From an optimization exercise on the open Yosys and OpenROAD flow, aimed at small area, a short achievable clock period and few clock cycles; shortcuts taken in it are not production practice.
Where RTL was checked, it was by simulation tests only, not by an equivalence proof against the original.
Some runs may be left out. An edit can pass the tests and still lose a function that they never use.
Function not checked in runs 7 to 10: the RTL went through the layout flow alone.

**flow/config.mk**
```make
export PLATFORM = sky130hd
export DESIGN_NAME = qrcode_decoder
export DESIGN_NICKNAME = qrcode_decoder
export VERILOG_FILES = /design/flow/design.v
export SDC_FILE = /design/flow/constraint.sdc
export NUM_CORES = 8
export LEC_CHECK = 0
export CAP_MARGIN = 20
export CORE_MARGIN = 2
export CORE_UTILIZATION = 40
export SLEW_MARGIN = 20
```
**flow/constraint.sdc**
```tcl
create_clock -name core_clock -period 16.0 [get_ports {clk}]
set_input_delay 3.2000 -clock core_clock [delete_from_list [all_inputs] [get_ports {clk}]]
set_output_delay 3.2000 -clock core_clock [all_outputs]
set_load 0.01 [all_outputs]
```
**flow/design.v**
```verilog
module qrcode_decoder(
    input clk,
    input srst_n,             
    input start,                         
    input sram_rdata,       
    output reg [11:0] sram_raddr,
    output reg [5:0] loc_y,
    output reg [5:0] loc_x,
    output reg [7:0] decode_text,
    output reg valid,
    output reg finish         
);
reg [11:0] n_sram_raddr;
reg [7:0] n_decode_text;
reg [5:0] n_loc_y;
reg [5:0] n_loc_x;
reg n_finish;
reg n_valid;
localparam IDLE = 3'b000, LOC = 3'b001, ROTAT = 3'b010, MASK = 3'b011, READ = 3'b100, WRITE = 3'b101;
reg [2:0]state, n_state;
reg [8:0]cnt, n_cnt;
reg [2:0]rot, n_rot;
reg rot_done, n_rot_done;
reg rot_pause, n_rot_pause;
reg [2:0] mask_ID, n_mask_ID;
reg [152-1:0] codeword;
reg [152-1:0] n_codeword;
reg [8-1:0] length;
reg [5:0] i_index, n_i_index; 
reg [5:0] j_index, n_j_index;
integer i, j;
always @* begin
    case (state)  
        IDLE: begin
            n_state = IDLE;
            n_sram_raddr = 0;
            n_rot = rot;
            n_loc_x = 0;
            n_loc_y = 0;
            n_i_index = 0;
            n_j_index = 0;
            n_rot_done = 0;
            n_rot_pause = 0; 
            if(start) begin
                n_state = LOC;
            end
        end 
        LOC : begin
            n_state = LOC;
            n_sram_raddr = sram_raddr + 1;
            n_rot = rot;
            n_loc_x = loc_x;
            n_loc_y = loc_y;
            n_i_index = 0;
            n_j_index = 0;
            n_rot_done = 0;
            n_rot_pause = 0;     
            if(sram_rdata) begin
                n_state = ROTAT;
                n_loc_x = sram_raddr%64;
                n_loc_y = sram_raddr/64;
                n_sram_raddr = sram_raddr;
            end
        end
        ROTAT: begin
            n_state = ROTAT;
            n_sram_raddr = sram_raddr + 1;
            n_rot = rot;
            n_loc_x = loc_x;
            n_loc_y = loc_y;
            n_i_index = i_index;
            n_j_index = j_index;
            n_rot_done = rot_done;
            n_rot_pause = rot_pause;
            if(rot_done) begin
                n_state = MASK;
                n_rot_done = 0;
                n_i_index = 2;
                n_j_index = 8;
                case (rot)
                    3'b111: begin  
                        n_loc_x = loc_x;
                        n_loc_y = loc_y;
                        n_sram_raddr = loc_x + 64*loc_y + 514;
                    end
                    3'b101: begin  
                        n_loc_x = loc_x;
                        n_loc_y = loc_y + 20;
                        n_sram_raddr = loc_x + 64*loc_y + 1160;
                    end
                    3'b110: begin  
                        n_loc_x = loc_x + 20;
                        n_loc_y = loc_y + 20;
                        n_sram_raddr = loc_x + 64*loc_y + 786; 
                    end
                    3'b011: begin  
                        n_loc_x = loc_x + 20;
                        n_loc_y = loc_y;
                        n_sram_raddr = loc_x + 64*loc_y + 140; 
                    end
                    3'b000: begin  
                        n_loc_x = loc_x + 20; 
                        n_loc_y = loc_y + 20;
                        n_sram_raddr = loc_x + 64*loc_y + 786; 
                    end
                    default: begin
                        n_loc_x = loc_x;
                        n_loc_y = loc_y;
                        n_sram_raddr = loc_x + 64*loc_y + 514;
                    end
                endcase
            end
            else if(sram_raddr/64 == loc_y) begin
                n_rot_done = 0;
                n_rot_pause = 0;
                if(sram_raddr%64 < loc_x+7) begin
                    if(~sram_rdata) begin
                        n_rot[0] = 0;
                        n_sram_raddr = loc_x+(64*loc_y)+14;
                        n_rot_pause = 1;
                    end
                    else if(sram_raddr%64 == loc_x+6) begin
                        n_rot[0] = 1;
                        n_sram_raddr = loc_x+(64*loc_y)+14;
                    end
                end
                else if(rot_pause & (sram_raddr == loc_x+(64*loc_y)+14)) begin
                    n_rot = rot;
                    n_rot_pause = 0;
                    n_sram_raddr = sram_raddr;
                end
                else begin
                    if(~sram_rdata) begin
                        n_rot[1] = 0;
                        n_sram_raddr = loc_x+64*(loc_y+14);
                        if(~n_rot[0]) begin
                            n_loc_x = ((sram_raddr- 21)%64);
                        end 
                    end
                    else if(sram_raddr%64 == loc_x+20) begin
                        n_rot[1] = 1;
                        n_sram_raddr = loc_x+64*(loc_y+14);
                    end      
                end
            end
            else begin
                n_rot_done = 0;
                n_sram_raddr = sram_raddr + 64;
                if(~sram_rdata) begin
                    n_rot[2] = 0;
                    n_rot_done = 1;
                end
                else if(sram_raddr/64 == loc_y+20)begin
                    n_rot[2] = 1;
                    n_rot_done = 1;
                end
            end
        end
        MASK: begin
            n_state = MASK;
            n_rot = rot;
            n_loc_x = loc_x;
            n_loc_y = loc_y;
            n_i_index = i_index + 1;
            n_j_index = 8;
            n_rot_done = rot_done;
            n_rot_pause = rot_pause;
            n_sram_raddr = (loc_x + n_i_index) + 64*(loc_y + n_j_index);
            case (rot)
                3'b111: begin  
                    n_sram_raddr = (loc_x + n_i_index) + 64*(loc_y + n_j_index);
                end
                3'b101: begin  
                    n_sram_raddr = (loc_x + n_j_index) + 64*(loc_y - n_i_index);
                end
                3'b110: begin  
                    n_sram_raddr = (loc_x - n_i_index) + 64*(loc_y - n_j_index);
                end
                3'b011: begin  
                    n_sram_raddr = (loc_x - n_j_index) + 64*(loc_y + n_i_index);
                end
                3'b000: begin  
                    n_sram_raddr = (loc_x - n_i_index) + 64*(loc_y - n_j_index);
                end
                default: begin
                    n_sram_raddr = (loc_x + n_i_index) + 64*(loc_y + n_j_index);
                end
            endcase
            if(i_index == 4) begin
                n_state = READ;
                n_i_index = 20;
                n_j_index = 20;
            end
        end
        READ: begin
            n_state = READ;
            n_rot = rot;
            n_loc_x = loc_x;
            n_loc_y = loc_y;
            n_rot_done = rot_done;
            n_rot_pause = rot_pause;
            n_i_index = i_index - 1;
            n_j_index = j_index;
            if(j_index > 8) begin
                if(i_index == 11) begin
                    n_j_index = j_index - 1;
                    if(j_index == 9)
                        n_i_index = 12;
                    else
                        n_i_index = 20;
                end
            end
            else begin
                if(i_index == 9) begin
                    n_i_index = 12;
                    if(j_index == 7)
                        n_j_index = j_index - 2;
                    else if(j_index == 0) begin
                        n_i_index = 0;
                        n_j_index = 0;
                        n_state = WRITE;
                    end
                    else
                        n_j_index = j_index - 1;
                end
            end
            n_sram_raddr = (loc_x + n_i_index) + 64*(loc_y + n_j_index);
            case (rot)
                3'b111: begin  
                    n_sram_raddr = (loc_x + n_i_index) + 64*(loc_y + n_j_index);
                end
                3'b101: begin  
                    n_sram_raddr = (loc_x + n_j_index) + 64*(loc_y - n_i_index);
                end
                3'b110: begin  
                    n_sram_raddr = (loc_x - n_i_index) + 64*(loc_y - n_j_index);
                end
                3'b011: begin  
                    n_sram_raddr = (loc_x - n_j_index) + 64*(loc_y + n_i_index);
                end
                3'b000: begin  
                    n_sram_raddr = (loc_x - n_i_index) + 64*(loc_y - n_j_index);
                end
                default: begin
                    n_sram_raddr = (loc_x + n_i_index) + 64*(loc_y + n_j_index);
                end
            endcase
        end
        WRITE: begin
            n_state = WRITE;
            n_sram_raddr = sram_raddr;
            n_rot = rot;
            n_loc_x = loc_x;
            n_loc_y = loc_y;
            n_i_index = i_index;
            n_j_index = j_index;
            n_rot_done = rot_done;
            n_rot_pause = rot_pause;
            if(n_finish) n_state = IDLE;
        end
        default: begin
            n_state = IDLE;
            n_sram_raddr = sram_raddr;
            n_rot = rot;
            n_loc_x = loc_x;
            n_loc_y = loc_y;
            n_i_index = i_index;
            n_j_index = j_index;
            n_rot_done = rot_done;
            n_rot_pause = rot_pause;
        end 
    endcase
end
always @* begin
    n_mask_ID = mask_ID;
    if(state == MASK) begin
    case (i_index)  
        2: n_mask_ID[2] = sram_rdata^1'b1;
        3: n_mask_ID[1] = sram_rdata^1'b0;
        4: n_mask_ID[0] = sram_rdata^1'b1;
        default: n_mask_ID = 3'b0;
    endcase
    end
end
reg [31:0] cw_idx;
reg cw_we;
reg cw_bit;
always @* begin
    for(i=0; i<152; i=i+1)
        n_codeword[i] = codeword[i];
    case (mask_ID) 
    3'b000: cw_bit = sram_rdata^(((j_index)+(i_index))%2 == 0)?1:0;
    3'b001: cw_bit = sram_rdata^((j_index)%2 == 0)?1:0;
    3'b010: cw_bit = sram_rdata^((i_index)%3 == 0)?1:0;
    3'b011: cw_bit = sram_rdata^(((j_index)+(i_index))%3 == 0)?1:0;
    3'b100: cw_bit = sram_rdata^((((j_index)/2)+((i_index)/3))%2 == 0)?1:0;
    3'b101: cw_bit = sram_rdata^((((j_index)*(i_index))%2)+(((j_index)*(i_index))%3) == 0)?1:0;
    3'b110: cw_bit = sram_rdata^(((((j_index)*(i_index))%2)+(((j_index)*(i_index))%3))%2 == 0)?1:0;
    default: cw_bit = sram_rdata^(((((j_index)*(i_index))%3)+(((j_index)+(i_index))%2))%2 == 0)?1:0;
    endcase
    cw_we = 0;
    cw_idx = 0;
    if(state == READ) begin
        if(j_index > 8) begin
            if((i_index-1)%4 > 1) begin
                if((i_index-1)/4 == 4) begin
                    cw_we = 1;
                    cw_idx = 23-2*(j_index-9)-(i_index-19);
                end
                else if((i_index-1)/4 == 3) begin
                    cw_we = 1;
                    cw_idx = 71-2*(j_index-9)-(i_index-15);
                end
                else if((i_index-1)/4 == 2) begin
                    cw_we = 1;
                    cw_idx = 119-2*(j_index-9)-(i_index-11);
                end
            end
            else begin
                if((i_index-1)/4 == 4) begin
                    cw_we = 1;
                    cw_idx = 25+2*(j_index-9)-(i_index-17);
                end
                else if((i_index-1)/4 == 3) begin
                    cw_we = 1;
                    cw_idx = 73+2*(j_index-9)-(i_index-13);
                end
            end 
        end
        else begin
            if((i_index-1)%4 > 1) begin
                if((j_index) > 6) begin
                    cw_we = 1;
                    cw_idx = 123-2*(j_index-7)-(i_index-11);
                end
                else begin
                    cw_we = 1;
                    cw_idx = 135-2*(j_index)-(i_index-11);
                end
            end
            else begin
                if((j_index) > 6) begin
                    cw_we = 1;
                    cw_idx = 149+2*(j_index-7)-(i_index-9);
                end
                else begin
                    cw_we = 1;
                    cw_idx = 137+2*(j_index)-(i_index-9);
                end
            end
        end
        if(cw_we) n_codeword[cw_idx] = cw_bit;
    end
end
always @* begin
    for(i=0; i<8; i=i+1)
        length[i] = codeword[11-i];
end
always @* begin
    n_cnt = cnt;
    n_valid = 0;
    n_finish = 0;
    n_decode_text = decode_text;
    if(state == WRITE) begin
        n_cnt = cnt + 1;
        n_valid = 1;
        n_finish = 0;
        n_decode_text[0] = codeword[19+cnt*8];
        n_decode_text[1] = codeword[18+cnt*8];
        n_decode_text[2] = codeword[17+cnt*8];
        n_decode_text[3] = codeword[16+cnt*8];
        n_decode_text[4] = codeword[15+cnt*8];
        n_decode_text[5] = codeword[14+cnt*8];
        n_decode_text[6] = codeword[13+cnt*8];
        n_decode_text[7] = codeword[12+cnt*8];
        if(cnt == length-1) begin
            n_finish = 1;
        end
    end
end
always @(posedge clk) begin
    if(!srst_n) begin
        sram_raddr <= 0;
        decode_text <= 0;
        mask_ID <= 0;
        loc_y <= 0;
        loc_x <= 0;
        finish <= 0;
        valid <= 0;
        state <= 0;
        cnt <= 0;
        rot <= 0;
        rot_done <= 0;
        rot_pause <= 0;
        for(i=0; i<152; i=i+1)
            codeword[i] <= 0;
        i_index <= 0;
        j_index <= 0;
    end
    else begin
        sram_raddr <= n_sram_raddr;
        decode_text <= n_decode_text;
        mask_ID <= n_mask_ID;
        loc_y <= n_loc_y;
        loc_x <= n_loc_x;
        finish <= n_finish;
        valid <= n_valid;
        state <= n_state;
        cnt <= n_cnt;
        rot <= n_rot;
        rot_done <= n_rot_done;
        rot_pause <= n_rot_pause;
        for(i=0; i<152; i=i+1)
            codeword[i] <= n_codeword[i];
        i_index <= n_i_index;
        j_index <= n_j_index;
    end
end
endmodule
```
**flow/run.sh**
```bash
#!/bin/bash
# synth_recipe.tcl (not shown) runs the flow's synth.tcl, then flattens the netlist and writes it again
# the make line also repeats each setting of config.mk as NAME=value (left out here)
make -C /OpenROAD-flow-scripts/flow DESIGN_CONFIG=/design/flow/config.mk WORK_HOME=/design/flow/orfs CLKGATE_MAP_FILE= SYNTH_SCRIPT=/design/flow/synth_recipe.tcl finish
```
==> results.cfg, run 1 <==
[outcome]
status = timing/DRC/antenna clean

[finish]
n_clock_buffer = 34
buffer_area_frac = 0.0242
final_nets = 3984
multiInputGateArea_um2 = 23200
final_common_cell = nor2_1
area_growth_pct = 6.36
n_antenna_cell = 0
instances_no_fill = 4587
non_clock_inverter_count = 242

[sta]
finalWorstSetupSlack_ns = 2.33
min_period_over_period = 0.855
hold_viol = 0
holdWs_ns = 0.508
fmax_mhz = 73.1

[clock_tree]
clkTransAtPathRegs_ns = 0.06
cts_tree = built
cts_buffers = 25

[yosys]
ys_seq_area_frac = 0.146
ys_top_cells_by_count = nor2_1, ha_1, nand2_1
ys_ff_latch = 214
synth-simple-area-share = 0.182
netlist.area_leader.share = 0.146

[grt]
grt_max_degree = 122
gr-usage-met3 = 0.0285

[place]
pre_cts_slack_ns = 2.46
gp_congestion = 0.933

[min_path]
hold_depth = 2
holdCritStartpoint = decode_text[7]

[die]
tap_cells = 959
coreArea_um2 = 72700
num_io_pins = 38

[critical_path]
r2r_cells = 42
arrival_ns = 14.10

[detailed_routing]
vias = 27625
Testbench counts for the RTL of run 1, summed over its fixed seeds: cycles 309,800.
### Layout detail, run 1

Bar = 10 um. Window x 125 to 150, y 70 to 95 um. Cells in grey, sequential cells in the stronger grey; small squares are vias.
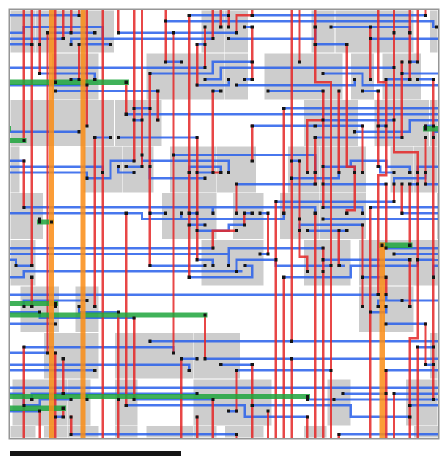
colour	layer
blue	metal 1
orange	metal 4
green	metal 3
red	metal 2
sequential cells in the window	0
most frequent	nor2_1 (8), ha_1 (7), a21o_1 (4)
cells with their middle in the window	42

### Logic cells by family, run 1

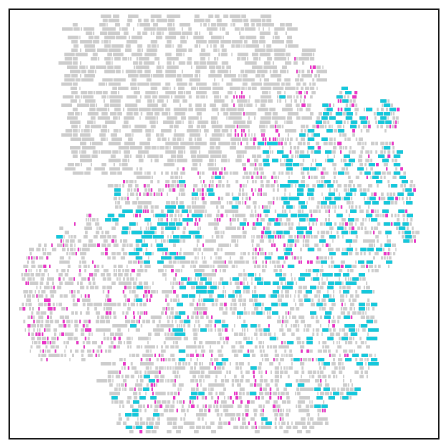
colour	family	cells
cyan	adder and majority cells	368
magenta	NAND gates	403

### Cell area per tile, run 1

27 x 27 tiles, from dark purple (low) to yellow (high), 0 to 100% covered.
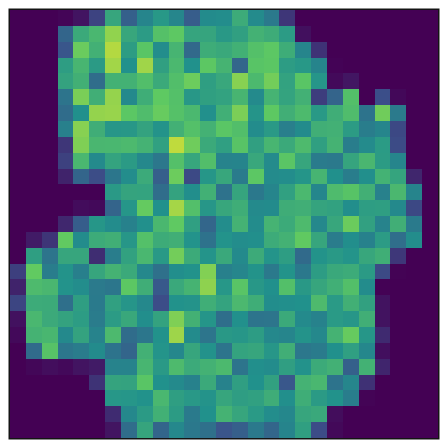
mean over tiles	40%
tiles over 75% full	4.5%
nearly empty tiles	24%
densest ninth of the die	top centre
emptiest ninth of the die	upper right

### I/O pins on the die edge, run 1

Bar = 100 um. Pins as bars across the die edge, other pins in grey.
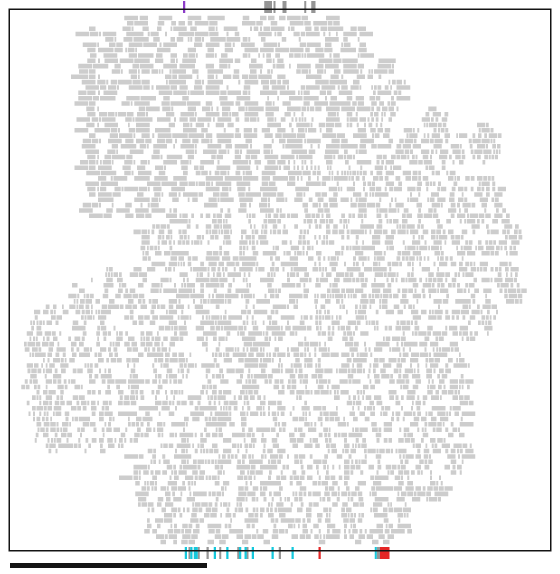

## Run 2: files that changed since run 1, shown whole
==> flow/design.v <==
module qrcode_decoder(
    input clk,
    input srst_n,
    input start,
    input sram_rdata,
    output [11:0] sram_raddr,
    output reg [5:0] loc_y,
    output reg [5:0] loc_x,
    output reg [7:0] decode_text,
    output reg valid,
    output reg finish
);
localparam S_A = 3'd0, S_P = 3'd1, S_Y = 3'd2, S_X = 3'd3, S_V = 3'd4,
           S_M = 3'd5, S_D = 3'd6, S_E = 3'd7;
reg [2:0] st;
reg [5:0] y, x;           
reg       pv;             
reg       started;
assign sram_raddr = {y, x};
wire dark = sram_rdata & pv;
reg [4:0] t;              
reg [3:0] k;              
reg [4:0] o;              
reg [5:0] ylo, yhi, xlo, xhi;
reg       grp;            
reg [1:0] cidx;           
reg [1:0] rot;
reg [2:0] mask;
reg [4:0] i, j;
reg       up;
reg [2:0] bc;
reg       inlen;
reg [4:0] rem;
function [11:0] rotd;     
    input [1:0] r;
    input [5:0] di, dj;
    begin
        case (r)
            2'd0: rotd = {di, dj};
            2'd1: rotd = {dj, -di};
            2'd2: rotd = {-di, -dj};
            default: rotd = {-dj, di};
        endcase
    end
endfunction
function maskbit;
    input [2:0] m;
    input [4:0] a, b;     
    reg [9:0] p;
    begin
        p = a * b;
        case (m)
            3'd0: maskbit = ((a + b) % 2) == 0;
            3'd1: maskbit = (a % 2) == 0;
            3'd2: maskbit = (b % 3) == 0;
            3'd3: maskbit = ((a + b) % 3) == 0;
            3'd4: maskbit = ((a / 2 + b / 3) % 2) == 0;
            3'd5: maskbit = ((p % 2) + (p % 3)) == 0;
            3'd6: maskbit = (((p % 2) + (p % 3)) % 2) == 0;
            default: maskbit = ((((a + b) % 2) + (p % 3)) % 2) == 0;
        endcase
    end
endfunction
function [11:0] apoint;   
    input [4:0] tt;
    input [3:0] kk;
    reg [5:0] c, h, l;
    begin
        c = {1'b0, tt} + 6'd20; h = {1'b0, tt} + 6'd41; l = {1'b0, tt} + 6'd63;
        case (kk)
            4'd0: apoint = {c, c};
            4'd1: apoint = {c, h};
            4'd2: apoint = {h, c};
            4'd3: apoint = {h, h};
            4'd4: apoint = {c, l};
            4'd5: apoint = {h, l};
            4'd6: apoint = {l, c};
            4'd7: apoint = {l, h};
            default: apoint = {l, l};
        endcase
    end
endfunction
function [11:0] poff;     
    input [4:0] oo;
    begin
        case (oo)
            5'd0:  poff = {6'd0,  6'd14};
            5'd1:  poff = {6'd0,  6'd50};
            5'd2:  poff = {6'd14, 6'd0};
            5'd3:  poff = {6'd50, 6'd0};
            5'd4:  poff = {6'd14, 6'd14};
            5'd5:  poff = {6'd50, 6'd50};
            5'd6:  poff = {6'd14, 6'd50};
            5'd7:  poff = {6'd50, 6'd14};
            5'd8:  poff = {6'd0,  6'd7};
            5'd9:  poff = {6'd0,  6'd57};
            5'd10: poff = {6'd7,  6'd0};
            5'd11: poff = {6'd57, 6'd0};
            5'd12: poff = {6'd7,  6'd7};
            5'd13: poff = {6'd57, 6'd57};
            5'd14: poff = {6'd7,  6'd57};
            5'd15: poff = {6'd57, 6'd7};
            5'd16: poff = {6'd0,  6'd17};
            5'd17: poff = {6'd0,  6'd47};
            5'd18: poff = {6'd17, 6'd0};
            5'd19: poff = {6'd47, 6'd0};
            5'd20: poff = {6'd0,  6'd10};
            5'd21: poff = {6'd0,  6'd54};
            5'd22: poff = {6'd10, 6'd0};
            5'd23: poff = {6'd54, 6'd0};
            5'd24: poff = {6'd3,  6'd14};
            5'd25: poff = {6'd61, 6'd50};
            5'd26: poff = {6'd14, 6'd3};
            default: poff = {6'd50, 6'd61};
        endcase
    end
endfunction
localparam [4:0] P_LAST = 5'd27;
function [6:0] ring;      
    input [3:0] kk;
    begin
        case (kk)
            4'd0: ring = {3'd3, 3'd3, 1'b1};
            4'd1: ring = {3'd1, 3'd1, 1'b0};
            4'd2: ring = {3'd2, 3'd2, 1'b1};
            4'd3: ring = {3'd1, 3'd3, 1'b0};
            4'd4: ring = {3'd3, 3'd1, 1'b0};
            4'd5: ring = {3'd1, 3'd5, 1'b0};
            4'd6: ring = {3'd5, 3'd1, 1'b0};
            4'd7: ring = {3'd4, 3'd4, 1'b1};
            4'd8: ring = {3'd1, 3'd2, 1'b0};
            4'd9: ring = {3'd2, 3'd1, 1'b0};
            4'd10: ring = {3'd5, 3'd5, 1'b0};
            4'd11: ring = {3'd2, 3'd4, 1'b1};
            4'd12: ring = {3'd4, 3'd2, 1'b1};
            4'd13: ring = {3'd1, 3'd4, 1'b0};
            4'd14: ring = {3'd4, 3'd1, 1'b0};
            default: ring = {3'd3, 3'd2, 1'b1};
        endcase
    end
endfunction
wire [4:0] o1 = o + 5'd1;
wire [11:0] po = poff(o1);
wire [6:0] pny = {1'b0, loc_y} + {po[11], po[11:6]};
wire [6:0] pnx = {1'b0, loc_x} + {po[5], po[5:0]};
wire [5:0] ym20 = y - 6'd20, xm20 = x - 6'd20;
wire [5:0] u_ylo = (y >= 6'd20 && ym20 > ylo) ? ym20 : ylo;
wire [5:0] u_yhi = (y < yhi) ? y : yhi;
wire [5:0] u_xlo = (x >= 6'd20 && xm20 > xlo) ? xm20 : xlo;
wire [5:0] u_xhi = (x < xhi) ? x : xhi;
wire [5:0] c_ylo = dark ? u_ylo : ylo;
wire [5:0] c_yhi = dark ? u_yhi : yhi;
wire [5:0] c_xlo = dark ? u_xlo : xlo;
wire [5:0] c_xhi = dark ? u_xhi : xhi;
wire c_small = ((c_yhi - c_ylo) <= 6'd6) && ((c_xhi - c_xlo) <= 6'd6);
wire [4:0] top = (j >= 5'd13) ? 5'd9 : 5'd0;
wire lowj = (j <= 5'd12);
reg [5:0] w_di, w_dj;
reg [4:0] w_i, w_j;
reg       w_up;
always @* begin
    w_up = up;
    if (!j[0]) begin
        w_di = 0; w_dj = 6'h3f; w_i = i; w_j = j - 5'd1;
    end else if (up) begin
        if (i == top) begin
            w_di = 0; w_dj = 6'h3f; w_i = i; w_j = j - 5'd1; w_up = 1'b0;
        end else if (lowj && i == 5'd7) begin
            w_di = 6'h3e; w_dj = 6'd1; w_i = 5'd5; w_j = j + 5'd1;
        end else begin
            w_di = 6'h3f; w_dj = 6'd1; w_i = i - 5'd1; w_j = j + 5'd1;
        end
    end else begin
        if (i == 5'd20) begin
            w_di = 0; w_dj = 6'h3f; w_i = i; w_j = j - 5'd1; w_up = 1'b1;
        end else if (lowj && i == 5'd5) begin
            w_di = 6'd2; w_dj = 6'd1; w_i = 5'd7; w_j = j + 5'd1;
        end else begin
            w_di = 6'd1; w_dj = 6'd1; w_i = i + 5'd1; w_j = j + 5'd1;
        end
    end
end
wire [11:0] w_d = rotd(rot, w_di, w_dj);
wire dbit = sram_rdata ^ maskbit(mask, i, j);
reg [1:0] m_rot;
reg [5:0] m_oy, m_ox;
always @* begin
    case (cidx)
        2'd0: begin m_rot = 2'd2; m_oy = ylo + 6'd20; m_ox = xlo + 6'd20; end
        2'd1: begin m_rot = 2'd3; m_oy = ylo + 6'd20; m_ox = xlo; end
        2'd2: begin m_rot = 2'd1; m_oy = ylo; m_ox = xlo + 6'd20; end
        default: begin m_rot = 2'd0; m_oy = ylo; m_ox = xlo; end
    endcase
end
wire [11:0] m_d0 = rotd(m_rot, 6'd8, 6'd2);
wire [11:0] m_dn = rotd(rot, 6'd0, 6'd1);
wire [11:0] m_dd = rotd(rot, 6'd9, 6'd15);    
wire [1:0] cn = cidx + 2'd1;
wire [5:0] cy0 = ylo, cy1 = ylo + 6'd20, cx0 = xlo, cx1 = xlo + 6'd20;
wire [6:0] rg = ring(k);
wire [6:0] rgn = ring(k + 4'd1);
wire [6:0] rg0 = ring(4'd0);
function [11:0] raddr;    
    input [1:0] c;
    input [2:0] a, b;
    input [5:0] yl, xl;
    begin
        raddr = {c[1] ? yl + 6'd20 - a : yl + a, c[0] ? xl + 6'd20 - b : xl + b};
    end
endfunction
always @(posedge clk) begin
    if (!srst_n) begin
        st <= S_A; y <= 6'd20; x <= 6'd20; pv <= 1'b1; started <= 1'b0;
        t <= 0; k <= 0; o <= 0; ylo <= 0; yhi <= 0; xlo <= 0; xhi <= 0;
        grp <= 0; cidx <= 0; rot <= 0; mask <= 0; i <= 0; j <= 0; up <= 0;
        bc <= 0; inlen <= 0; rem <= 0;
        loc_y <= 0; loc_x <= 0; decode_text <= 0; valid <= 0; finish <= 0;
    end else begin
        if (start) started <= 1'b1;
        valid <= 1'b0;
        finish <= 1'b0;
        case (st)
        S_A: begin
            if (dark) begin
                loc_y <= y; loc_x <= x;
                ylo <= (y >= 6'd20) ? y - 6'd20 : 6'd0;
                yhi <= (y > 6'd43) ? 6'd43 : y;
                xlo <= (x >= 6'd20) ? x - 6'd20 : 6'd0;
                xhi <= (x > 6'd43) ? 6'd43 : x;
                o <= 5'd0;
                st <= S_P;
                y <= y; x <= x + 6'd14; pv <= (x <= 6'd49);
            end else begin
                if (k == 4'd8) begin
                    k <= 4'd0;
                    t <= (t == 5'd20) ? 5'd0 : t + 5'd1;
                    {y, x} <= apoint((t == 5'd20) ? 5'd0 : t + 5'd1, 4'd0);
                end else begin
                    k <= k + 4'd1;
                    {y, x} <= apoint(t, k + 4'd1);
                end
                pv <= 1'b1;
            end
        end
        S_P: begin
            ylo <= c_ylo; yhi <= c_yhi; xlo <= c_xlo; xhi <= c_xhi;
            if (c_small || o == P_LAST) begin
                st <= S_Y; grp <= 1'b0;
                y <= c_ylo; x <= c_xhi; pv <= 1'b1;
            end else begin
                o <= o1;
                y <= pny[5:0]; x <= pnx[5:0];
                pv <= (pny[6] == 1'b0) && (pnx[6] == 1'b0);
            end
        end
        S_Y: begin
            pv <= 1'b1;
            if (dark) begin
                ylo <= y;
                st <= S_X; grp <= 1'b0;
                y <= y; x <= xlo;
            end else if (!grp) begin
                if (x >= xlo + 6'd7) x <= x - 6'd7;
                else begin grp <= 1'b1; x <= xlo + 6'd20; end
            end else begin
                if (x + 6'd7 <= xhi + 6'd20 && x <= 6'd56) x <= x + 6'd7;
                else begin grp <= 1'b0; y <= y + 6'd1; x <= xhi; end
            end
        end
        S_X: begin
            pv <= 1'b1;
            if (dark) begin
                xlo <= x;
                st <= S_V;
                if (grp) begin
                    cidx <= 2'd0; st <= S_M;
                    rot <= 2'd2; loc_y <= ylo + 6'd20; loc_x <= x + 6'd20;
                    {y, x} <= {ylo + 6'd20 - 6'd8, x + 6'd20 - 6'd2};
                    k <= 4'd0;
                end else begin
                    cidx <= 2'd1; grp <= 1'b0;
                    y <= ylo; x <= x + 6'd20;
                end
            end else if (!grp) begin
                grp <= 1'b1; y <= ylo + 6'd20;
            end else begin
                grp <= 1'b0; y <= ylo; x <= x + 6'd1;
            end
        end
        S_V: begin
            if ((!grp && !dark) || (grp && (dark != rg[0]))) begin
                st <= S_M; rot <= m_rot; loc_y <= m_oy; loc_x <= m_ox;
                y <= m_oy + m_d0[11:6]; x <= m_ox + m_d0[5:0];
                k <= 4'd0;
            end else if (!grp) begin
                if (cidx == 2'd3) begin
                    grp <= 1'b1; cidx <= 2'd0; k <= 4'd0;
                    {y, x} <= raddr(2'd0, rg0[6:4], rg0[3:1], ylo, xlo);
                end else begin
                    cidx <= cn;
                    y <= cn[1] ? cy1 : cy0; x <= cn[0] ? cx1 : cx0;
                end
            end else begin
                cidx <= cn;
                if (cidx == 2'd3 && k == 4'd15) begin
                    st <= S_M; rot <= m_rot; loc_y <= m_oy; loc_x <= m_ox;
                    y <= m_oy + m_d0[11:6]; x <= m_ox + m_d0[5:0];
                    k <= 4'd0;
                end else if (cidx == 2'd3) begin
                    k <= k + 4'd1;
                    {y, x} <= raddr(2'd0, rgn[6:4], rgn[3:1], ylo, xlo);
                end else begin
                    {y, x} <= raddr(cn, rg[6:4], rg[3:1], ylo, xlo);
                end
            end
        end
        S_M: begin
            if (k == 4'd0 && !started) begin
            end else begin
                mask <= {mask[1:0], sram_rdata ^ ~k[0]};
                if (k == 4'd2) begin
                    st <= S_D; i <= 5'd17; j <= 5'd19; up <= 1'b1;
                    inlen <= 1'b1; bc <= 3'd0; rem <= 5'd0;
                    y <= y + m_dd[11:6]; x <= x + m_dd[5:0];
                end else begin
                    k <= k + 4'd1;
                    y <= y + m_dn[11:6]; x <= x + m_dn[5:0];
                end
            end
        end
        S_D: begin
            i <= w_i; j <= w_j; up <= w_up;
            y <= y + w_d[11:6]; x <= x + w_d[5:0];
            if (inlen) begin
                rem <= {rem[3:0], dbit};
                bc <= (bc == 3'd4) ? 3'd0 : bc + 3'd1;
                if (bc == 3'd4) inlen <= 1'b0;
            end else begin
                decode_text <= {decode_text[6:0], dbit};
                bc <= bc + 3'd1;
                if (bc == 3'd7) begin
                    valid <= 1'b1;
                    rem <= rem - 5'd1;
                    if (rem == 5'd1) begin
                        finish <= 1'b1;
                        st <= S_E;
                    end
                end
            end
        end
        default: ;
        endcase
    end
end
endmodule
### I/O pins on the die edge, run 2

Bar = 50 um. Pins as bars across the die edge, other pins in grey.
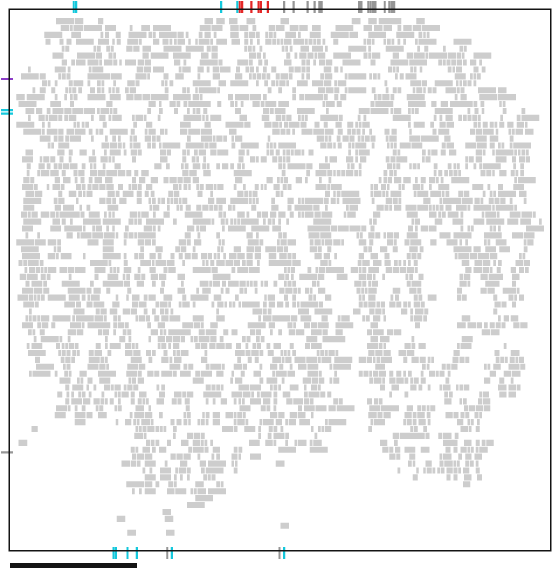
colour	port	pins	direction	edge
red	loc_y	6	output	top
cyan	sram_raddr	12	output	6 bottom, 4 top, 2 left
purple	clk	1	input	left
all pins by edge	26 top, 8 bottom, 4 left

==> results.cfg, run 2 <==
[outcome]
status = timing/DRC/antenna clean

[yosys]
ys_top_cells_by_count = nor2_1, nand2_1, a21oi_1
ys_ff_latch = 112
netlist.area_leader.share = 0.150
synth_cells = 2499
synth_top_family_by_area = compound AO/OA/AOI/OAI gates
synthTopCellsByArea = ha_1, dfxtp_1, a21oi_1
syn_nets = 2735
synth-simple-area-share = 0.216
ys_seq_area_frac = 0.129

[sta]
holdWs_ns = 0.475
worst_pin_slew_ns = 1.07
fmax_mhz = 90.6
min_period_over_period = 0.690
hold_viol = 0
finalWorstSetupSlack_ns = 4.96
finalClockSkew_ns = 0.0184

[finish]
buffer_area_frac = 0.0370
n_clock_buffer = 11
final_nets = 2676
non_clock_inverter_count = 164
instances_no_fill = 3030
n_antenna_cell = 0
seq_share = 0.121
drive_gt1_frac = 0.0434
area_growth_pct = 6.61
fin_area_um2 = 18500
largest_class = multi-input gates
final_common_cell = nor2_1
multiInputGateArea_um2 = 14000

[clock_tree]
root_buffer = clkbuf_16
clk_latency_ns = 0.40
clkTransAtPathRegs_ns = 0.08
cts_buffers = 9
cts_tree = built

[place]
gp_congestion = 1.00
pre_cts_slack_ns = 5.09

[grt]
gr-usage-met3 = 0.0365

[critical_path]
crit_family = compound AO/OA/AOI/OAI gates
r2r_setup_slack_ns = 4.96
arrival_ns = 11.31
r2r_cells = 42

[detailed_routing]
vias = 18281

[die]
num_io_pins = 38
dieHeight_um = 212
coreArea_um2 = 43000
start_util = 0.404

[min_path]
holdCritStartpoint = decode_text[2]
hold_depth = 2
Testbench counts for the RTL of run 2, summed over its fixed seeds: cycles 22,667.
### Layout detail, run 2

Bar = 10 um. Window x 94 to 119, y 51 to 76 um. Cells in grey, sequential cells in the stronger grey; small squares are vias.
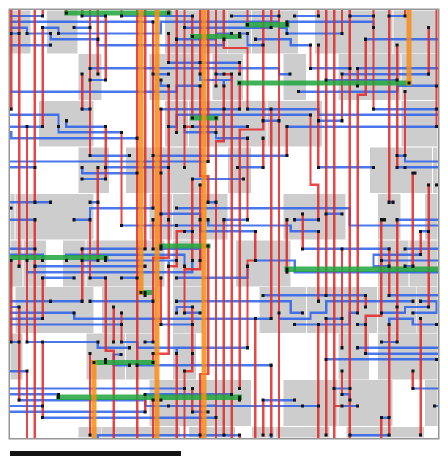

### Cell area per tile, run 2

21 x 21 tiles, from dark purple (low) to yellow (high), 0 to 100% covered.
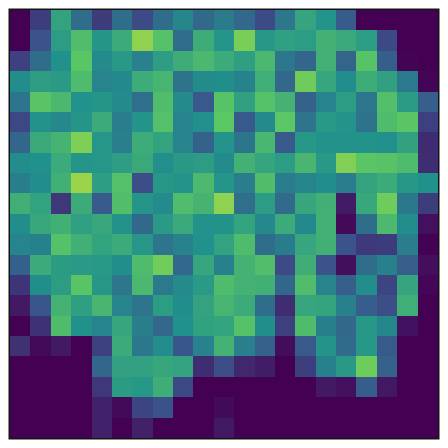

==> run 3: a larger rewrite; changed files in full <==
removed: flow/run.sh
==> flow/design.v <==
module qrcode_decoder(
    input clk,
    input srst_n,
    input start,
    input sram_rdata,
    output [11:0] sram_raddr,
    output reg [5:0] loc_y,
    output reg [5:0] loc_x,
    output reg [7:0] decode_text,
    output reg valid,
    output reg finish
);
localparam S_A = 3'd0, S_P = 3'd1, S_Y = 3'd2, S_X = 3'd3, S_V = 3'd4,
           S_M = 3'd5, S_D = 3'd6, S_E = 3'd7;
reg [2:0] st, pst;        
reg [5:0] y, x;           
reg       pv;             
reg [5:0] py, px;         
reg       pix;            
reg       started;
assign sram_raddr = {y, x};
reg [5:0] k;              
reg [5:0] ya, yb, xa, xb; 
reg       tight, wide;    
reg       grp;            
reg [1:0] cidx, pcidx;    
reg       pf;             
reg [1:0] rot;
reg [2:0] mask;
reg [1:0] pk;             
reg [4:0] i, j;           
reg       up;
reg [2:0] mv;             
reg [1:0] i3, j3;         
reg       jq;             
reg       mbit;           
reg [2:0] bc;
reg       inlen;
reg [4:0] rem;
function [11:0] rotd;     
    input [1:0] r;
    input [5:0] di, dj;
    begin
        case (r)
            2'd0: rotd = {di, dj};
            2'd1: rotd = {dj, -di};
            2'd2: rotd = {-di, -dj};
            default: rotd = {-dj, di};
        endcase
    end
endfunction
function maskbit;        
    input [2:0] m;
    input a0, a1, b0;     
    input [1:0] a3, b3;   
    input q;              
    reg [1:0] p3, s3;
    reg p2, s2;
    begin
        p3 = (a3 == 2'd0 || b3 == 2'd0) ? 2'd0 : (a3 == b3) ? 2'd1 : 2'd2;
        s3 = (a3 == 2'd0) ? b3 : (b3 == 2'd0) ? a3 : (a3 != b3) ? 2'd0 : (a3 == 2'd1) ? 2'd2 : 2'd1;
        p2 = a0 & b0;
        s2 = a0 ^ b0;
        case (m)
            3'd0: maskbit = ~s2;
            3'd1: maskbit = ~a0;
            3'd2: maskbit = (b3 == 2'd0);
            3'd3: maskbit = (s3 == 2'd0);
            3'd4: maskbit = ~(a1 ^ q);
            3'd5: maskbit = ~p2 & (p3 == 2'd0);
            3'd6: maskbit = ~(p2 ^ p3[0]);
            default: maskbit = ~(s2 ^ p3[0]);
        endcase
    end
endfunction
function [11:0] astep;    
    input [3:0] kk;
    begin
        astep =
    (kk == 4'd0) ? {6'd0, 6'd21} :
    (kk == 4'd1) ? {6'd21, 6'd43} :
    (kk == 4'd2) ? {6'd0, 6'd21} :
    (kk == 4'd3) ? {6'd43, 6'd22} :
    (kk == 4'd4) ? {6'd21, 6'd0} :
    (kk == 4'd5) ? {6'd22, 6'd21} :
    (kk == 4'd6) ? {6'd0, 6'd21} :
    (kk == 4'd7) ? {6'd0, 6'd22} :
    {6'd22, 6'd22};
    end
endfunction
function [11:0] poff;     
    input [4:0] kk;
    begin
        poff =
    (kk == 5'd0) ? {6'd0, 6'd14} :
    (kk == 5'd1) ? {6'd0, 6'd50} :
    (kk == 5'd2) ? {6'd14, 6'd0} :
    (kk == 5'd3) ? {6'd50, 6'd0} :
    (kk == 5'd4) ? {6'd14, 6'd14} :
    (kk == 5'd5) ? {6'd50, 6'd50} :
    (kk == 5'd6) ? {6'd14, 6'd50} :
    (kk == 5'd7) ? {6'd50, 6'd14} :
    (kk == 5'd8) ? {6'd0, 6'd7} :
    (kk == 5'd9) ? {6'd0, 6'd57} :
    (kk == 5'd10) ? {6'd7, 6'd0} :
    (kk == 5'd11) ? {6'd57, 6'd0} :
    (kk == 5'd12) ? {6'd7, 6'd7} :
    (kk == 5'd13) ? {6'd57, 6'd57} :
    (kk == 5'd14) ? {6'd7, 6'd57} :
    (kk == 5'd15) ? {6'd57, 6'd7} :
    (kk == 5'd16) ? {6'd0, 6'd17} :
    (kk == 5'd17) ? {6'd0, 6'd47} :
    (kk == 5'd18) ? {6'd17, 6'd0} :
    (kk == 5'd19) ? {6'd47, 6'd0} :
    (kk == 5'd20) ? {6'd0, 6'd10} :
    (kk == 5'd21) ? {6'd0, 6'd54} :
    (kk == 5'd22) ? {6'd10, 6'd0} :
    (kk == 5'd23) ? {6'd54, 6'd0} :
    (kk == 5'd24) ? {6'd3, 6'd14} :
    (kk == 5'd25) ? {6'd61, 6'd50} :
    (kk == 5'd26) ? {6'd14, 6'd3} :
    {6'd50, 6'd61};
    end
endfunction
localparam [5:0] P_N = 6'd28;
function [5:0] roff;      
    input s;
    input [2:0] a;
    begin
        roff = s ? 6'd20 - {3'd0, a} : {3'd0, a};
    end
endfunction
function [2:0] wmove;     
    input [4:0] a, b;
    input u;
    begin
        if (!b[0]) wmove = 3'd0;                                    
        else if (u) begin
            if (a == ((b >= 5'd13) ? 5'd9 : 5'd0)) wmove = 3'd0;    
            else if (b <= 5'd12 && a == 5'd7) wmove = 3'd2;         
            else wmove = 3'd1;
        end else begin
            if (a == 5'd20) wmove = 3'd0;
            else if (b <= 5'd12 && a == 5'd5) wmove = 3'd4;
            else wmove = 3'd3;
        end
    end
endfunction
wire [1:0] cn = cidx + 2'd1;
wire [5:0] kn = (cidx == 2'd3) ? k + 6'd1 : k;
wire ring_f = (k[5:3] != 3'd7) && (k[2:0] != 3'd7) &&
              !(((k[5:3] == 3'd1) || (k[5:3] == 3'd5)) && (k[2:0] >= 3'd1) && (k[2:0] <= 3'd5)) &&
              !(((k[2:0] == 3'd1) || (k[2:0] == 3'd5)) && (k[5:3] >= 3'd1) && (k[5:3] <= 3'd5));
wire v_miss = (pst == S_V) && (pix != pf);
wire v_end = v_miss || (cidx == 2'd3 && k == 6'd63);
wire [1:0] mc = (st == S_X) ? 2'd0 : v_miss ? pcidx : 2'd3;
reg [1:0] m_rot;
reg [5:0] m_my, m_mx;     
always @* begin
    case (mc)
        2'd0: begin m_rot = 2'd2; m_my = 6'd12; m_mx = 6'd18; end
        2'd1: begin m_rot = 2'd3; m_my = 6'd18; m_mx = 6'd8;  end
        2'd2: begin m_rot = 2'd1; m_my = 6'd2;  m_mx = 6'd12; end
        default: begin m_rot = 2'd0; m_my = 6'd8; m_mx = 6'd2; end
    endcase
end
reg [2:0] n_mask;
always @* begin
    n_mask = mask;
    if (pst == S_M) begin
        case (pk)
            2'd0: n_mask[2] = ~pix;
            2'd1: n_mask[1] = pix;
            default: n_mask[0] = ~pix;
        endcase
    end
end
wire dbit = pix ^ mbit;
reg [5:0] mdi, mdj;
always @* begin
    case (mv)
        3'd0: begin mdi = 6'd0;  mdj = 6'h3f; end
        3'd1: begin mdi = 6'h3f; mdj = 6'd1; end
        3'd2: begin mdi = 6'h3e; mdj = 6'd1; end
        3'd3: begin mdi = 6'd1;  mdj = 6'd1; end
        default: begin mdi = 6'd2; mdj = 6'd1; end
    endcase
end
wire [4:0] ni = i + mdi[4:0];
wire [4:0] nj = j + mdj[4:0];
wire nup = (mv == 3'd0 && j[0]) ? ~up : up;
reg [1:0] ni3, nj3;
reg nq;
always @* begin
    case (mv)
        3'd1: ni3 = (i3 == 2'd0) ? 2'd2 : i3 - 2'd1;
        3'd2: ni3 = (i3 == 2'd2) ? 2'd0 : i3 + 2'd1;
        3'd3: ni3 = (i3 == 2'd2) ? 2'd0 : i3 + 2'd1;
        3'd4: ni3 = (i3 == 2'd0) ? 2'd2 : i3 - 2'd1;
        default: ni3 = i3;
    endcase
    if (mv == 3'd0) begin
        nj3 = (j3 == 2'd0) ? 2'd2 : j3 - 2'd1;
        nq = (j3 == 2'd0) ? ~jq : jq;
    end else begin
        nj3 = (j3 == 2'd2) ? 2'd0 : j3 + 2'd1;
        nq = (j3 == 2'd2) ? ~jq : jq;
    end
end
wire [11:0] a_st = astep(k[3:0]);
wire [11:0] p_of = poff(k[4:0]);
wire [11:0] r_dd = rotd(rot, 6'd9, 6'd15);    
wire [11:0] r_dn = rotd(rot, 6'd0, 6'd1);     
wire [11:0] r_dw = rotd(rot, mdi, mdj);       
reg [5:0] ay, by, ax, bx;
wire [6:0] sy = {1'b0, ay} + {by[5], by};
wire [6:0] sx = {1'b0, ax} + {bx[5], bx};
wire hit = pix && (pst == st);
always @* begin
    ay = y; by = 6'd0; ax = x; bx = 6'd0;
    case (st)
        S_A: if (hit) begin ay = py; ax = px; bx = 6'd14; end
             else begin by = a_st[11:6]; bx = a_st[5:0]; end
        S_P: if (tight || k == P_N) begin ay = yb; by = 6'd44; ax = xa; end
             else begin ay = loc_y; by = p_of[11:6]; ax = loc_x; bx = p_of[5:0]; end
        S_Y: if (hit) begin ay = py; ax = xb; bx = 6'd44; end
             else case (k[2:0])
                 3'd0, 3'd2, 3'd4: bx = 6'd14;
                 3'd1, 3'd3: if (wide) bx = 6'd43; else begin by = 6'd1; bx = 6'd50; end
                 default: by = 6'd1;
             endcase
        S_X: if (hit) begin
                 ay = ya; ax = px;
                 if (py != ya) begin by = m_my; bx = m_mx; end
                 else bx = 6'd20;
             end else if (!grp) by = 6'd20;
             else begin by = 6'd44; bx = 6'd1; end
        S_V: if (v_end) begin ay = ya; by = m_my; ax = xb; bx = m_mx; end
             else begin ay = ya; by = roff(cn[1], kn[5:3]); ax = xb; bx = roff(cn[0], kn[2:0]); end
        S_M: if (k == 6'd2) begin by = r_dd[11:6]; bx = r_dd[5:0]; end
             else if (k != 6'd0 || started) begin by = r_dn[11:6]; bx = r_dn[5:0]; end
        S_D: begin by = r_dw[11:6]; bx = r_dw[5:0]; end
        default: ;
    endcase
end
always @(posedge clk) begin
    begin
        if (start) started <= 1'b1;
        py <= y; px <= x; pix <= sram_rdata & pv; pst <= st;
        pcidx <= cidx; pf <= ring_f; pk <= k[1:0];
        mask <= n_mask;
        mbit <= maskbit(n_mask, i[0], i[1], j[0], i3, j3, jq);
        y <= sy[5:0]; x <= sx[5:0]; pv <= 1'b1;
        valid <= 1'b0;
        finish <= 1'b0;
        case (st)
        S_A: begin
            if (hit) begin
                loc_y <= py; loc_x <= px;
                ya <= py; yb <= py;
                xa <= (px > 6'd43) ? 6'd43 : px; xb <= px;
                tight <= 1'b0;
                st <= S_P; k <= 6'd1;
                pv <= !sx[6];
            end else begin
                k <= (k == 6'd8) ? 6'd0 : k + 6'd1;
            end
        end
        S_P: begin
            if (hit) begin
                if (py < ya) ya <= py;
                if (py > yb) yb <= py;
                if (px < xa) xa <= px;
                if (px > xb) xb <= px;
            end
            tight <= ((yb - ya >= 6'd14) || (ya <= 6'd6) || (yb >= 6'd57)) &&
                     ((xb - xa >= 6'd14) || (xa <= 6'd6) || (xb >= 6'd57));
            wide <= !((xb - xa >= 6'd14) || (xa <= 6'd6) || (xb >= 6'd57));
            if (tight || k == P_N) begin
                st <= S_Y; k <= 6'd0;
                if (sy[6]) y <= 6'd0;
            end else begin
                k <= k + 6'd1;
                pv <= !sy[6] && !sx[6];
            end
        end
        S_Y: begin
            if (hit) begin
                ya <= py;                       
                st <= S_X; grp <= 1'b0;
                if (sx[6]) x <= 6'd0;           
            end else begin
                if (k[2:0] == (wide ? 3'd5 : 3'd1)) k <= 6'd0;
                else k <= k + 6'd1;
            end
        end
        S_X: begin
            if (hit) begin
                xb <= px;                       
                if (py != ya) begin
                    rot <= 2'd2; loc_y <= ya + 6'd20; loc_x <= px + 6'd20;
                    st <= S_M; k <= 6'd0;
                end else begin
                    st <= S_V; cidx <= 2'd1; k <= 6'd0;
                end
            end else grp <= ~grp;
        end
        S_V: begin
            if (v_end) begin
                rot <= m_rot;
                loc_y <= mc[1] ? ya : ya + 6'd20;
                loc_x <= mc[0] ? xb : xb + 6'd20;
                st <= S_M; k <= 6'd0;
            end else begin
                cidx <= cn; k <= kn;
            end
        end
        S_M: begin
            if (k == 6'd2) begin
                st <= S_D; i <= 5'd17; j <= 5'd19; up <= 1'b1; mv <= 3'd1;
                i3 <= 2'd2; j3 <= 2'd1; jq <= 1'b0;
                inlen <= 1'b1; bc <= 3'd0; rem <= 5'd0;
            end else if (k != 6'd0 || started) k <= k + 6'd1;
        end
        S_D: begin
            i <= ni; j <= nj; up <= nup; mv <= wmove(ni, nj, nup);
            i3 <= ni3; j3 <= nj3; jq <= nq;
            if (pst == S_D) begin
                if (inlen) begin
                    rem <= {rem[3:0], dbit};
                    bc <= (bc == 3'd4) ? 3'd0 : bc + 3'd1;
                    if (bc == 3'd4) inlen <= 1'b0;
                end else begin
                    decode_text <= {decode_text[6:0], dbit};
                    bc <= bc + 3'd1;
                    if (bc == 3'd7) begin
                        valid <= 1'b1;
                        rem <= rem - 5'd1;
                        if (rem == 5'd1) begin
                            finish <= 1'b1;
                            st <= S_E;
                        end
                    end
                end
            end
        end
        default: ;
        endcase
    end
    if (!srst_n) begin
        st <= S_A; pst <= S_E; y <= 6'd20; x <= 6'd20; pv <= 1'b1;
        started <= 1'b0; k <= 6'd0; valid <= 1'b0; finish <= 1'b0;
    end
end
endmodule
==> flow/flow/run.sh <==
#!/bin/bash
# The standard layout, with one change: the buffers that the flow puts on every
# input and output port are sky130_fd_sc_hd__buf_4 cells instead of the delay
# buffers buffer_ports picks by default. Each tool's output is in standard.log.
export BUFFER_PORTS_ARGS="-buffer_cell sky130_fd_sc_hd__buf_4"
bash standard.sh > standard.log 2>&1
==> flow/standard.sh <==
#!/bin/bash
# synth_recipe.tcl (not shown) runs the flow's synth.tcl, then flattens the netlist and writes it again
# the make line also repeats each setting of config.mk as NAME=value (left out here)
make -C /OpenROAD-flow-scripts/flow DESIGN_CONFIG=/design/flow/config.mk WORK_HOME=/design/flow/orfs CLKGATE_MAP_FILE= SYNTH_SCRIPT=/design/flow/synth_recipe.tcl "${@:-finish}"
==> flow/config.mk <==
export PLATFORM = sky130hd
export DESIGN_NAME = qrcode_decoder
export DESIGN_NICKNAME = qrcode_decoder
export VERILOG_FILES = /design/flow/design.v
export SDC_FILE = /design/flow/constraint.sdc
export NUM_CORES = 8
export LEC_CHECK = 0
export ABC_AREA = 1
export CAP_MARGIN = 20
export CORE_MARGIN = 2
export CORE_UTILIZATION = 40
export SLEW_MARGIN = 20
### Cell area per tile, run 3

16 x 16 tiles, from dark purple (low) to yellow (high), 0 to 100% covered.
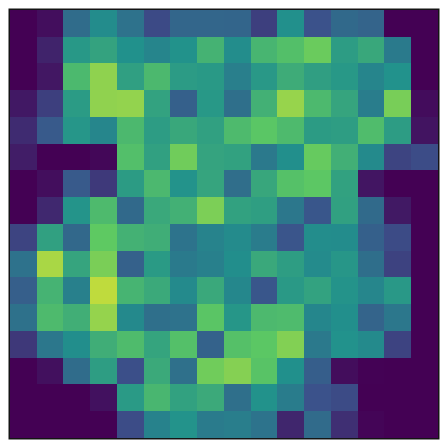
fullest tile	90%
tiles over 75% full	6.2%
emptiest ninth of the die	lower right
nearly empty tiles	14%
mean over tiles	41%

==> results.cfg, run 3 <==
[place]
io_buffers = 37
gp_congestion = 0.984
pre_cts_slack_ns = 11.26

[sta]
hold_viol = 0
holdWs_ns = 0.381
worst_pin_slew_ns = 1.06
fmax_mhz = 204
min_period_over_period = 0.306
finalWorstSetupSlack_ns = 11.10

[die]
num_io_pins = 38
dieHeight_um = 163
tap_cells = 330
start_util = 0.405
die_x_um = 163

[yosys]
ys_top_cells_by_count = nand2_1, inv_1, nor2_1
syn_nets = 1455
synth_top_area_cell = edfxtp_1
netlist.area_leader.share = 0.235
synth-adder-area-share = 0.131
synth_enable_flop_cells = 79
synth-simple-area-share = 0.227
ys_ff_latch = 129
synth_top_family_by_area = simple AND/OR/NAND/NOR gates
ys_seq_area_frac = 0.334

[min_path]
hold_depth = 0

[grt]
use_met1 = 0.314
grt_max_degree = 23
grt_pass1_vias = 9082

[finish]
n_antenna_cell = 0
largest_reg_flops = 8
final_nets = 1493
n_clock_buffer = 19
instances_no_fill = 1730
fin_area_um2 = 11300
comb.multi_input.count = 967
final_common_cell = nand2_1
drive_gt1_frac = 0.0929
seq_share = 0.299
non_clock_inverter_count = 230
buffer_area_frac = 0.0279

[outcome]
status = timing/DRC/antenna clean

[critical_path]
crit_family = compound AO/OA/AOI/OAI gates
r2r_setup_slack_ns = 11.10
r2r_cells = 18
crit_slowest_cell = fa_1
arrival_ns = 5.21

[clock_tree]
cts_tree = built
cts_sinks = 129
cts_buffers = 17
clk_latency_ns = 0.43
clkTransAtPathRegs_ns = 0.06
root_buffer = clkbuf_16

[detailed_routing]
vias = 9418
Testbench counts for the RTL of run 3, summed over its fixed seeds: cycles 23,910.
### Layout detail, run 3

Bar = 10 um. Window x 69 to 94, y 36 to 61 um. Cells in grey, sequential cells in the stronger grey; small squares are vias.
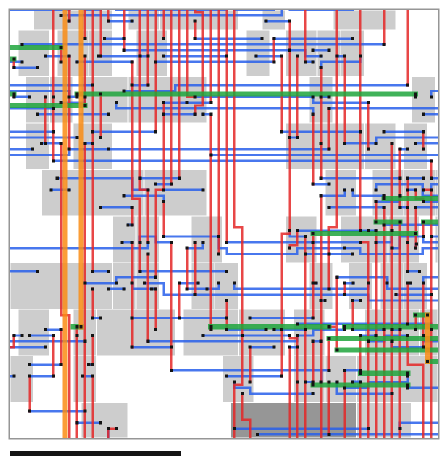
colour	layer
orange	metal 4
blue	metal 1
green	metal 3
red	metal 2
sequential cells in the window	1
most frequent	inv_1 (11), o21ai_0 (10), nand2_1 (8)
cells with their middle in the window	57
netlist names of flops here include	pk (1)

### I/O pins on the die edge, run 3

Bar = 50 um. Pins as bars across the die edge, other pins in grey.
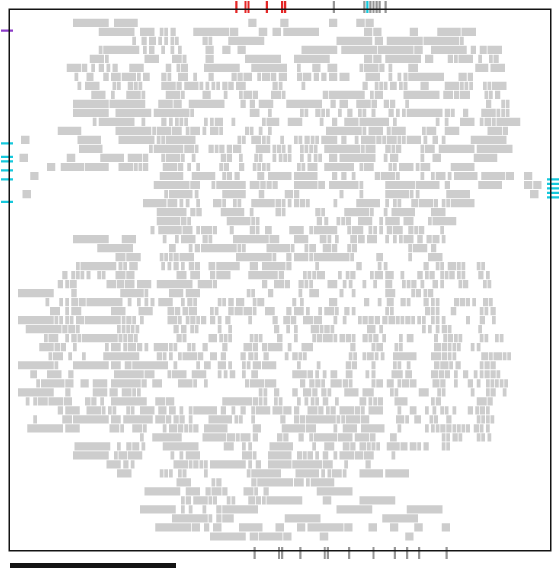

--- run 4 (diff from run 3) ---
==> flow/run.sh (new file) <==
#!/bin/bash
# synth_recipe.tcl (not shown) runs the flow's synth.tcl, then flattens the netlist and writes it again
# the make line also repeats each setting of config.mk as NAME=value (left out here)
make -C /OpenROAD-flow-scripts/flow DESIGN_CONFIG=/design/flow/config.mk WORK_HOME=/design/flow/orfs CLKGATE_MAP_FILE= SYNTH_SCRIPT=/design/flow/synth_recipe.tcl finish
removed: flow/flow/run.sh
removed: flow/standard.sh
### I/O pins on the die edge, run 4

Bar = 50 um. Pins as bars across the die edge, other pins in grey.
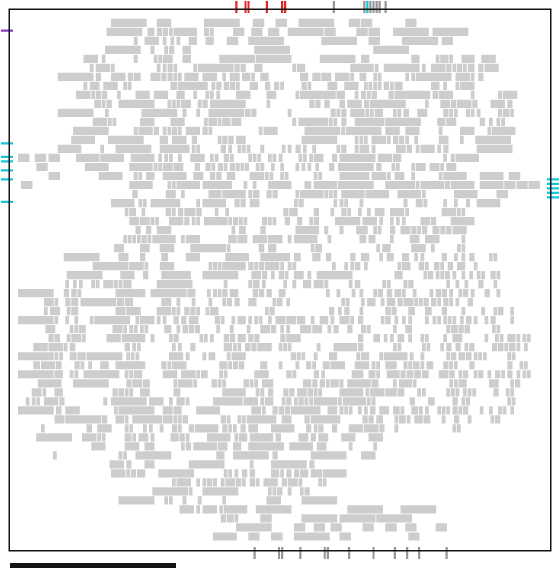
die height: 163 um
port buffer count: 37
die width: 163 um

==> results.cfg, run 4 <==
[outcome]
status = timing/DRC/antenna clean

[critical_path]
crit_slowest_cell = clkdlybuf4s50_1
r2r_setup_slack_ns = 11.36
arrival_ns = 5.18
r2r_cells = 21

[finish]
seq_share = 0.295
area_growth_pct = 13.0
buffer_area_frac = 0.0377
fin_area_um2 = 11400
drive_gt1_frac = 0.0691
n_clock_buffer = 17
instances_no_fill = 1733
comb.multi_input.count = 967
final_nets = 1496

[detailed_routing]
vias = 9350

[yosys]
ys_top_cells_by_count = nand2_1, inv_1, nor2_1
synth-adder-area-share = 0.131
synth_top_family_by_area = simple AND/OR/NAND/NOR gates
synthTopCellsByArea = edfxtp_1, ha_1, dfxtp_1
synth_top_area_cell = edfxtp_1
synth-simple-area-share = 0.227
synth_cells = 1349

[die]
coreArea_um2 = 25000
start_util = 0.405
tap_cells = 330

[grt]
grt_max_degree = 22
use_met1 = 0.306
grt_pass1_vias = 9011

[sta]
min_period_over_period = 0.304
worst_pin_slew_ns = 0.994

[clock_tree]
clk_latency_ns = 0.43
clkTransAtPathRegs_ns = 0.06
cts_tree = built
cts_buffers = 17
cts_sinks = 129

[place]
gp_congestion = 0.952
pre_cts_slack_ns = 10.74

[min_path]
holdCritStartpoint = x[1]
hold_depth = 0
### Layout detail, run 4

Bar = 10 um. Window x 69 to 94, y 36 to 61 um. Cells in grey, sequential cells in the stronger grey; small squares are vias.
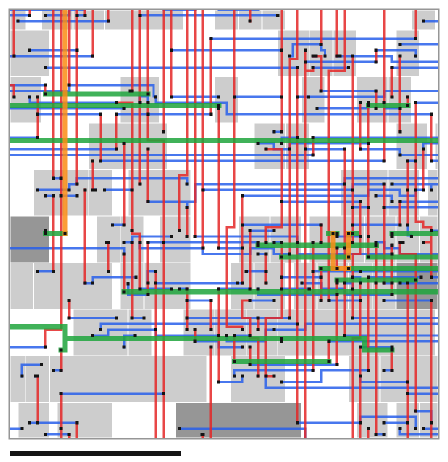
colour	layer
red	metal 2
orange	metal 4
blue	metal 1
green	metal 3
sequential cells in the window	1
netlist names of flops here include	k (1)
cells with their middle in the window	56
most frequent	o21ai_0 (11), inv_1 (11), nand2_1 (7)

### Logic cells by family, run 4

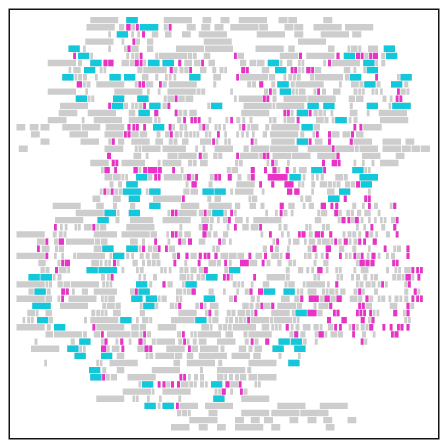

--- run 5 (diff from run 4) ---
==> flow/flow/run.sh (new file) <==
#!/bin/bash
# The standard layout (standard.sh, unchanged), with two changes made through
# its environment:
#  - the buffers that the flow puts on every input and output port are
#    sky130_fd_sc_hd__buf_4 cells instead of the slow delay cells that
#    buffer_ports picks by default;
#  - repair_timing aims for a setup slack of 12 ns, i.e. it sizes the cells of
#    paths slower than about 4 ns. The clock, its period and the I/O
#    constraints are the design's, unchanged.
# Each tool's full output is in standard.log in this folder.
export BUFFER_PORTS_ARGS="-buffer_cell sky130_fd_sc_hd__buf_4"
export SETUP_SLACK_MARGIN=12
bash standard.sh > standard.log 2>&1
==> flow/standard.sh (new file) <==
#!/bin/bash
# synth_recipe.tcl (not shown) runs the flow's synth.tcl, then flattens the netlist and writes it again
# the make line also repeats each setting of config.mk as NAME=value (left out here)
make -C /OpenROAD-flow-scripts/flow DESIGN_CONFIG=/design/flow/config.mk WORK_HOME=/design/flow/orfs CLKGATE_MAP_FILE= SYNTH_SCRIPT=/design/flow/synth_recipe.tcl "${@:-finish}"
removed: flow/run.sh
### Logic cells by family, run 5

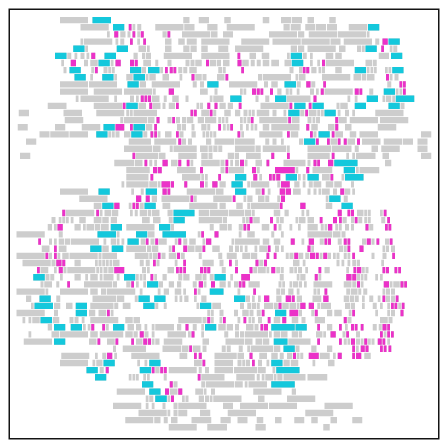
colour	family	cells
cyan	adder and majority cells	102
magenta	NAND gates	314

==> results.cfg, run 5 <==
[outcome]
status = timing/DRC/antenna clean

[grt]
grt_pass1_vias = 9297
gr-usage-met3 = 0.0397
grt_max_degree = 23

[yosys]
synthTopCellsByArea = edfxtp_1, ha_1, dfxtp_1
synth_enable_flop_cells = 79
ys_seq_area_frac = 0.334
synth_top_area_cell = edfxtp_1
synth-simple-area-share = 0.227

[detailed_routing]
vias = 9741

[finish]
seq_share = 0.281
final_nets = 1550
fin_area_um2 = 12200
multiInputGateArea_um2 = 6030
buffer_area_frac = 0.0711
largest_class = multi-input gates
comb.multi_input.count = 967
non_clock_inverter_count = 230
final_common_cell = nand2_1
instances_no_fill = 1787
area_growth_pct = 20.6
n_clock_buffer = 19
n_antenna_cell = 0

[place]
gp_congestion = 0.984
io_buffers = 37

[clock_tree]
clk_latency_ns = 0.43
cts_sinks = 129
clkTransAtPathRegs_ns = 0.06
cts_buffers = 17

[critical_path]
arrival_ns = 0.98
r2r_cells = 20
crit_family = flip-flops
crit_slowest_cell = edfxtp_1

[sta]
hold_viol = 0
worst_pin_slew_ns = 1.05

[min_path]
holdCritStartpoint = y[0]

[die]
num_io_pins = 38
coreArea_um2 = 25000
start_util = 0.405
### Cell area per tile, run 5

16 x 16 tiles, from dark purple (low) to yellow (high), 0 to 100% covered.
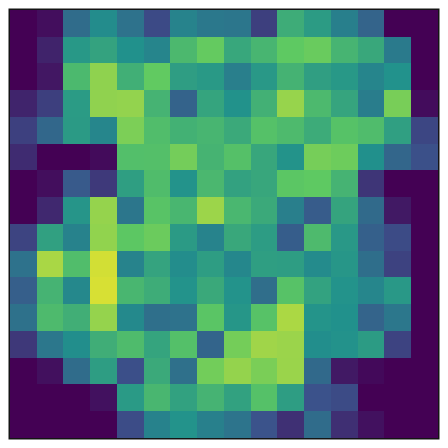
fullest tile	94%
tiles over 75% full	11%
nearly empty tiles	13%
mean over tiles	44%

### I/O pins on the die edge, run 5

Bar = 50 um. Pins as bars across the die edge, other pins in grey.
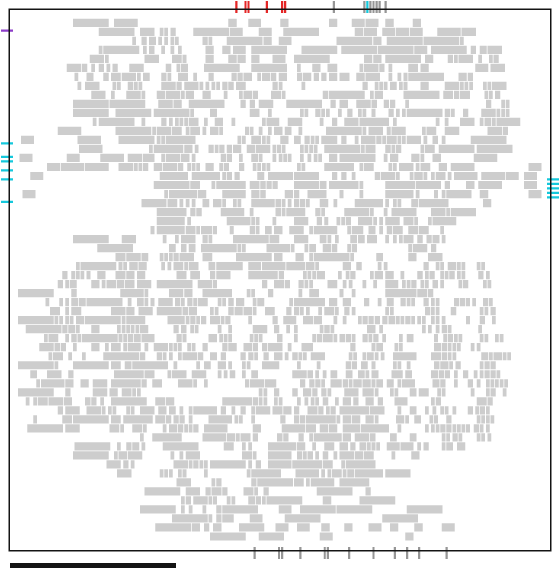

--- run 6 (diff from run 5) ---
--- a/flow/design.v
+++ b/flow/design.v
@@ -13,5 +13,6 @@
 localparam S_A = 3'd0, S_P = 3'd1, S_Y = 3'd2, S_X = 3'd3, S_V = 3'd4,
            S_M = 3'd5, S_D = 3'd6, S_E = 3'd7;
-reg [2:0] st, pst;        
+reg [2:0] st;             
+reg       cont;           
 reg [5:0] y, x;           
 reg       pv;             
@@ -28,5 +29,4 @@
 reg [1:0] rot;
 reg [2:0] mask;
-reg [1:0] pk;             
 reg [4:0] i, j;           
 reg       up;
@@ -34,5 +34,4 @@
 reg [1:0] i3, j3;         
 reg       jq;             
-reg       mbit;           
 reg [2:0] bc;
 reg       inlen;
@@ -152,5 +151,5 @@
               !(((k[5:3] == 3'd1) || (k[5:3] == 3'd5)) && (k[2:0] >= 3'd1) && (k[2:0] <= 3'd5)) &&
               !(((k[2:0] == 3'd1) || (k[2:0] == 3'd5)) && (k[5:3] >= 3'd1) && (k[5:3] <= 3'd5));
-wire v_miss = (pst == S_V) && (pix != pf);
+wire v_miss = cont && (pix != pf);
 wire v_end = v_miss || (cidx == 2'd3 && k == 6'd63);
 wire [1:0] mc = (st == S_X) ? 2'd0 : v_miss ? pcidx : 2'd3;
@@ -165,16 +164,5 @@
     endcase
 end
-reg [2:0] n_mask;
-always @* begin
-    n_mask = mask;
-    if (pst == S_M) begin
-        case (pk)
-            2'd0: n_mask[2] = ~pix;
-            2'd1: n_mask[1] = pix;
-            default: n_mask[0] = ~pix;
-        endcase
-    end
-end
-wire dbit = pix ^ mbit;
+wire dbit = sram_rdata ^ maskbit(mask, i[0], i[1], j[0], i3, j3, jq);
 reg [5:0] mdi, mdj;
 always @* begin
@@ -216,5 +204,5 @@
 wire [6:0] sy = {1'b0, ay} + {by[5], by};
 wire [6:0] sx = {1'b0, ax} + {bx[5], bx};
-wire hit = pix && (pst == st);
+wire hit = pix && cont;
 always @* begin
     ay = y; by = 6'd0; ax = x; bx = 6'd0;
@@ -247,8 +235,6 @@
     begin
         if (start) started <= 1'b1;
-        py <= y; px <= x; pix <= sram_rdata & pv; pst <= st;
-        pcidx <= cidx; pf <= ring_f; pk <= k[1:0];
-        mask <= n_mask;
-        mbit <= maskbit(n_mask, i[0], i[1], j[0], i3, j3, jq);
+        py <= y; px <= x; pix <= sram_rdata & pv; cont <= 1'b1;
+        pcidx <= cidx; pf <= ring_f;
         y <= sy[5:0]; x <= sx[5:0]; pv <= 1'b1;
         valid <= 1'b0;
@@ -261,5 +247,5 @@
                 xa <= (px > 6'd43) ? 6'd43 : px; xb <= px;
                 tight <= 1'b0;
-                st <= S_P; k <= 6'd1;
+                st <= S_P; cont <= 1'b0; k <= 6'd1;
                 pv <= !sx[6];
             end else begin
@@ -278,5 +264,5 @@
             wide <= !((xb - xa >= 6'd14) || (xa <= 6'd6) || (xb >= 6'd57));
             if (tight || k == P_N) begin
-                st <= S_Y; k <= 6'd0;
+                st <= S_Y; cont <= 1'b0; k <= 6'd0;
                 if (sy[6]) y <= 6'd0;
             end else begin
@@ -288,5 +274,5 @@
             if (hit) begin
                 ya <= py;                       
-                st <= S_X; grp <= 1'b0;
+                st <= S_X; cont <= 1'b0; grp <= 1'b0;
                 if (sx[6]) x <= 6'd0;           
             end else begin
@@ -300,7 +286,7 @@
                 if (py != ya) begin
                     rot <= 2'd2; loc_y <= ya + 6'd20; loc_x <= px + 6'd20;
-                    st <= S_M; k <= 6'd0;
+                    st <= S_M; cont <= 1'b0; k <= 6'd0;
                 end else begin
-                    st <= S_V; cidx <= 2'd1; k <= 6'd0;
+                    st <= S_V; cont <= 1'b0; cidx <= 2'd1; k <= 6'd0;
                 end
             end else grp <= ~grp;
@@ -311,5 +297,5 @@
                 loc_y <= mc[1] ? ya : ya + 6'd20;
                 loc_x <= mc[0] ? xb : xb + 6'd20;
-                st <= S_M; k <= 6'd0;
+                st <= S_M; cont <= 1'b0; k <= 6'd0;
             end else begin
                 cidx <= cn; k <= kn;
@@ -317,6 +303,11 @@
         end
         S_M: begin
+            case (k[1:0])
+                2'd0: mask[2] <= ~sram_rdata;
+                2'd1: mask[1] <= sram_rdata;
+                default: mask[0] <= ~sram_rdata;
+            endcase
             if (k == 6'd2) begin
-                st <= S_D; i <= 5'd17; j <= 5'd19; up <= 1'b1; mv <= 3'd1;
+                st <= S_D; cont <= 1'b0; i <= 5'd17; j <= 5'd19; up <= 1'b1; mv <= 3'd1;
                 i3 <= 2'd2; j3 <= 2'd1; jq <= 1'b0;
                 inlen <= 1'b1; bc <= 3'd0; rem <= 5'd0;
@@ -326,5 +317,5 @@
             i <= ni; j <= nj; up <= nup; mv <= wmove(ni, nj, nup);
             i3 <= ni3; j3 <= nj3; jq <= nq;
-            if (pst == S_D) begin
+            begin
                 if (inlen) begin
                     rem <= {rem[3:0], dbit};
@@ -339,5 +330,5 @@
                         if (rem == 5'd1) begin
                             finish <= 1'b1;
-                            st <= S_E;
+                            st <= S_E; cont <= 1'b0;
                         end
                     end
@@ -349,5 +340,5 @@
     end
     if (!srst_n) begin
-        st <= S_A; pst <= S_E; y <= 6'd20; x <= 6'd20; pv <= 1'b1;
+        st <= S_A; cont <= 1'b0; y <= 6'd20; x <= 6'd20; pv <= 1'b1;
         started <= 1'b0; k <= 6'd0; valid <= 1'b0; finish <= 1'b0;
     end
### I/O pins on the die edge, run 6

Bar = 50 um. Pins as bars across the die edge, other pins in grey.
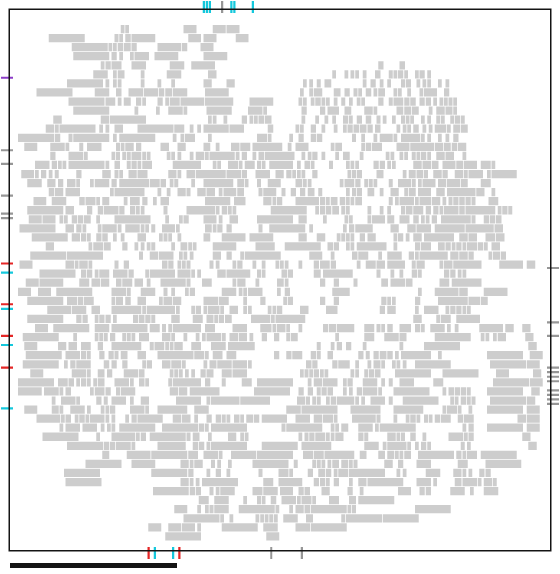
die height: 162 um
die width: 162 um

==> results.cfg, run 6 <==
[outcome]
status = timing/DRC/antenna clean

[grt]
gr-usage-met3 = 0.0416
grt_pass1_vias = 9159
use_met1 = 0.334
grt_max_degree = 26

[finish]
n_clock_buffer = 18
n_antenna_cell = 0
multiInputGateArea_um2 = 6000
fin_area_um2 = 12300
area_growth_pct = 23.3
final_nets = 1553
buffer_area_frac = 0.0819
seq_share = 0.272
drive_gt1_frac = 0.192

[sta]
holdWs_ns = 0.405
hold_viol = 0
finalWorstSetupSlack_ns = 11.76
worst_pin_slew_ns = 0.906

[yosys]
synth-simple-area-share = 0.243
synthTopCellsByArea = edfxtp_1, ha_1, dfxtp_1
synth_enable_flop_cells = 82
netlist.area_leader.share = 0.246
synth_top_area_cell = edfxtp_1
ys_top_cells_by_count = inv_1, nand2_1, nor2_1
ys_seq_area_frac = 0.330

[place]
gp_congestion = 0.966
io_buffers = 37
pre_cts_slack_ns = 11.37

[clock_tree]
clkTransAtPathRegs_ns = 0.06
cts_tree = built
cts_buffers = 17

[detailed_routing]
vias = 9753

[critical_path]
r2r_cells = 22
r2r_setup_slack_ns = 12.22
crit_slowest_cell = edfxtp_1

[die]
tap_cells = 324
num_io_pins = 38
Testbench counts for the RTL of run 6, summed over its fixed seeds: cycles 23,718.
### Cell area per tile, run 6

16 x 16 tiles, from dark purple (low) to yellow (high), 0 to 100% covered.
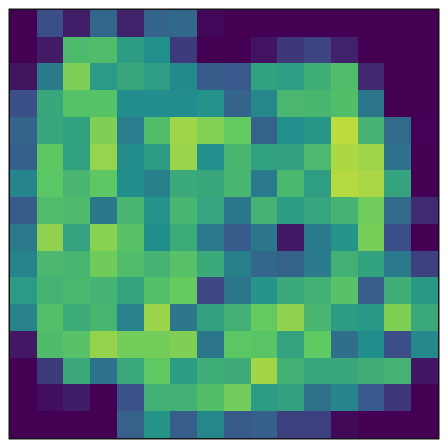
core footprint: 24500 um^2
Final Util: 0.504

### Layout detail, run 6

Bar = 10 um. Window x 69 to 94, y 36 to 61 um. Cells in grey, sequential cells in the stronger grey; small squares are vias.
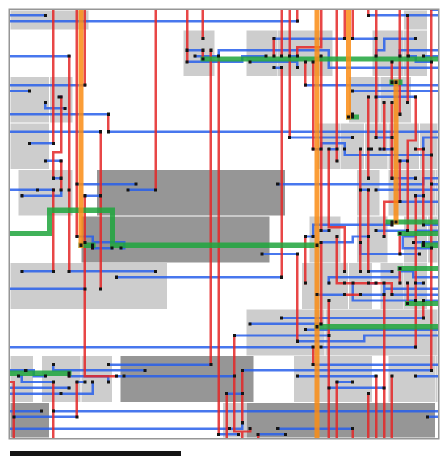

==> run 7: a larger rewrite; changed files in full <==
==> flow/design.v <==
module qrcode_decoder(
    input clk,
    input srst_n,
    input start,
    input sram_rdata,
    output [11:0] sram_raddr,
    output reg [5:0] loc_y,
    output reg [5:0] loc_x,
    output reg [7:0] decode_text,    
    output reg valid,
    output reg finish
);
localparam S_A = 3'd0, S_P = 3'd1, S_Y = 3'd2, S_X = 3'd3, S_V = 3'd4,
           S_M = 3'd5, S_D = 3'd6, S_E = 3'd7;
reg [2:0] st;             
reg       cont;           
reg [5:0] y, x;           
reg       pv;             
reg [5:0] py, px;         
reg       pix;            
reg       started;
assign sram_raddr = {y, x};
reg [5:0] k;              
reg [5:0] s0;             
reg [5:0] s1;             
reg [5:0] s2;             
reg [5:0] s3;             
reg [1:0] cidx, pcidx;    
reg [1:0] rot;
reg [2:0] mask;
wire signed [2:0] cy_lo = s0[5:3], cy_hi = s0[2:0];
wire signed [2:0] cx_lo = s1[5:3], cx_hi = s1[2:0];
wire signed [2:0] pcy = s2[5:3], pcx = s2[2:0];
wire tight = s3[5], wide = s3[4], grp = s3[0];
wire [4:0] i = s0[4:0];   
wire       up = s0[5];
wire [4:0] j = s1[4:0];
wire       inlen = s1[5]; 
wire [4:0] rem = s2[4:0]; 
wire       jq = s2[5];    
wire [2:0] mv = s3[2:0];  
wire [2:0] bc = s3[5:3];  
wire [1:0] i3 = cidx, j3 = pcidx;
always @* decode_text = {px[1:0], py};
function [11:0] rotd;     
    input [1:0] r;
    input [5:0] di, dj;
    begin
        case (r)
            2'd0: rotd = {di, dj};
            2'd1: rotd = {dj, -di};
            2'd2: rotd = {-di, -dj};
            default: rotd = {-dj, di};
        endcase
    end
endfunction
function maskbit;         
    input [2:0] m;
    input a0, a1, b0;     
    input [1:0] a3, b3;   
    input q;              
    reg [1:0] p3, s3;
    reg p2, s2;
    begin
        p3 = (a3 == 2'd0 || b3 == 2'd0) ? 2'd0 : (a3 == b3) ? 2'd1 : 2'd2;
        s3 = (a3 == 2'd0) ? b3 : (b3 == 2'd0) ? a3 : (a3 != b3) ? 2'd0 : (a3 == 2'd1) ? 2'd2 : 2'd1;
        p2 = a0 & b0;
        s2 = a0 ^ b0;
        case (m)
            3'd0: maskbit = ~s2;
            3'd1: maskbit = ~a0;
            3'd2: maskbit = (b3 == 2'd0);
            3'd3: maskbit = (s3 == 2'd0);
            3'd4: maskbit = ~(a1 ^ q);
            3'd5: maskbit = ~p2 & (p3 == 2'd0);
            3'd6: maskbit = ~(p2 ^ p3[0]);
            default: maskbit = ~(s2 ^ p3[0]);
        endcase
    end
endfunction
function [3:0] astep;     
    input [3:0] kk;       
    begin
        astep =
            (kk == 4'd0) ? {2'd0, 2'd1} :
            (kk == 4'd1) ? {2'd1, 2'd3} :
            (kk == 4'd2) ? {2'd0, 2'd1} :
            (kk == 4'd3) ? {2'd3, 2'd2} :
            (kk == 4'd4) ? {2'd1, 2'd0} :
            (kk == 4'd5) ? {2'd2, 2'd1} :
            (kk == 4'd6) ? {2'd0, 2'd1} :
            (kk == 4'd7) ? {2'd0, 2'd2} :
                           {2'd2, 2'd2};
    end
endfunction
function [5:0] astepv;    
    input [1:0] c;
    begin
        case (c)
            2'd0: astepv = 6'd0;
            2'd1: astepv = 6'd21;
            2'd2: astepv = 6'd22;
            default: astepv = 6'd43;
        endcase
    end
endfunction
function [5:0] poff;      
    input [3:0] kk;
    begin
        poff =
            (kk == 4'd0) ? {3'sd0, 3'sd2} :
            (kk == 4'd1) ? {3'sd0, -3'sd2} :
            (kk == 4'd2) ? {3'sd2, 3'sd0} :
            (kk == 4'd3) ? {-3'sd2, 3'sd0} :
            (kk == 4'd4) ? {3'sd2, 3'sd2} :
            (kk == 4'd5) ? {-3'sd2, -3'sd2} :
            (kk == 4'd6) ? {3'sd2, -3'sd2} :
            (kk == 4'd7) ? {-3'sd2, 3'sd2} :
            (kk == 4'd8) ? {3'sd0, 3'sd1} :
            (kk == 4'd9) ? {3'sd0, -3'sd1} :
            (kk == 4'd10) ? {3'sd1, 3'sd0} :
            (kk == 4'd11) ? {-3'sd1, 3'sd0} :
            (kk == 4'd12) ? {3'sd1, 3'sd1} :
            (kk == 4'd13) ? {-3'sd1, -3'sd1} :
            (kk == 4'd14) ? {3'sd1, -3'sd1} :
                           {-3'sd1, 3'sd1};
    end
endfunction
localparam [5:0] P_N = 6'd16;     
function [5:0] x7;        
    input [2:0] c;
    begin
        case (c)
            3'b001: x7 = 6'd7;
            3'b010: x7 = 6'd14;
            3'b111: x7 = 6'd57;
            3'b110: x7 = 6'd50;
            default: x7 = 6'd0;
        endcase
    end
endfunction
function [5:0] x7m20;     
    input [2:0] c;
    begin
        case (c)
            3'b001: x7m20 = 6'd51;
            3'b010: x7m20 = 6'd58;
            3'b111: x7m20 = 6'd37;
            3'b110: x7m20 = 6'd30;
            default: x7m20 = 6'd44;
        endcase
    end
endfunction
function span2;           
    input signed [2:0] lo, hi;
    begin
        span2 = (hi - lo) >= 2;
    end
endfunction
function [5:0] roff;      
    input s;
    input [2:0] c;
    begin
        case (c)
            3'd0: roff = s ? 6'd17 : 6'd3;
            3'd1: roff = s ? 6'd18 : 6'd2;
            3'd2: roff = s ? 6'd16 : 6'd4;
            3'd3: roff = s ? 6'd20 : 6'd0;
            default: roff = s ? 6'd14 : 6'd6;
        endcase
    end
endfunction
function [2:0] wmove;     
    input [4:0] a, b;
    input u;
    begin
        if (!b[0]) wmove = 3'd0;                                    
        else if (u) begin
            if (a == ((b >= 5'd13) ? 5'd9 : 5'd0)) wmove = 3'd0;    
            else if (b <= 5'd12 && a == 5'd7) wmove = 3'd2;         
            else wmove = 3'd1;
        end else begin
            if (a == 5'd20) wmove = 3'd0;
            else if (b <= 5'd12 && a == 5'd5) wmove = 3'd4;
            else wmove = 3'd3;
        end
    end
endfunction
wire [5:0] p_c = poff(k[3:0]);           
wire [5:0] p_n = poff(k[3:0] + 4'd1);     
wire y_ok = span2(cy_lo, cy_hi), x_ok = span2(cx_lo, cx_hi);
wire [5:0] xhi_c = 6'd43;
wire [1:0] cn = cidx + 2'd1;
wire [5:0] kn = (cidx != 2'd3) ? k : (k[2:0] == 3'd4) ? {k[5:3] + 3'd1, 3'd0} : k + 6'd1;
wire v_miss = cont && !pix;
wire v_end = v_miss || (cidx == 2'd3 && k == 6'o44);
wire [1:0] mc = (st == S_X) ? 2'd0 : v_miss ? pcidx : 2'd3;
reg [1:0] m_rot;
reg [5:0] m_my, m_mx;     
always @* begin
    case (mc)
        2'd0: begin m_rot = 2'd2; m_my = 6'd12; m_mx = 6'd18; end
        2'd1: begin m_rot = 2'd3; m_my = 6'd18; m_mx = 6'd8;  end
        2'd2: begin m_rot = 2'd1; m_my = 6'd2;  m_mx = 6'd12; end
        default: begin m_rot = 2'd0; m_my = 6'd8; m_mx = 6'd2; end
    endcase
end
wire dbit = sram_rdata ^ maskbit(mask, i[0], i[1], j[0], i3, j3, jq);
reg [2:0] mdi, mdj;       
always @* begin
    case (mv)
        3'd0: begin mdi = 3'd0; mdj = 3'd7; end
        3'd1: begin mdi = 3'd7; mdj = 3'd1; end
        3'd2: begin mdi = 3'd6; mdj = 3'd1; end
        3'd3: begin mdi = 3'd1; mdj = 3'd1; end
        default: begin mdi = 3'd2; mdj = 3'd1; end
    endcase
end
reg [2:0] wdy, wdx;       
always @* begin
    case (rot)
        2'd0: begin wdy = mdi; wdx = mdj; end
        2'd1: begin wdy = mdj; wdx = -mdi; end
        2'd2: begin wdy = -mdi; wdx = -mdj; end
        default: begin wdy = -mdj; wdx = mdi; end
    endcase
end
wire [4:0] ni = i + {{2{mdi[2]}}, mdi};
wire [4:0] nj = j + {{2{mdj[2]}}, mdj};
wire nup = (mv == 3'd0 && j[0]) ? ~up : up;
reg [1:0] ni3, nj3;
reg nq;
always @* begin
    case (mv)
        3'd1: ni3 = (i3 == 2'd0) ? 2'd2 : i3 - 2'd1;
        3'd2: ni3 = (i3 == 2'd2) ? 2'd0 : i3 + 2'd1;
        3'd3: ni3 = (i3 == 2'd2) ? 2'd0 : i3 + 2'd1;
        3'd4: ni3 = (i3 == 2'd0) ? 2'd2 : i3 - 2'd1;
        default: ni3 = i3;
    endcase
    if (mv == 3'd0) begin
        nj3 = (j3 == 2'd0) ? 2'd2 : j3 - 2'd1;
        nq = (j3 == 2'd0) ? ~jq : jq;
    end else begin
        nj3 = (j3 == 2'd2) ? 2'd0 : j3 + 2'd1;
        nq = (j3 == 2'd2) ? ~jq : jq;
    end
end
wire [3:0] a_st = astep(k[3:0]);
wire [11:0] r_dd = rotd(rot, 6'd9, 6'd15);    
wire [11:0] r_dn = rotd(rot, 6'd0, 6'd1);     
wire p_end = tight || k == P_N;
reg [5:0] ay, by, ax, bx;
wire [6:0] sy = {1'b0, ay} + {by[5], by};
wire [6:0] sx = {1'b0, ax} + {bx[5], bx};
wire hit = pix && cont;
always @* begin
    ay = y; by = 6'd0; ax = x; bx = 6'd0;
    case (st)
        S_A: if (hit) begin ay = py; ax = px; bx = 6'd14; end
             else begin by = astepv(a_st[3:2]); bx = astepv(a_st[1:0]); end
        S_P: begin
                 ay = loc_y; ax = loc_x;
                 if (p_end) begin by = x7m20(cy_hi); bx = x7(cx_lo); end
                 else begin by = x7(p_n[5:3]); bx = x7(p_n[2:0]); end
             end
        S_Y: if (hit) begin ay = py; ax = loc_x; bx = x7m20(cx_hi); end
             else case (k[2:0])
                 3'd0, 3'd2, 3'd4: bx = 6'd14;
                 3'd1, 3'd3: if (wide) bx = 6'd43; else begin by = 6'd1; bx = 6'd50; end
                 default: by = 6'd1;
             endcase
        S_X: if (hit) begin
                 ay = loc_y; ax = px;
                 if (py != loc_y) begin by = m_my; bx = m_mx; end
                 else bx = 6'd20;
             end else if (!grp) by = 6'd20;
             else begin by = 6'd44; bx = 6'd1; end
        S_V: if (v_end) begin ay = loc_y; by = m_my; ax = loc_x; bx = m_mx; end
             else begin ay = loc_y; by = roff(cn[1], kn[5:3]); ax = loc_x; bx = roff(cn[0], kn[2:0]); end
        S_M: if (k == 6'd2) begin by = r_dd[11:6]; bx = r_dd[5:0]; end
             else if (k != 6'd0 || started) begin by = r_dn[11:6]; bx = r_dn[5:0]; end
        S_D: begin by = {{3{wdy[2]}}, wdy}; bx = {{3{wdx[2]}}, wdx}; end
        default: ;
    endcase
end
always @(posedge clk) begin
    if (start) started <= 1'b1;
    if (st != S_D) begin py <= y; px <= x; pcidx <= cidx; end
    pix <= sram_rdata & pv; cont <= 1'b1;
    y <= sy[5:0]; x <= sx[5:0]; pv <= 1'b1;
    valid <= 1'b0;
    finish <= 1'b0;
    case (st)
    S_A: begin
        if (hit) begin
            loc_y <= py; loc_x <= px;
            s0 <= 6'd0; s1 <= 6'd0; s3 <= 6'd0;
            st <= S_P; cont <= 1'b0; k <= 6'd0;
            pv <= !sx[6];
        end else begin
            k <= (k == 6'd8) ? 6'd0 : k + 6'd1;
        end
    end
    S_P: begin
        if (hit) begin
            if (pcy < cy_lo) s0[5:3] <= pcy;
            if (pcy > cy_hi) s0[2:0] <= pcy;
            if (pcx < cx_lo) s1[5:3] <= pcx;
            if (pcx > cx_hi) s1[2:0] <= pcx;
        end
        s3[5] <= y_ok && x_ok;
        s3[4] <= !x_ok;
        if (p_end) begin
            st <= S_Y; cont <= 1'b0; k <= 6'd0;
            if (sy[6]) y <= 6'd0;
            if (sx[5:0] > 6'd43) x <= xhi_c;
        end else begin
            k <= k + 6'd1;
            pv <= !sy[6] && !sx[6] && (k != P_N - 6'd1);
        end
        s2 <= p_c;                          
    end
    S_Y: begin
        if (hit) begin
            loc_y <= py;                        
            st <= S_X; cont <= 1'b0; s3[0] <= 1'b0;
            if (sx[6]) x <= 6'd0;               
        end else begin
            if (k[2:0] == (wide ? 3'd5 : 3'd1)) k <= 6'd0;
            else k <= k + 6'd1;
        end
    end
    S_X: begin
        if (hit) begin
            loc_x <= px;                        
            if (py != loc_y) begin
                rot <= 2'd2; loc_y <= loc_y + 6'd20; loc_x <= px + 6'd20;
                st <= S_M; cont <= 1'b0; k <= 6'd0;
            end else begin
                st <= S_V; cont <= 1'b0; cidx <= 2'd1; k <= 6'd0;
            end
        end else s3[0] <= ~grp;
    end
    S_V: begin
        if (v_end) begin
            rot <= m_rot;
            if (!mc[1]) loc_y <= loc_y + 6'd20;
            if (!mc[0]) loc_x <= loc_x + 6'd20;
            st <= S_M; cont <= 1'b0; k <= 6'd0;
        end else begin
            cidx <= cn; k <= kn;
        end
    end
    S_M: begin
        case (k[1:0])
            2'd0: mask[2] <= ~sram_rdata;
            2'd1: mask[1] <= sram_rdata;
            default: mask[0] <= ~sram_rdata;
        endcase
        if (k == 6'd2) begin
            st <= S_D; cont <= 1'b0;
            s0 <= {1'b1, 5'd17};            
            s1 <= {1'b1, 5'd19};            
            s2 <= {1'b0, 5'd0};             
            s3 <= {3'd0, 3'd1};             
            cidx <= 2'd2; pcidx <= 2'd1;    
        end else if (k != 6'd0 || started) k <= k + 6'd1;
    end
    S_D: begin
        s0 <= {nup, ni}; s1[4:0] <= nj; s3[2:0] <= wmove(ni, nj, nup);
        cidx <= ni3; pcidx <= nj3; s2[5] <= nq;
        if (inlen) begin
            s2[4:0] <= {rem[3:0], dbit};
            s3[5:3] <= (bc == 3'd4) ? 3'd0 : bc + 3'd1;
            if (bc == 3'd4) s1[5] <= 1'b0;
        end else begin
            {px[1:0], py} <= {px[0], py, dbit};
            s3[5:3] <= bc + 3'd1;
            if (bc == 3'd7) begin
                valid <= 1'b1;
                s2[4:0] <= rem - 5'd1;
                if (rem == 5'd1) begin
                    finish <= 1'b1;
                    st <= S_E; cont <= 1'b0;
                end
            end
        end
    end
    default: ;
    endcase
    if (!srst_n) begin
        st <= S_A; cont <= 1'b0; y <= 6'd20; x <= 6'd20; pv <= 1'b1;
        started <= 1'b0; k <= 6'd0; valid <= 1'b0; finish <= 1'b0;
    end
end
endmodule
==> flow/flow/run.sh <==
#!/bin/bash
# The standard layout (standard.sh, unchanged), with two changes made through
# its environment:
#  - the buffers that the flow puts on every input and output port are
#    sky130_fd_sc_hd__buf_4 cells instead of the slow delay cells that
#    buffer_ports picks by default;
#  - repair_timing aims for a setup slack of 12 ns, i.e. it sizes the cells of
#    paths slower than about 4 ns. The clock, its period and the I/O
#    constraints are the design's, unchanged.
# Each tool's full output is in standard.log in this folder.
export BUFFER_PORTS_ARGS="-buffer_cell sky130_fd_sc_hd__buf_4"
export SETUP_SLACK_MARGIN=11.5
bash standard.sh > standard.log 2>&1
### Layout detail, run 7

Bar = 10 um. Window x 62 to 87, y 32 to 57 um. Cells in grey, sequential cells in the stronger grey; small squares are vias.
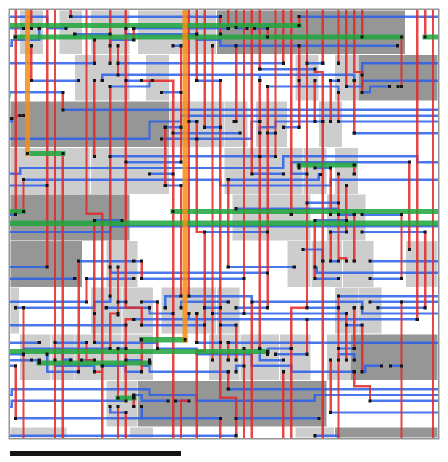
colour	layer
red	metal 2
blue	metal 1
green	metal 3
orange	metal 4
sequential cells in the window	4
most frequent	o21ai_0 (7), nor2_1 (6), nand2_1 (6)
netlist names of flops here include	s2 (3), s1 (1)
cells with their middle in the window	43

==> results.cfg, run 7 <==
[yosys]
synth_cells = 1176
synth-adder-area-share = 0.139
ys_seq_area_frac = 0.255
ys_top_cells_by_count = nand2_1, inv_1, nor2_1
syn_nets = 1270
synth_enable_flop_cells = 47
synthTopCellsByArea = edfxtp_1, ha_1, nand2_1
ys_ff_latch = 84
synth_top_area_cell = edfxtp_1
netlist.area_leader.share = 0.167

[critical_path]
crit_slowest_cell = a2111oi_1
r2r_setup_slack_ns = 11.68
crit_family = simple AND/OR/NAND/NOR gates
r2r_cells = 24
arrival_ns = 4.57

[clock_tree]
cts_sinks = 84
cts_tree = built
root_buffer = clkbuf_16
cts_buffers = 9
clkTransAtPathRegs_ns = 0.07
clk_latency_ns = 0.36

[sta]
min_period_over_period = 0.270
holdWs_ns = 0.449
worst_pin_slew_ns = 0.799
finalWorstSetupSlack_ns = 11.68
hold_viol = 0

[min_path]
hold_depth = 2

[finish]
non_clock_inverter_count = 190
instances_no_fill = 1512
multiInputGateArea_um2 = 5680
largest_class = multi-input gates
utilization = 0.465
n_antenna_cell = 0
final_common_cell = nand2_1
n_clock_buffer = 10
area_growth_pct = 15.2
comb.multi_input.count = 882
final_nets = 1326

[place]
pre_cts_slack_ns = 11.15
gp_congestion = 1.05
io_buffers = 37

[die]
start_util = 0.404
die_x_um = 149
coreArea_um2 = 20900
tap_cells = 275

[outcome]
status = timing/DRC/antenna clean

[grt]
gr-usage-met3 = 0.0651
use_met1 = 0.373
grt_max_degree = 28
grt_pass1_vias = 7720

[detailed_routing]
vias = 8570
### Cell area per tile, run 7

15 x 15 tiles, from dark purple (low) to yellow (high), 0 to 100% covered.
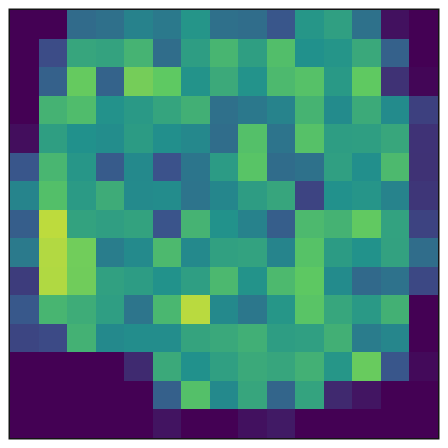
tiles over 75% full	4.9%
densest ninth of the die	middle left
mean over tiles	42%
fullest tile	90%

### Logic cells by family, run 7

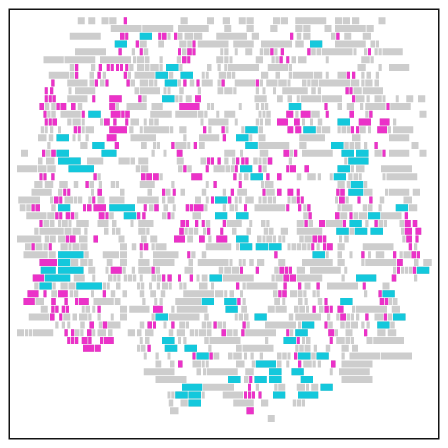

--- run 8 (diff from run 7) ---
--- a/flow/flow/run.sh
+++ b/flow/flow/run.sh
@@ -10,4 +10,4 @@
 # Each tool's full output is in standard.log in this folder.
 export BUFFER_PORTS_ARGS="-buffer_cell sky130_fd_sc_hd__buf_4"
-export SETUP_SLACK_MARGIN=11.5
+export SETUP_SLACK_MARGIN=12.5
 bash standard.sh > standard.log 2>&1
### Logic cells by family, run 8

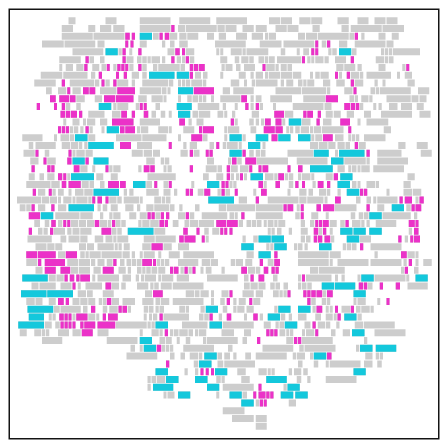
colour	family	cells
cyan	adder and majority cells	90
magenta	NAND gates	321

### Layout detail, run 8

Bar = 10 um. Window x 62 to 87, y 32 to 57 um. Cells in grey, sequential cells in the stronger grey; small squares are vias.
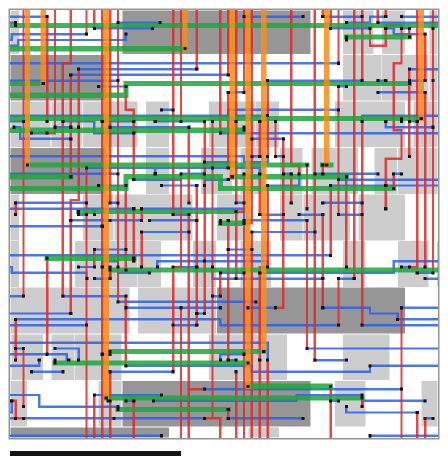

==> results.cfg, run 8 <==
[sta]
holdWs_ns = 0.449
worst_pin_slew_ns = 0.766
finalWorstSetupSlack_ns = 11.85

[place]
gp_congestion = 1.04
io_buffers = 37
pre_cts_slack_ns = 11.45

[finish]
seq_share = 0.196
area_growth_pct = 34.3
utilization = 0.543
fin_area_um2 = 11300
n_antenna_cell = 1
non_clock_inverter_count = 190
instances_no_fill = 1617

[min_path]
holdCritStartpoint = pv

[outcome]
status = timing/DRC/antenna clean

[die]
num_io_pins = 38
coreArea_um2 = 20900

[yosys]
synth_top_family_by_area = simple AND/OR/NAND/NOR gates
netlist.area_leader.share = 0.167
ys_ff_latch = 84
synth-adder-area-share = 0.139
synth_cells = 1176
synthTopCellsByArea = edfxtp_1, ha_1, nand2_1
synth_top_area_cell = edfxtp_1
synth_enable_flop_cells = 47
syn_nets = 1270

[critical_path]
r2r_cells = 27

[clock_tree]
root_buffer = clkbuf_16
cts_tree = built
clk_latency_ns = 0.36

[detailed_routing]
vias = 9166
### Cell area per tile, run 8

15 x 15 tiles, from dark purple (low) to yellow (high), 0 to 100% covered.
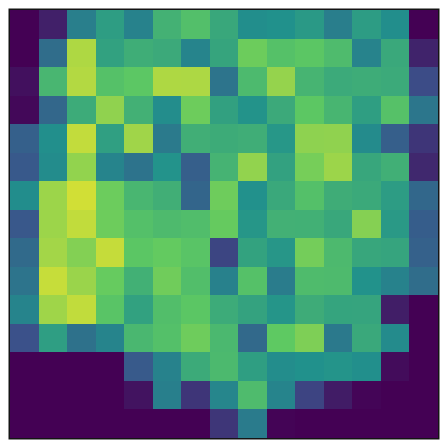

--- run 9 (diff from run 8) ---
--- a/flow/design.v
+++ b/flow/design.v
@@ -189,5 +189,9 @@
 wire [5:0] p_c = poff(k[3:0]);           
 wire [5:0] p_n = poff(k[3:0] + 4'd1);     
-wire y_ok = span2(cy_lo, cy_hi), x_ok = span2(cx_lo, cx_hi);
+wire signed [2:0] u_ylo = (hit && pcy < cy_lo) ? pcy : cy_lo;
+wire signed [2:0] u_yhi = (hit && pcy > cy_hi) ? pcy : cy_hi;
+wire signed [2:0] u_xlo = (hit && pcx < cx_lo) ? pcx : cx_lo;
+wire signed [2:0] u_xhi = (hit && pcx > cx_hi) ? pcx : cx_hi;
+wire y_ok = span2(u_ylo, u_yhi), x_ok = span2(u_xlo, u_xhi);
 wire [5:0] xhi_c = 6'd43;
 wire [1:0] cn = cidx + 2'd1;
@@ -304,10 +308,5 @@
     end
     S_P: begin
-        if (hit) begin
-            if (pcy < cy_lo) s0[5:3] <= pcy;
-            if (pcy > cy_hi) s0[2:0] <= pcy;
-            if (pcx < cx_lo) s1[5:3] <= pcx;
-            if (pcx > cx_hi) s1[2:0] <= pcx;
-        end
+        s0 <= {u_ylo, u_yhi}; s1 <= {u_xlo, u_xhi};
         s3[5] <= y_ok && x_ok;
         s3[4] <= !x_ok;
--- a/flow/flow/run.sh
+++ b/flow/flow/run.sh
@@ -10,4 +10,4 @@
 # Each tool's full output is in standard.log in this folder.
 export BUFFER_PORTS_ARGS="-buffer_cell sky130_fd_sc_hd__buf_4"
-export SETUP_SLACK_MARGIN=12.5
+export SETUP_SLACK_MARGIN=11.0
 bash standard.sh > standard.log 2>&1
### Cell area per tile, run 9

15 x 15 tiles, from dark purple (low) to yellow (high), 0 to 100% covered.
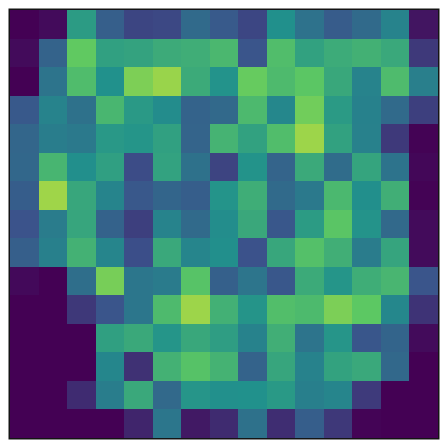
emptiest ninth of the die	lower left
mean over tiles	40%
tiles over 75% full	4.4%
fullest tile	85%
nearly empty tiles	12%

==> results.cfg, run 9 <==
[die]
die_x_um = 147
start_util = 0.406

[clock_tree]
cts_sinks = 84
clk_latency_ns = 0.36
clkTransAtPathRegs_ns = 0.07

[yosys]
synth-simple-area-share = 0.255
ys_seq_area_frac = 0.263
synth-adder-area-share = 0.138
synth_top_area_cell = edfxtp_1
synthTopCellsByArea = edfxtp_1, ha_1, nand2_1
syn_nets = 1254

[finish]
comb.multi_input.count = 863
instances_no_fill = 1468
largest_class = multi-input gates
n_antenna_cell = 0
drive_gt1_frac = 0.0927
area_growth_pct = 10.9
final_common_cell = nand2_1
n_clock_buffer = 10

[place]
io_buffers = 37

[critical_path]
r2r_setup_slack_ns = 11.38
crit_slowest_cell = dfxtp_1
crit_family = simple AND/OR/NAND/NOR gates

[sta]
holdWs_ns = 0.439
worst_pin_slew_ns = 0.852

[outcome]
status = timing/DRC/antenna clean
### Layout detail, run 9

Bar = 10 um. Window x 61 to 86, y 32 to 57 um. Cells in grey, sequential cells in the stronger grey; small squares are vias.
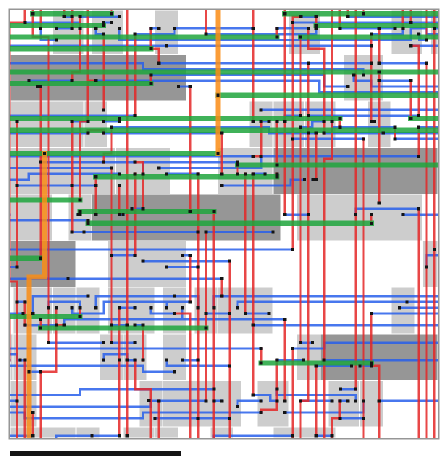
colour	layer
orange	metal 4
red	metal 2
blue	metal 1
green	metal 3
cells with their middle in the window	42
most frequent	inv_1 (6), nand2_1 (6), nor2_1 (5)
sequential cells in the window	4
netlist names of flops here include	s2 (3), s1 (1)

### I/O pins on the die edge, run 9

Bar = 50 um. Pins as bars across the die edge, other pins in grey.
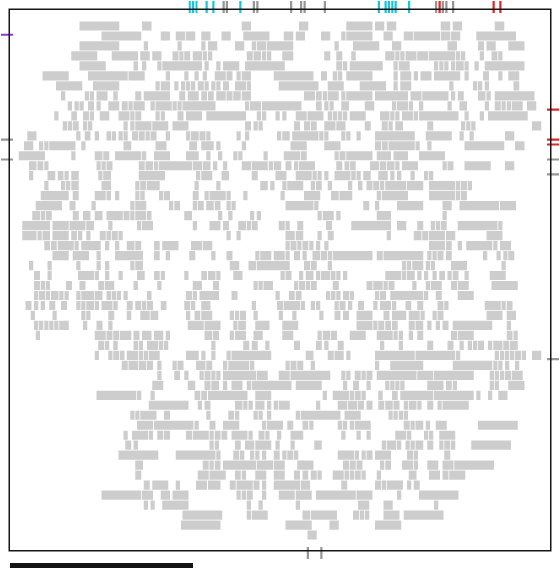

--- run 10 (diff from run 9) ---
--- a/flow/flow/run.sh
+++ b/flow/flow/run.sh
@@ -10,4 +10,4 @@
 # Each tool's full output is in standard.log in this folder.
 export BUFFER_PORTS_ARGS="-buffer_cell sky130_fd_sc_hd__buf_4"
-export SETUP_SLACK_MARGIN=11.0
+export SETUP_SLACK_MARGIN=10.5
 bash standard.sh > standard.log 2>&1
### I/O pins on the die edge, run 10

Bar = 50 um. Pins as bars across the die edge, other pins in grey.
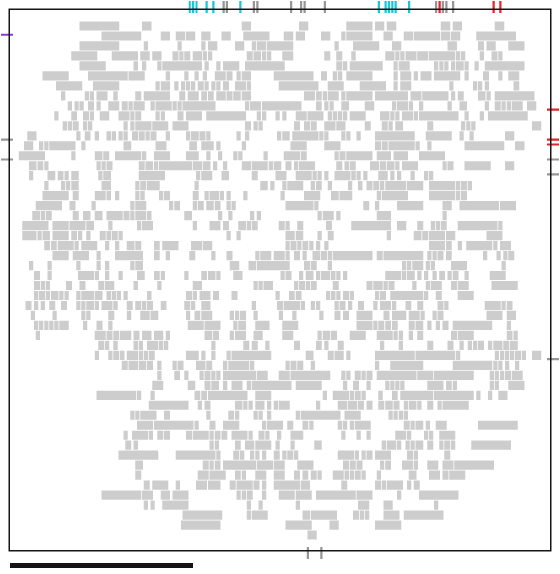
colour	port	pins	direction	edge
cyan	sram_raddr	12	output	top
purple	clk	1	input	left
red	loc_y	6	output	3 right, 3 top
all pins by edge	27 top, 6 right, 3 left, 2 bottom

==> results.cfg, run 10 <==
[place]
pre_cts_slack_ns = 11.20
gp_congestion = 1.03
io_buffers = 37

[finish]
seq_share = 0.237
final_common_cell = nand2_1
buffer_area_frac = 0.0339
n_clock_buffer = 10
non_clock_inverter_count = 194
drive_gt1_frac = 0.0868
final_nets = 1284
comb.multi_input.count = 863
fin_area_um2 = 9070
n_antenna_cell = 0
largest_class = multi-input gates
utilization = 0.450

[die]
die_x_um = 147
tap_cells = 270
start_util = 0.406
dieHeight_um = 147
coreArea_um2 = 20200

[clock_tree]
clkTransAtPathRegs_ns = 0.07
cts_sinks = 84
clk_latency_ns = 0.37
cts_buffers = 9
root_buffer = clkbuf_16

[critical_path]
r2r_cells = 21
crit_slowest_cell = nor2_1

[sta]
hold_viol = 0
fmax_mhz = 203
min_period_over_period = 0.308
holdWs_ns = 0.435
finalClockSkew_ns = 0.00917
worst_pin_slew_ns = 0.905

[grt]
grt_max_degree = 27
use_met1 = 0.397
grt_pass1_vias = 7555

[yosys]
synth-adder-area-share = 0.138
synth_cells = 1163
netlist.area_leader.share = 0.172
syn_nets = 1254
ys_seq_area_frac = 0.263
ys_top_cells_by_count = nand2_1, inv_1, nor2_1
synth-simple-area-share = 0.255
synth_top_area_cell = edfxtp_1
synthTopCellsByArea = edfxtp_1, ha_1, nand2_1
ys_ff_latch = 84

[min_path]
hold_depth = 2
holdCritStartpoint = pv

[detailed_routing]
vias = 8341

[outcome]
status = timing/DRC/antenna clean
### Layout detail, run 10

Bar = 10 um. Window x 61 to 86, y 32 to 57 um. Cells in grey, sequential cells in the stronger grey; small squares are vias.
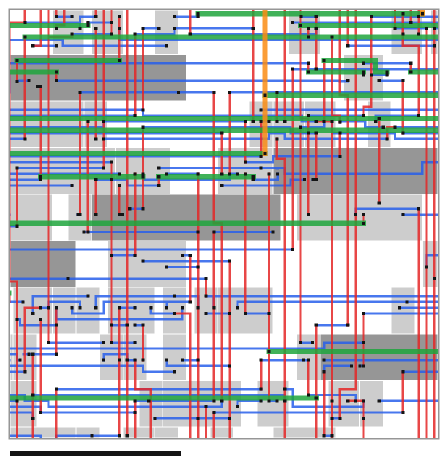
colour	layer
blue	metal 1
green	metal 3
red	metal 2
orange	metal 4
most frequent	inv_1 (6), nand2_1 (6), nor2_1 (5)
cells with their middle in the window	42
sequential cells in the window	4
netlist names of flops here include	s2 (3), s1 (1)

### Cell area per tile, run 10

15 x 15 tiles, from dark purple (low) to yellow (high), 0 to 100% covered.
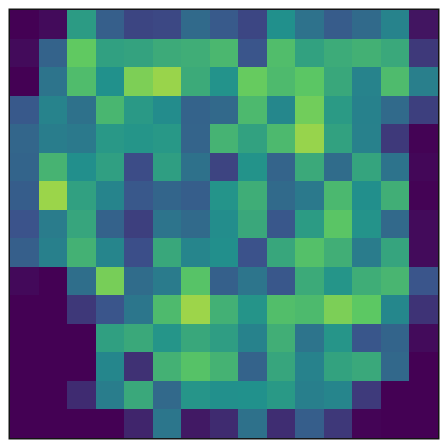

--- run 11 (diff from run 10) ---
--- a/flow/design.v
+++ b/flow/design.v
@@ -60,20 +60,20 @@
     input [1:0] a3, b3;   
     input q;              
-    reg [1:0] p3, s3;
-    reg p2, s2;
+    reg s2, p2, p1, p0, s0;
     begin
-        p3 = (a3 == 2'd0 || b3 == 2'd0) ? 2'd0 : (a3 == b3) ? 2'd1 : 2'd2;
-        s3 = (a3 == 2'd0) ? b3 : (b3 == 2'd0) ? a3 : (a3 != b3) ? 2'd0 : (a3 == 2'd1) ? 2'd2 : 2'd1;
-        p2 = a0 & b0;
-        s2 = a0 ^ b0;
+        s2 = a0 ^ b0;                                   
+        p2 = a0 & b0;                                   
+        p1 = (a3 == b3) && (a3 != 2'd0);                
+        p0 = (a3 == 2'd0) || (b3 == 2'd0);              
+        s0 = (a3 == 2'd0) ? (b3 == 2'd0) : (a3 == 2'd1) ? (b3 == 2'd2) : (b3 == 2'd1);  
         case (m)
             3'd0: maskbit = ~s2;
             3'd1: maskbit = ~a0;
             3'd2: maskbit = (b3 == 2'd0);
-            3'd3: maskbit = (s3 == 2'd0);
+            3'd3: maskbit = s0;
             3'd4: maskbit = ~(a1 ^ q);
-            3'd5: maskbit = ~p2 & (p3 == 2'd0);
-            3'd6: maskbit = ~(p2 ^ p3[0]);
-            default: maskbit = ~(s2 ^ p3[0]);
+            3'd5: maskbit = ~p2 & p0;
+            3'd6: maskbit = ~(p2 ^ p1);
+            default: maskbit = ~(s2 ^ p1);
         endcase
     end
@@ -221,13 +221,8 @@
     endcase
 end
-reg [2:0] wdy, wdx;       
-always @* begin
-    case (rot)
-        2'd0: begin wdy = mdi; wdx = mdj; end
-        2'd1: begin wdy = mdj; wdx = -mdi; end
-        2'd2: begin wdy = -mdi; wdx = -mdj; end
-        default: begin wdy = -mdj; wdx = mdi; end
-    endcase
-end
+wire [2:0] ei = (rot[0] == rot[1]) ? mdi : -mdi;
+wire [2:0] ej = rot[1] ? -mdj : mdj;
+wire [2:0] wdy = rot[0] ? ej : ei;
+wire [2:0] wdx = rot[0] ? ei : ej;
 wire [4:0] ni = i + {{2{mdi[2]}}, mdi};
 wire [4:0] nj = j + {{2{mdj[2]}}, mdj};
--- a/flow/flow/run.sh
+++ b/flow/flow/run.sh
@@ -10,4 +10,4 @@
 # Each tool's full output is in standard.log in this folder.
 export BUFFER_PORTS_ARGS="-buffer_cell sky130_fd_sc_hd__buf_4"
-export SETUP_SLACK_MARGIN=10.5
+export SETUP_SLACK_MARGIN=11.5
 bash standard.sh > standard.log 2>&1
### Cell area per tile, run 11

15 x 15 tiles, from dark purple (low) to yellow (high), 0 to 100% covered.
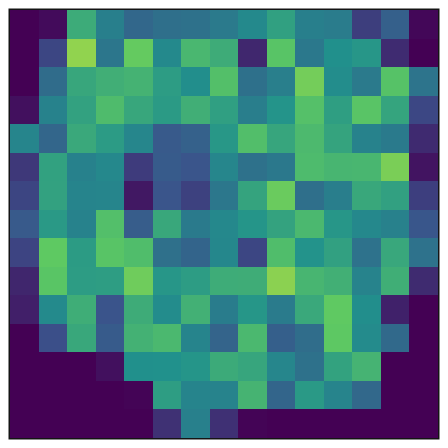
emptiest ninth of the die	lower left
mean over tiles	41%
fullest tile	83%
nearly empty tiles	14%
tiles over 75% full	3.6%

### I/O pins on the die edge, run 11

Bar = 50 um. Pins as bars across the die edge, other pins in grey.
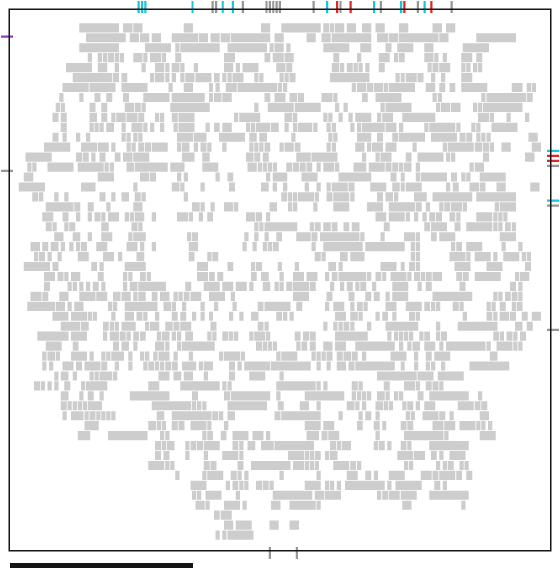
colour	port	pins	direction	edge
cyan	sram_raddr	12	output	10 top, 2 right
purple	clk	1	input	left
red	loc_y	6	output	4 top, 2 right

==> results.cfg, run 11 <==
[clock_tree]
cts_buffers = 9
cts_sinks = 84
root_buffer = clkbuf_16
clkTransAtPathRegs_ns = 0.08
clk_latency_ns = 0.37

[finish]
final_nets = 1301
non_clock_inverter_count = 198
drive_gt1_frac = 0.118
final_common_cell = nand2_1
buffer_area_frac = 0.0385
fin_area_um2 = 9170
utilization = 0.453
largest_class = multi-input gates
area_growth_pct = 11.0

[die]
die_x_um = 148
start_util = 0.408
tap_cells = 270
num_io_pins = 38

[sta]
finalClockSkew_ns = 0.0115
holdWs_ns = 0.452
min_period_over_period = 0.266

[critical_path]
arrival_ns = 1.05
r2r_cells = 18
r2r_setup_slack_ns = 11.86
crit_slowest_cell = edfxtp_1
crit_family = flip-flops

[yosys]
syn_nets = 1263
ys_seq_area_frac = 0.261
synthTopCellsByArea = edfxtp_1, ha_1, nand2_1
synth_top_area_cell = edfxtp_1
synth-simple-area-share = 0.263
synth_cells = 1174
synth_top_family_by_area = simple AND/OR/NAND/NOR gates
synth-adder-area-share = 0.134

[grt]
grt_pass1_vias = 7805
use_met1 = 0.400
grt_max_degree = 22

[place]
gp_congestion = 1.05
pre_cts_slack_ns = 11.63

[outcome]
status = timing/DRC/antenna clean

[min_path]
holdCritStartpoint = pv

[detailed_routing]
vias = 8418
Testbench counts for the RTL of run 11, summed over its fixed seeds: cycles 24,384.
### Layout detail, run 11

Bar = 10 um. Window x 61 to 86, y 32 to 57 um. Cells in grey, sequential cells in the stronger grey; small squares are vias.
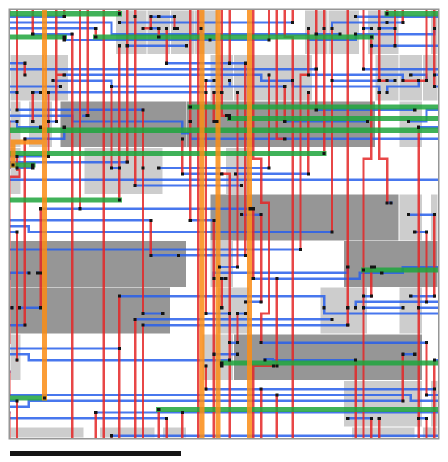

--- run 12 (diff from run 11) ---
--- a/flow/flow/run.sh
+++ b/flow/flow/run.sh
@@ -10,4 +10,4 @@
 # Each tool's full output is in standard.log in this folder.
 export BUFFER_PORTS_ARGS="-buffer_cell sky130_fd_sc_hd__buf_4"
-export SETUP_SLACK_MARGIN=11.5
+export SETUP_SLACK_MARGIN=12.0
 bash standard.sh > standard.log 2>&1
### Layout detail, run 12

Bar = 10 um. Window x 61 to 86, y 32 to 57 um. Cells in grey, sequential cells in the stronger grey; small squares are vias.
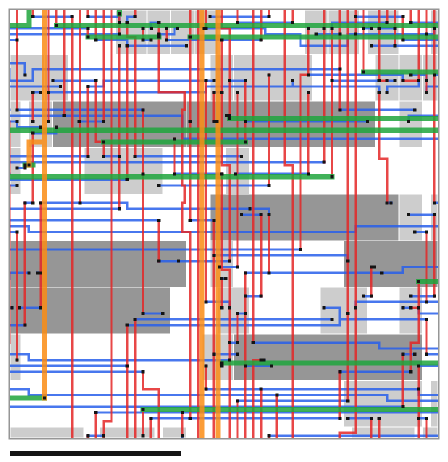
colour	layer
red	metal 2
blue	metal 1
orange	metal 4
green	metal 3
most frequent	inv_1 (7), nor2_1 (5), edfxtp_1 (5)
sequential cells in the window	6
netlist names of flops here include	s3 (3), s1 (2)
cells with their middle in the window	30

### Cell area per tile, run 12

15 x 15 tiles, from dark purple (low) to yellow (high), 0 to 100% covered.
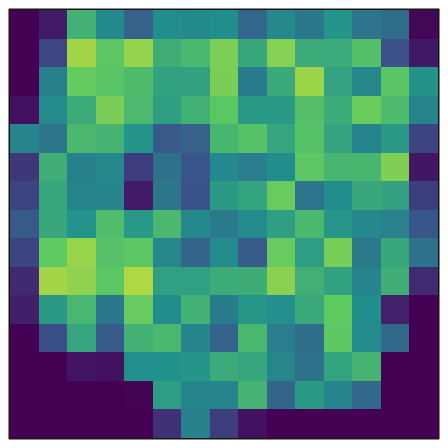
tiles over 75% full	9.3%
emptiest ninth of the die	lower left
mean over tiles	44%

==> results.cfg, run 12 <==
[outcome]
status = timing/DRC/antenna clean

[critical_path]
crit_slowest_cell = edfxtp_1
r2r_cells = 27
r2r_setup_slack_ns = 12.10

[die]
start_util = 0.408
tap_cells = 270
num_io_pins = 38
die_x_um = 148
coreArea_um2 = 20200
dieHeight_um = 148

[grt]
grt_pass1_vias = 8023
gr-usage-met3 = 0.0435
use_met1 = 0.401
grt_max_degree = 22

[finish]
final_common_cell = nand2_1
utilization = 0.495
fin_area_um2 = 10000
n_antenna_cell = 1
final_nets = 1355
largest_class = multi-input gates
multiInputGateArea_um2 = 5540
drive_gt1_frac = 0.212
area_growth_pct = 21.4
comb.multi_input.count = 872
n_clock_buffer = 9
buffer_area_frac = 0.0880

[place]
pre_cts_slack_ns = 11.63
io_buffers = 37

[clock_tree]
cts_tree = built
root_buffer = clkbuf_16
clk_latency_ns = 0.37
cts_buffers = 9

[yosys]
synth_top_family_by_area = simple AND/OR/NAND/NOR gates
ys_top_cells_by_count = nand2_1, inv_1, nor2_1
netlist.area_leader.share = 0.171
synth_top_area_cell = edfxtp_1
syn_nets = 1263
synthTopCellsByArea = edfxtp_1, ha_1, nand2_1
ys_seq_area_frac = 0.261

[sta]
fmax_mhz = 241
holdWs_ns = 0.452
finalClockSkew_ns = 0.0101

[min_path]
holdCritStartpoint = pv
hold_depth = 2

[detailed_routing]
vias = 8717
### Logic cells by family, run 12

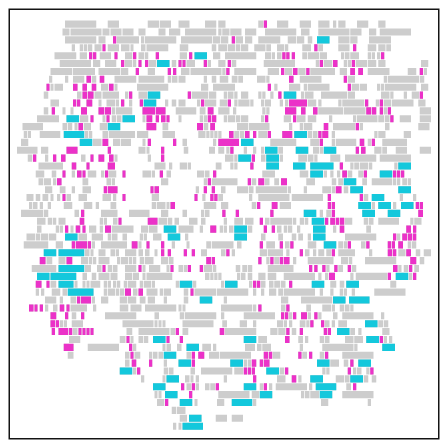

--- run 13 (diff from run 12) ---
--- a/flow/flow/run.sh
+++ b/flow/flow/run.sh
@@ -10,4 +10,4 @@
 # Each tool's full output is in standard.log in this folder.
 export BUFFER_PORTS_ARGS="-buffer_cell sky130_fd_sc_hd__buf_4"
-export SETUP_SLACK_MARGIN=12.0
+export SETUP_SLACK_MARGIN=11.75
 bash standard.sh > standard.log 2>&1
### Logic cells by family, run 13

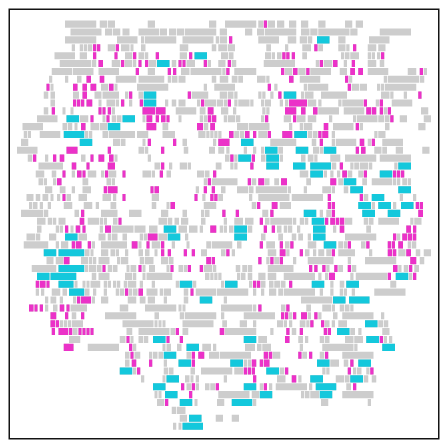
colour	family	cells
cyan	adder and majority cells	85
magenta	NAND gates	321

### I/O pins on the die edge, run 13

Bar = 50 um. Pins as bars across the die edge, other pins in grey.
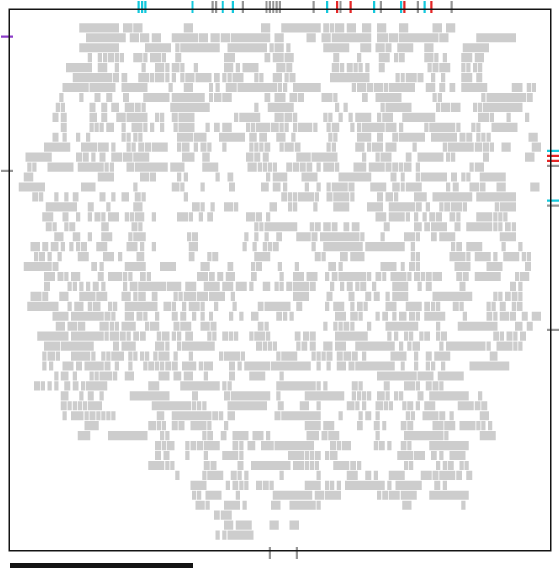
die width: 148 um
die height: 148 um

==> results.cfg, run 13 <==
[outcome]
status = timing/DRC/antenna clean

[min_path]
holdCritStartpoint = pv
hold_depth = 2

[clock_tree]
cts_buffers = 9
cts_tree = built

[finish]
seq_share = 0.231
n_clock_buffer = 9
drive_gt1_frac = 0.144
final_nets = 1312
area_growth_pct = 13.5
utilization = 0.463
n_antenna_cell = 0
instances_no_fill = 1498
largest_class = multi-input gates
buffer_area_frac = 0.0465
non_clock_inverter_count = 198

[sta]
finalClockSkew_ns = 0.0108
holdWs_ns = 0.455
min_period_over_period = 0.264
worst_pin_slew_ns = 1.05
fmax_mhz = 237

[yosys]
syn_nets = 1263
synth_enable_flop_cells = 47
synth_top_area_cell = edfxtp_1
synth-simple-area-share = 0.263
synth_cells = 1174
synthTopCellsByArea = edfxtp_1, ha_1, nand2_1
synth-adder-area-share = 0.134
netlist.area_leader.share = 0.171
ys_top_cells_by_count = nand2_1, inv_1, nor2_1

[critical_path]
crit_slowest_cell = edfxtp_1
crit_family = flip-flops
arrival_ns = 1.02
r2r_cells = 26

[grt]
grt_max_degree = 22
gr-usage-met3 = 0.0395
grt_pass1_vias = 7807

[place]
gp_congestion = 1.05
pre_cts_slack_ns = 11.63

[die]
start_util = 0.408
num_io_pins = 38
tap_cells = 270
coreArea_um2 = 20200

[detailed_routing]
vias = 8462

==> notes/layouts.md <==
Pictures saved along the way, in no particular order.

Logic cells by family.
picture 1
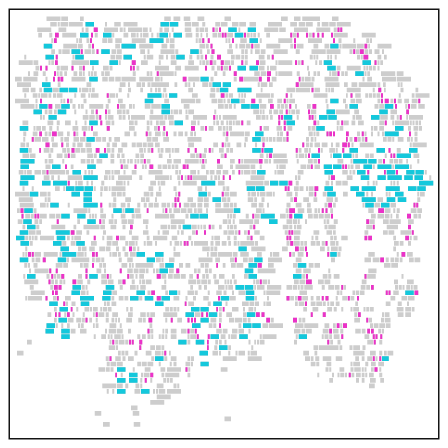
picture 2
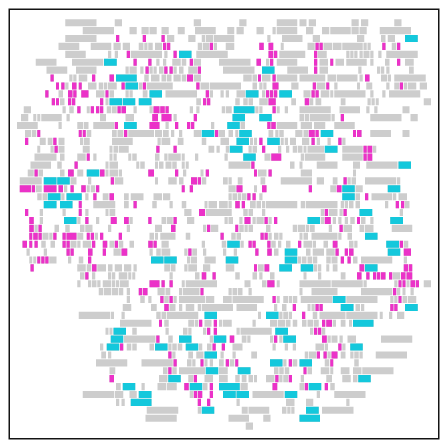
picture 3
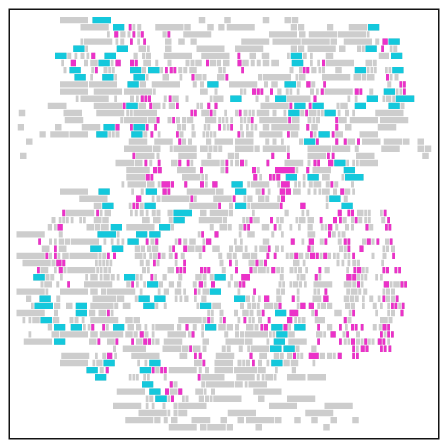
picture 4
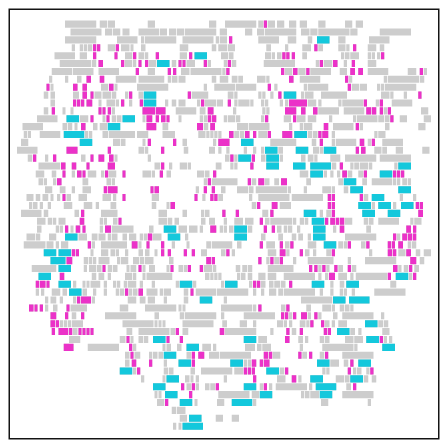
picture 5
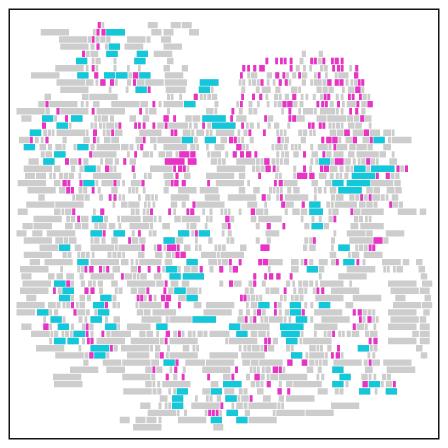
Run 3 is picture 3.
Run 9 is picture 2.
Run 2 is picture 1.
Run 11 is picture 4.
Run 6 is picture 5.
- most cells: picture 1

Key to picture 5:
colour	family	cells	where
cyan	adder and majority cells	102	all over the die
magenta	NAND gates	312	all over the die

==> what the ideal ports hide <==
No port has a modelled driver above. Below, the same layouts with a new extraction and two added sets of constraints. Step 1 assumes that a clkbuf_16 drives the clock port and a buf_2 every other input. Step 2, shift: input delay + t, output delay - t, t = (earliest + latest rising clock arrival at the registers) / 2. This alone moves slack from input paths to output paths. Three values: ideal ports, drivers, drivers and shift; two values: the first two.
| run | t (ns) | setup slack, ns | hold WS [ns] |
|---|---|---|---|
| run 1 | 0.616 | 2.326 / 2.326 / 2.326 | 0.508 / 0.508 / 0.508 |
| run 2 | 0.447 | 4.960 / 4.960 / 4.960 | 0.475 / 0.475 / 0.475 |
| run 3 | 0.472 | 11.096 / 11.096 / 11.096 | 0.381 / 0.381 / 0.381 |
| run 4 | 0.475 | 11.131 / 11.156 / 10.682 | 0.376 / 0.376 / 0.376 |
| run 5 | 0.470 | 11.818 / 11.768 / 11.668 | 0.397 / 0.397 / 0.397 |
| run 6 | 0.472 | 11.762 / 11.713 / 11.704 | 0.405 / 0.405 / 0.405 |
| run 7 | 0.406 | 11.676 / 11.676 / 11.676 | 0.449 / 0.449 / 0.449 |
| run 8 | 0.406 | 11.851 / 11.804 / 11.986 | 0.449 / 0.449 / 0.449 |
| run 9 | 0.403 | 11.384 / 11.384 / 11.384 | 0.439 / 0.439 / 0.439 |
| run 10 | 0.408 | 11.080 / 11.080 / 11.080 | 0.435 / 0.435 / 0.435 |
| run 11 | 0.406 | 11.747 / 11.703 / 11.823 | 0.452 / 0.452 / 0.452 |
| run 12 | 0.405 | 11.847 / 11.802 / 11.813 | 0.452 / 0.452 / 0.452 |
| run 13 | 0.405 | 11.777 / 11.734 / 11.817 | 0.455 / 0.455 / 0.455 |
After both steps every run listed still meets setup and hold. The setup slack of run 4, which loses most, moves by +0.025 ns with the drivers and by -0.449 ns with both steps.
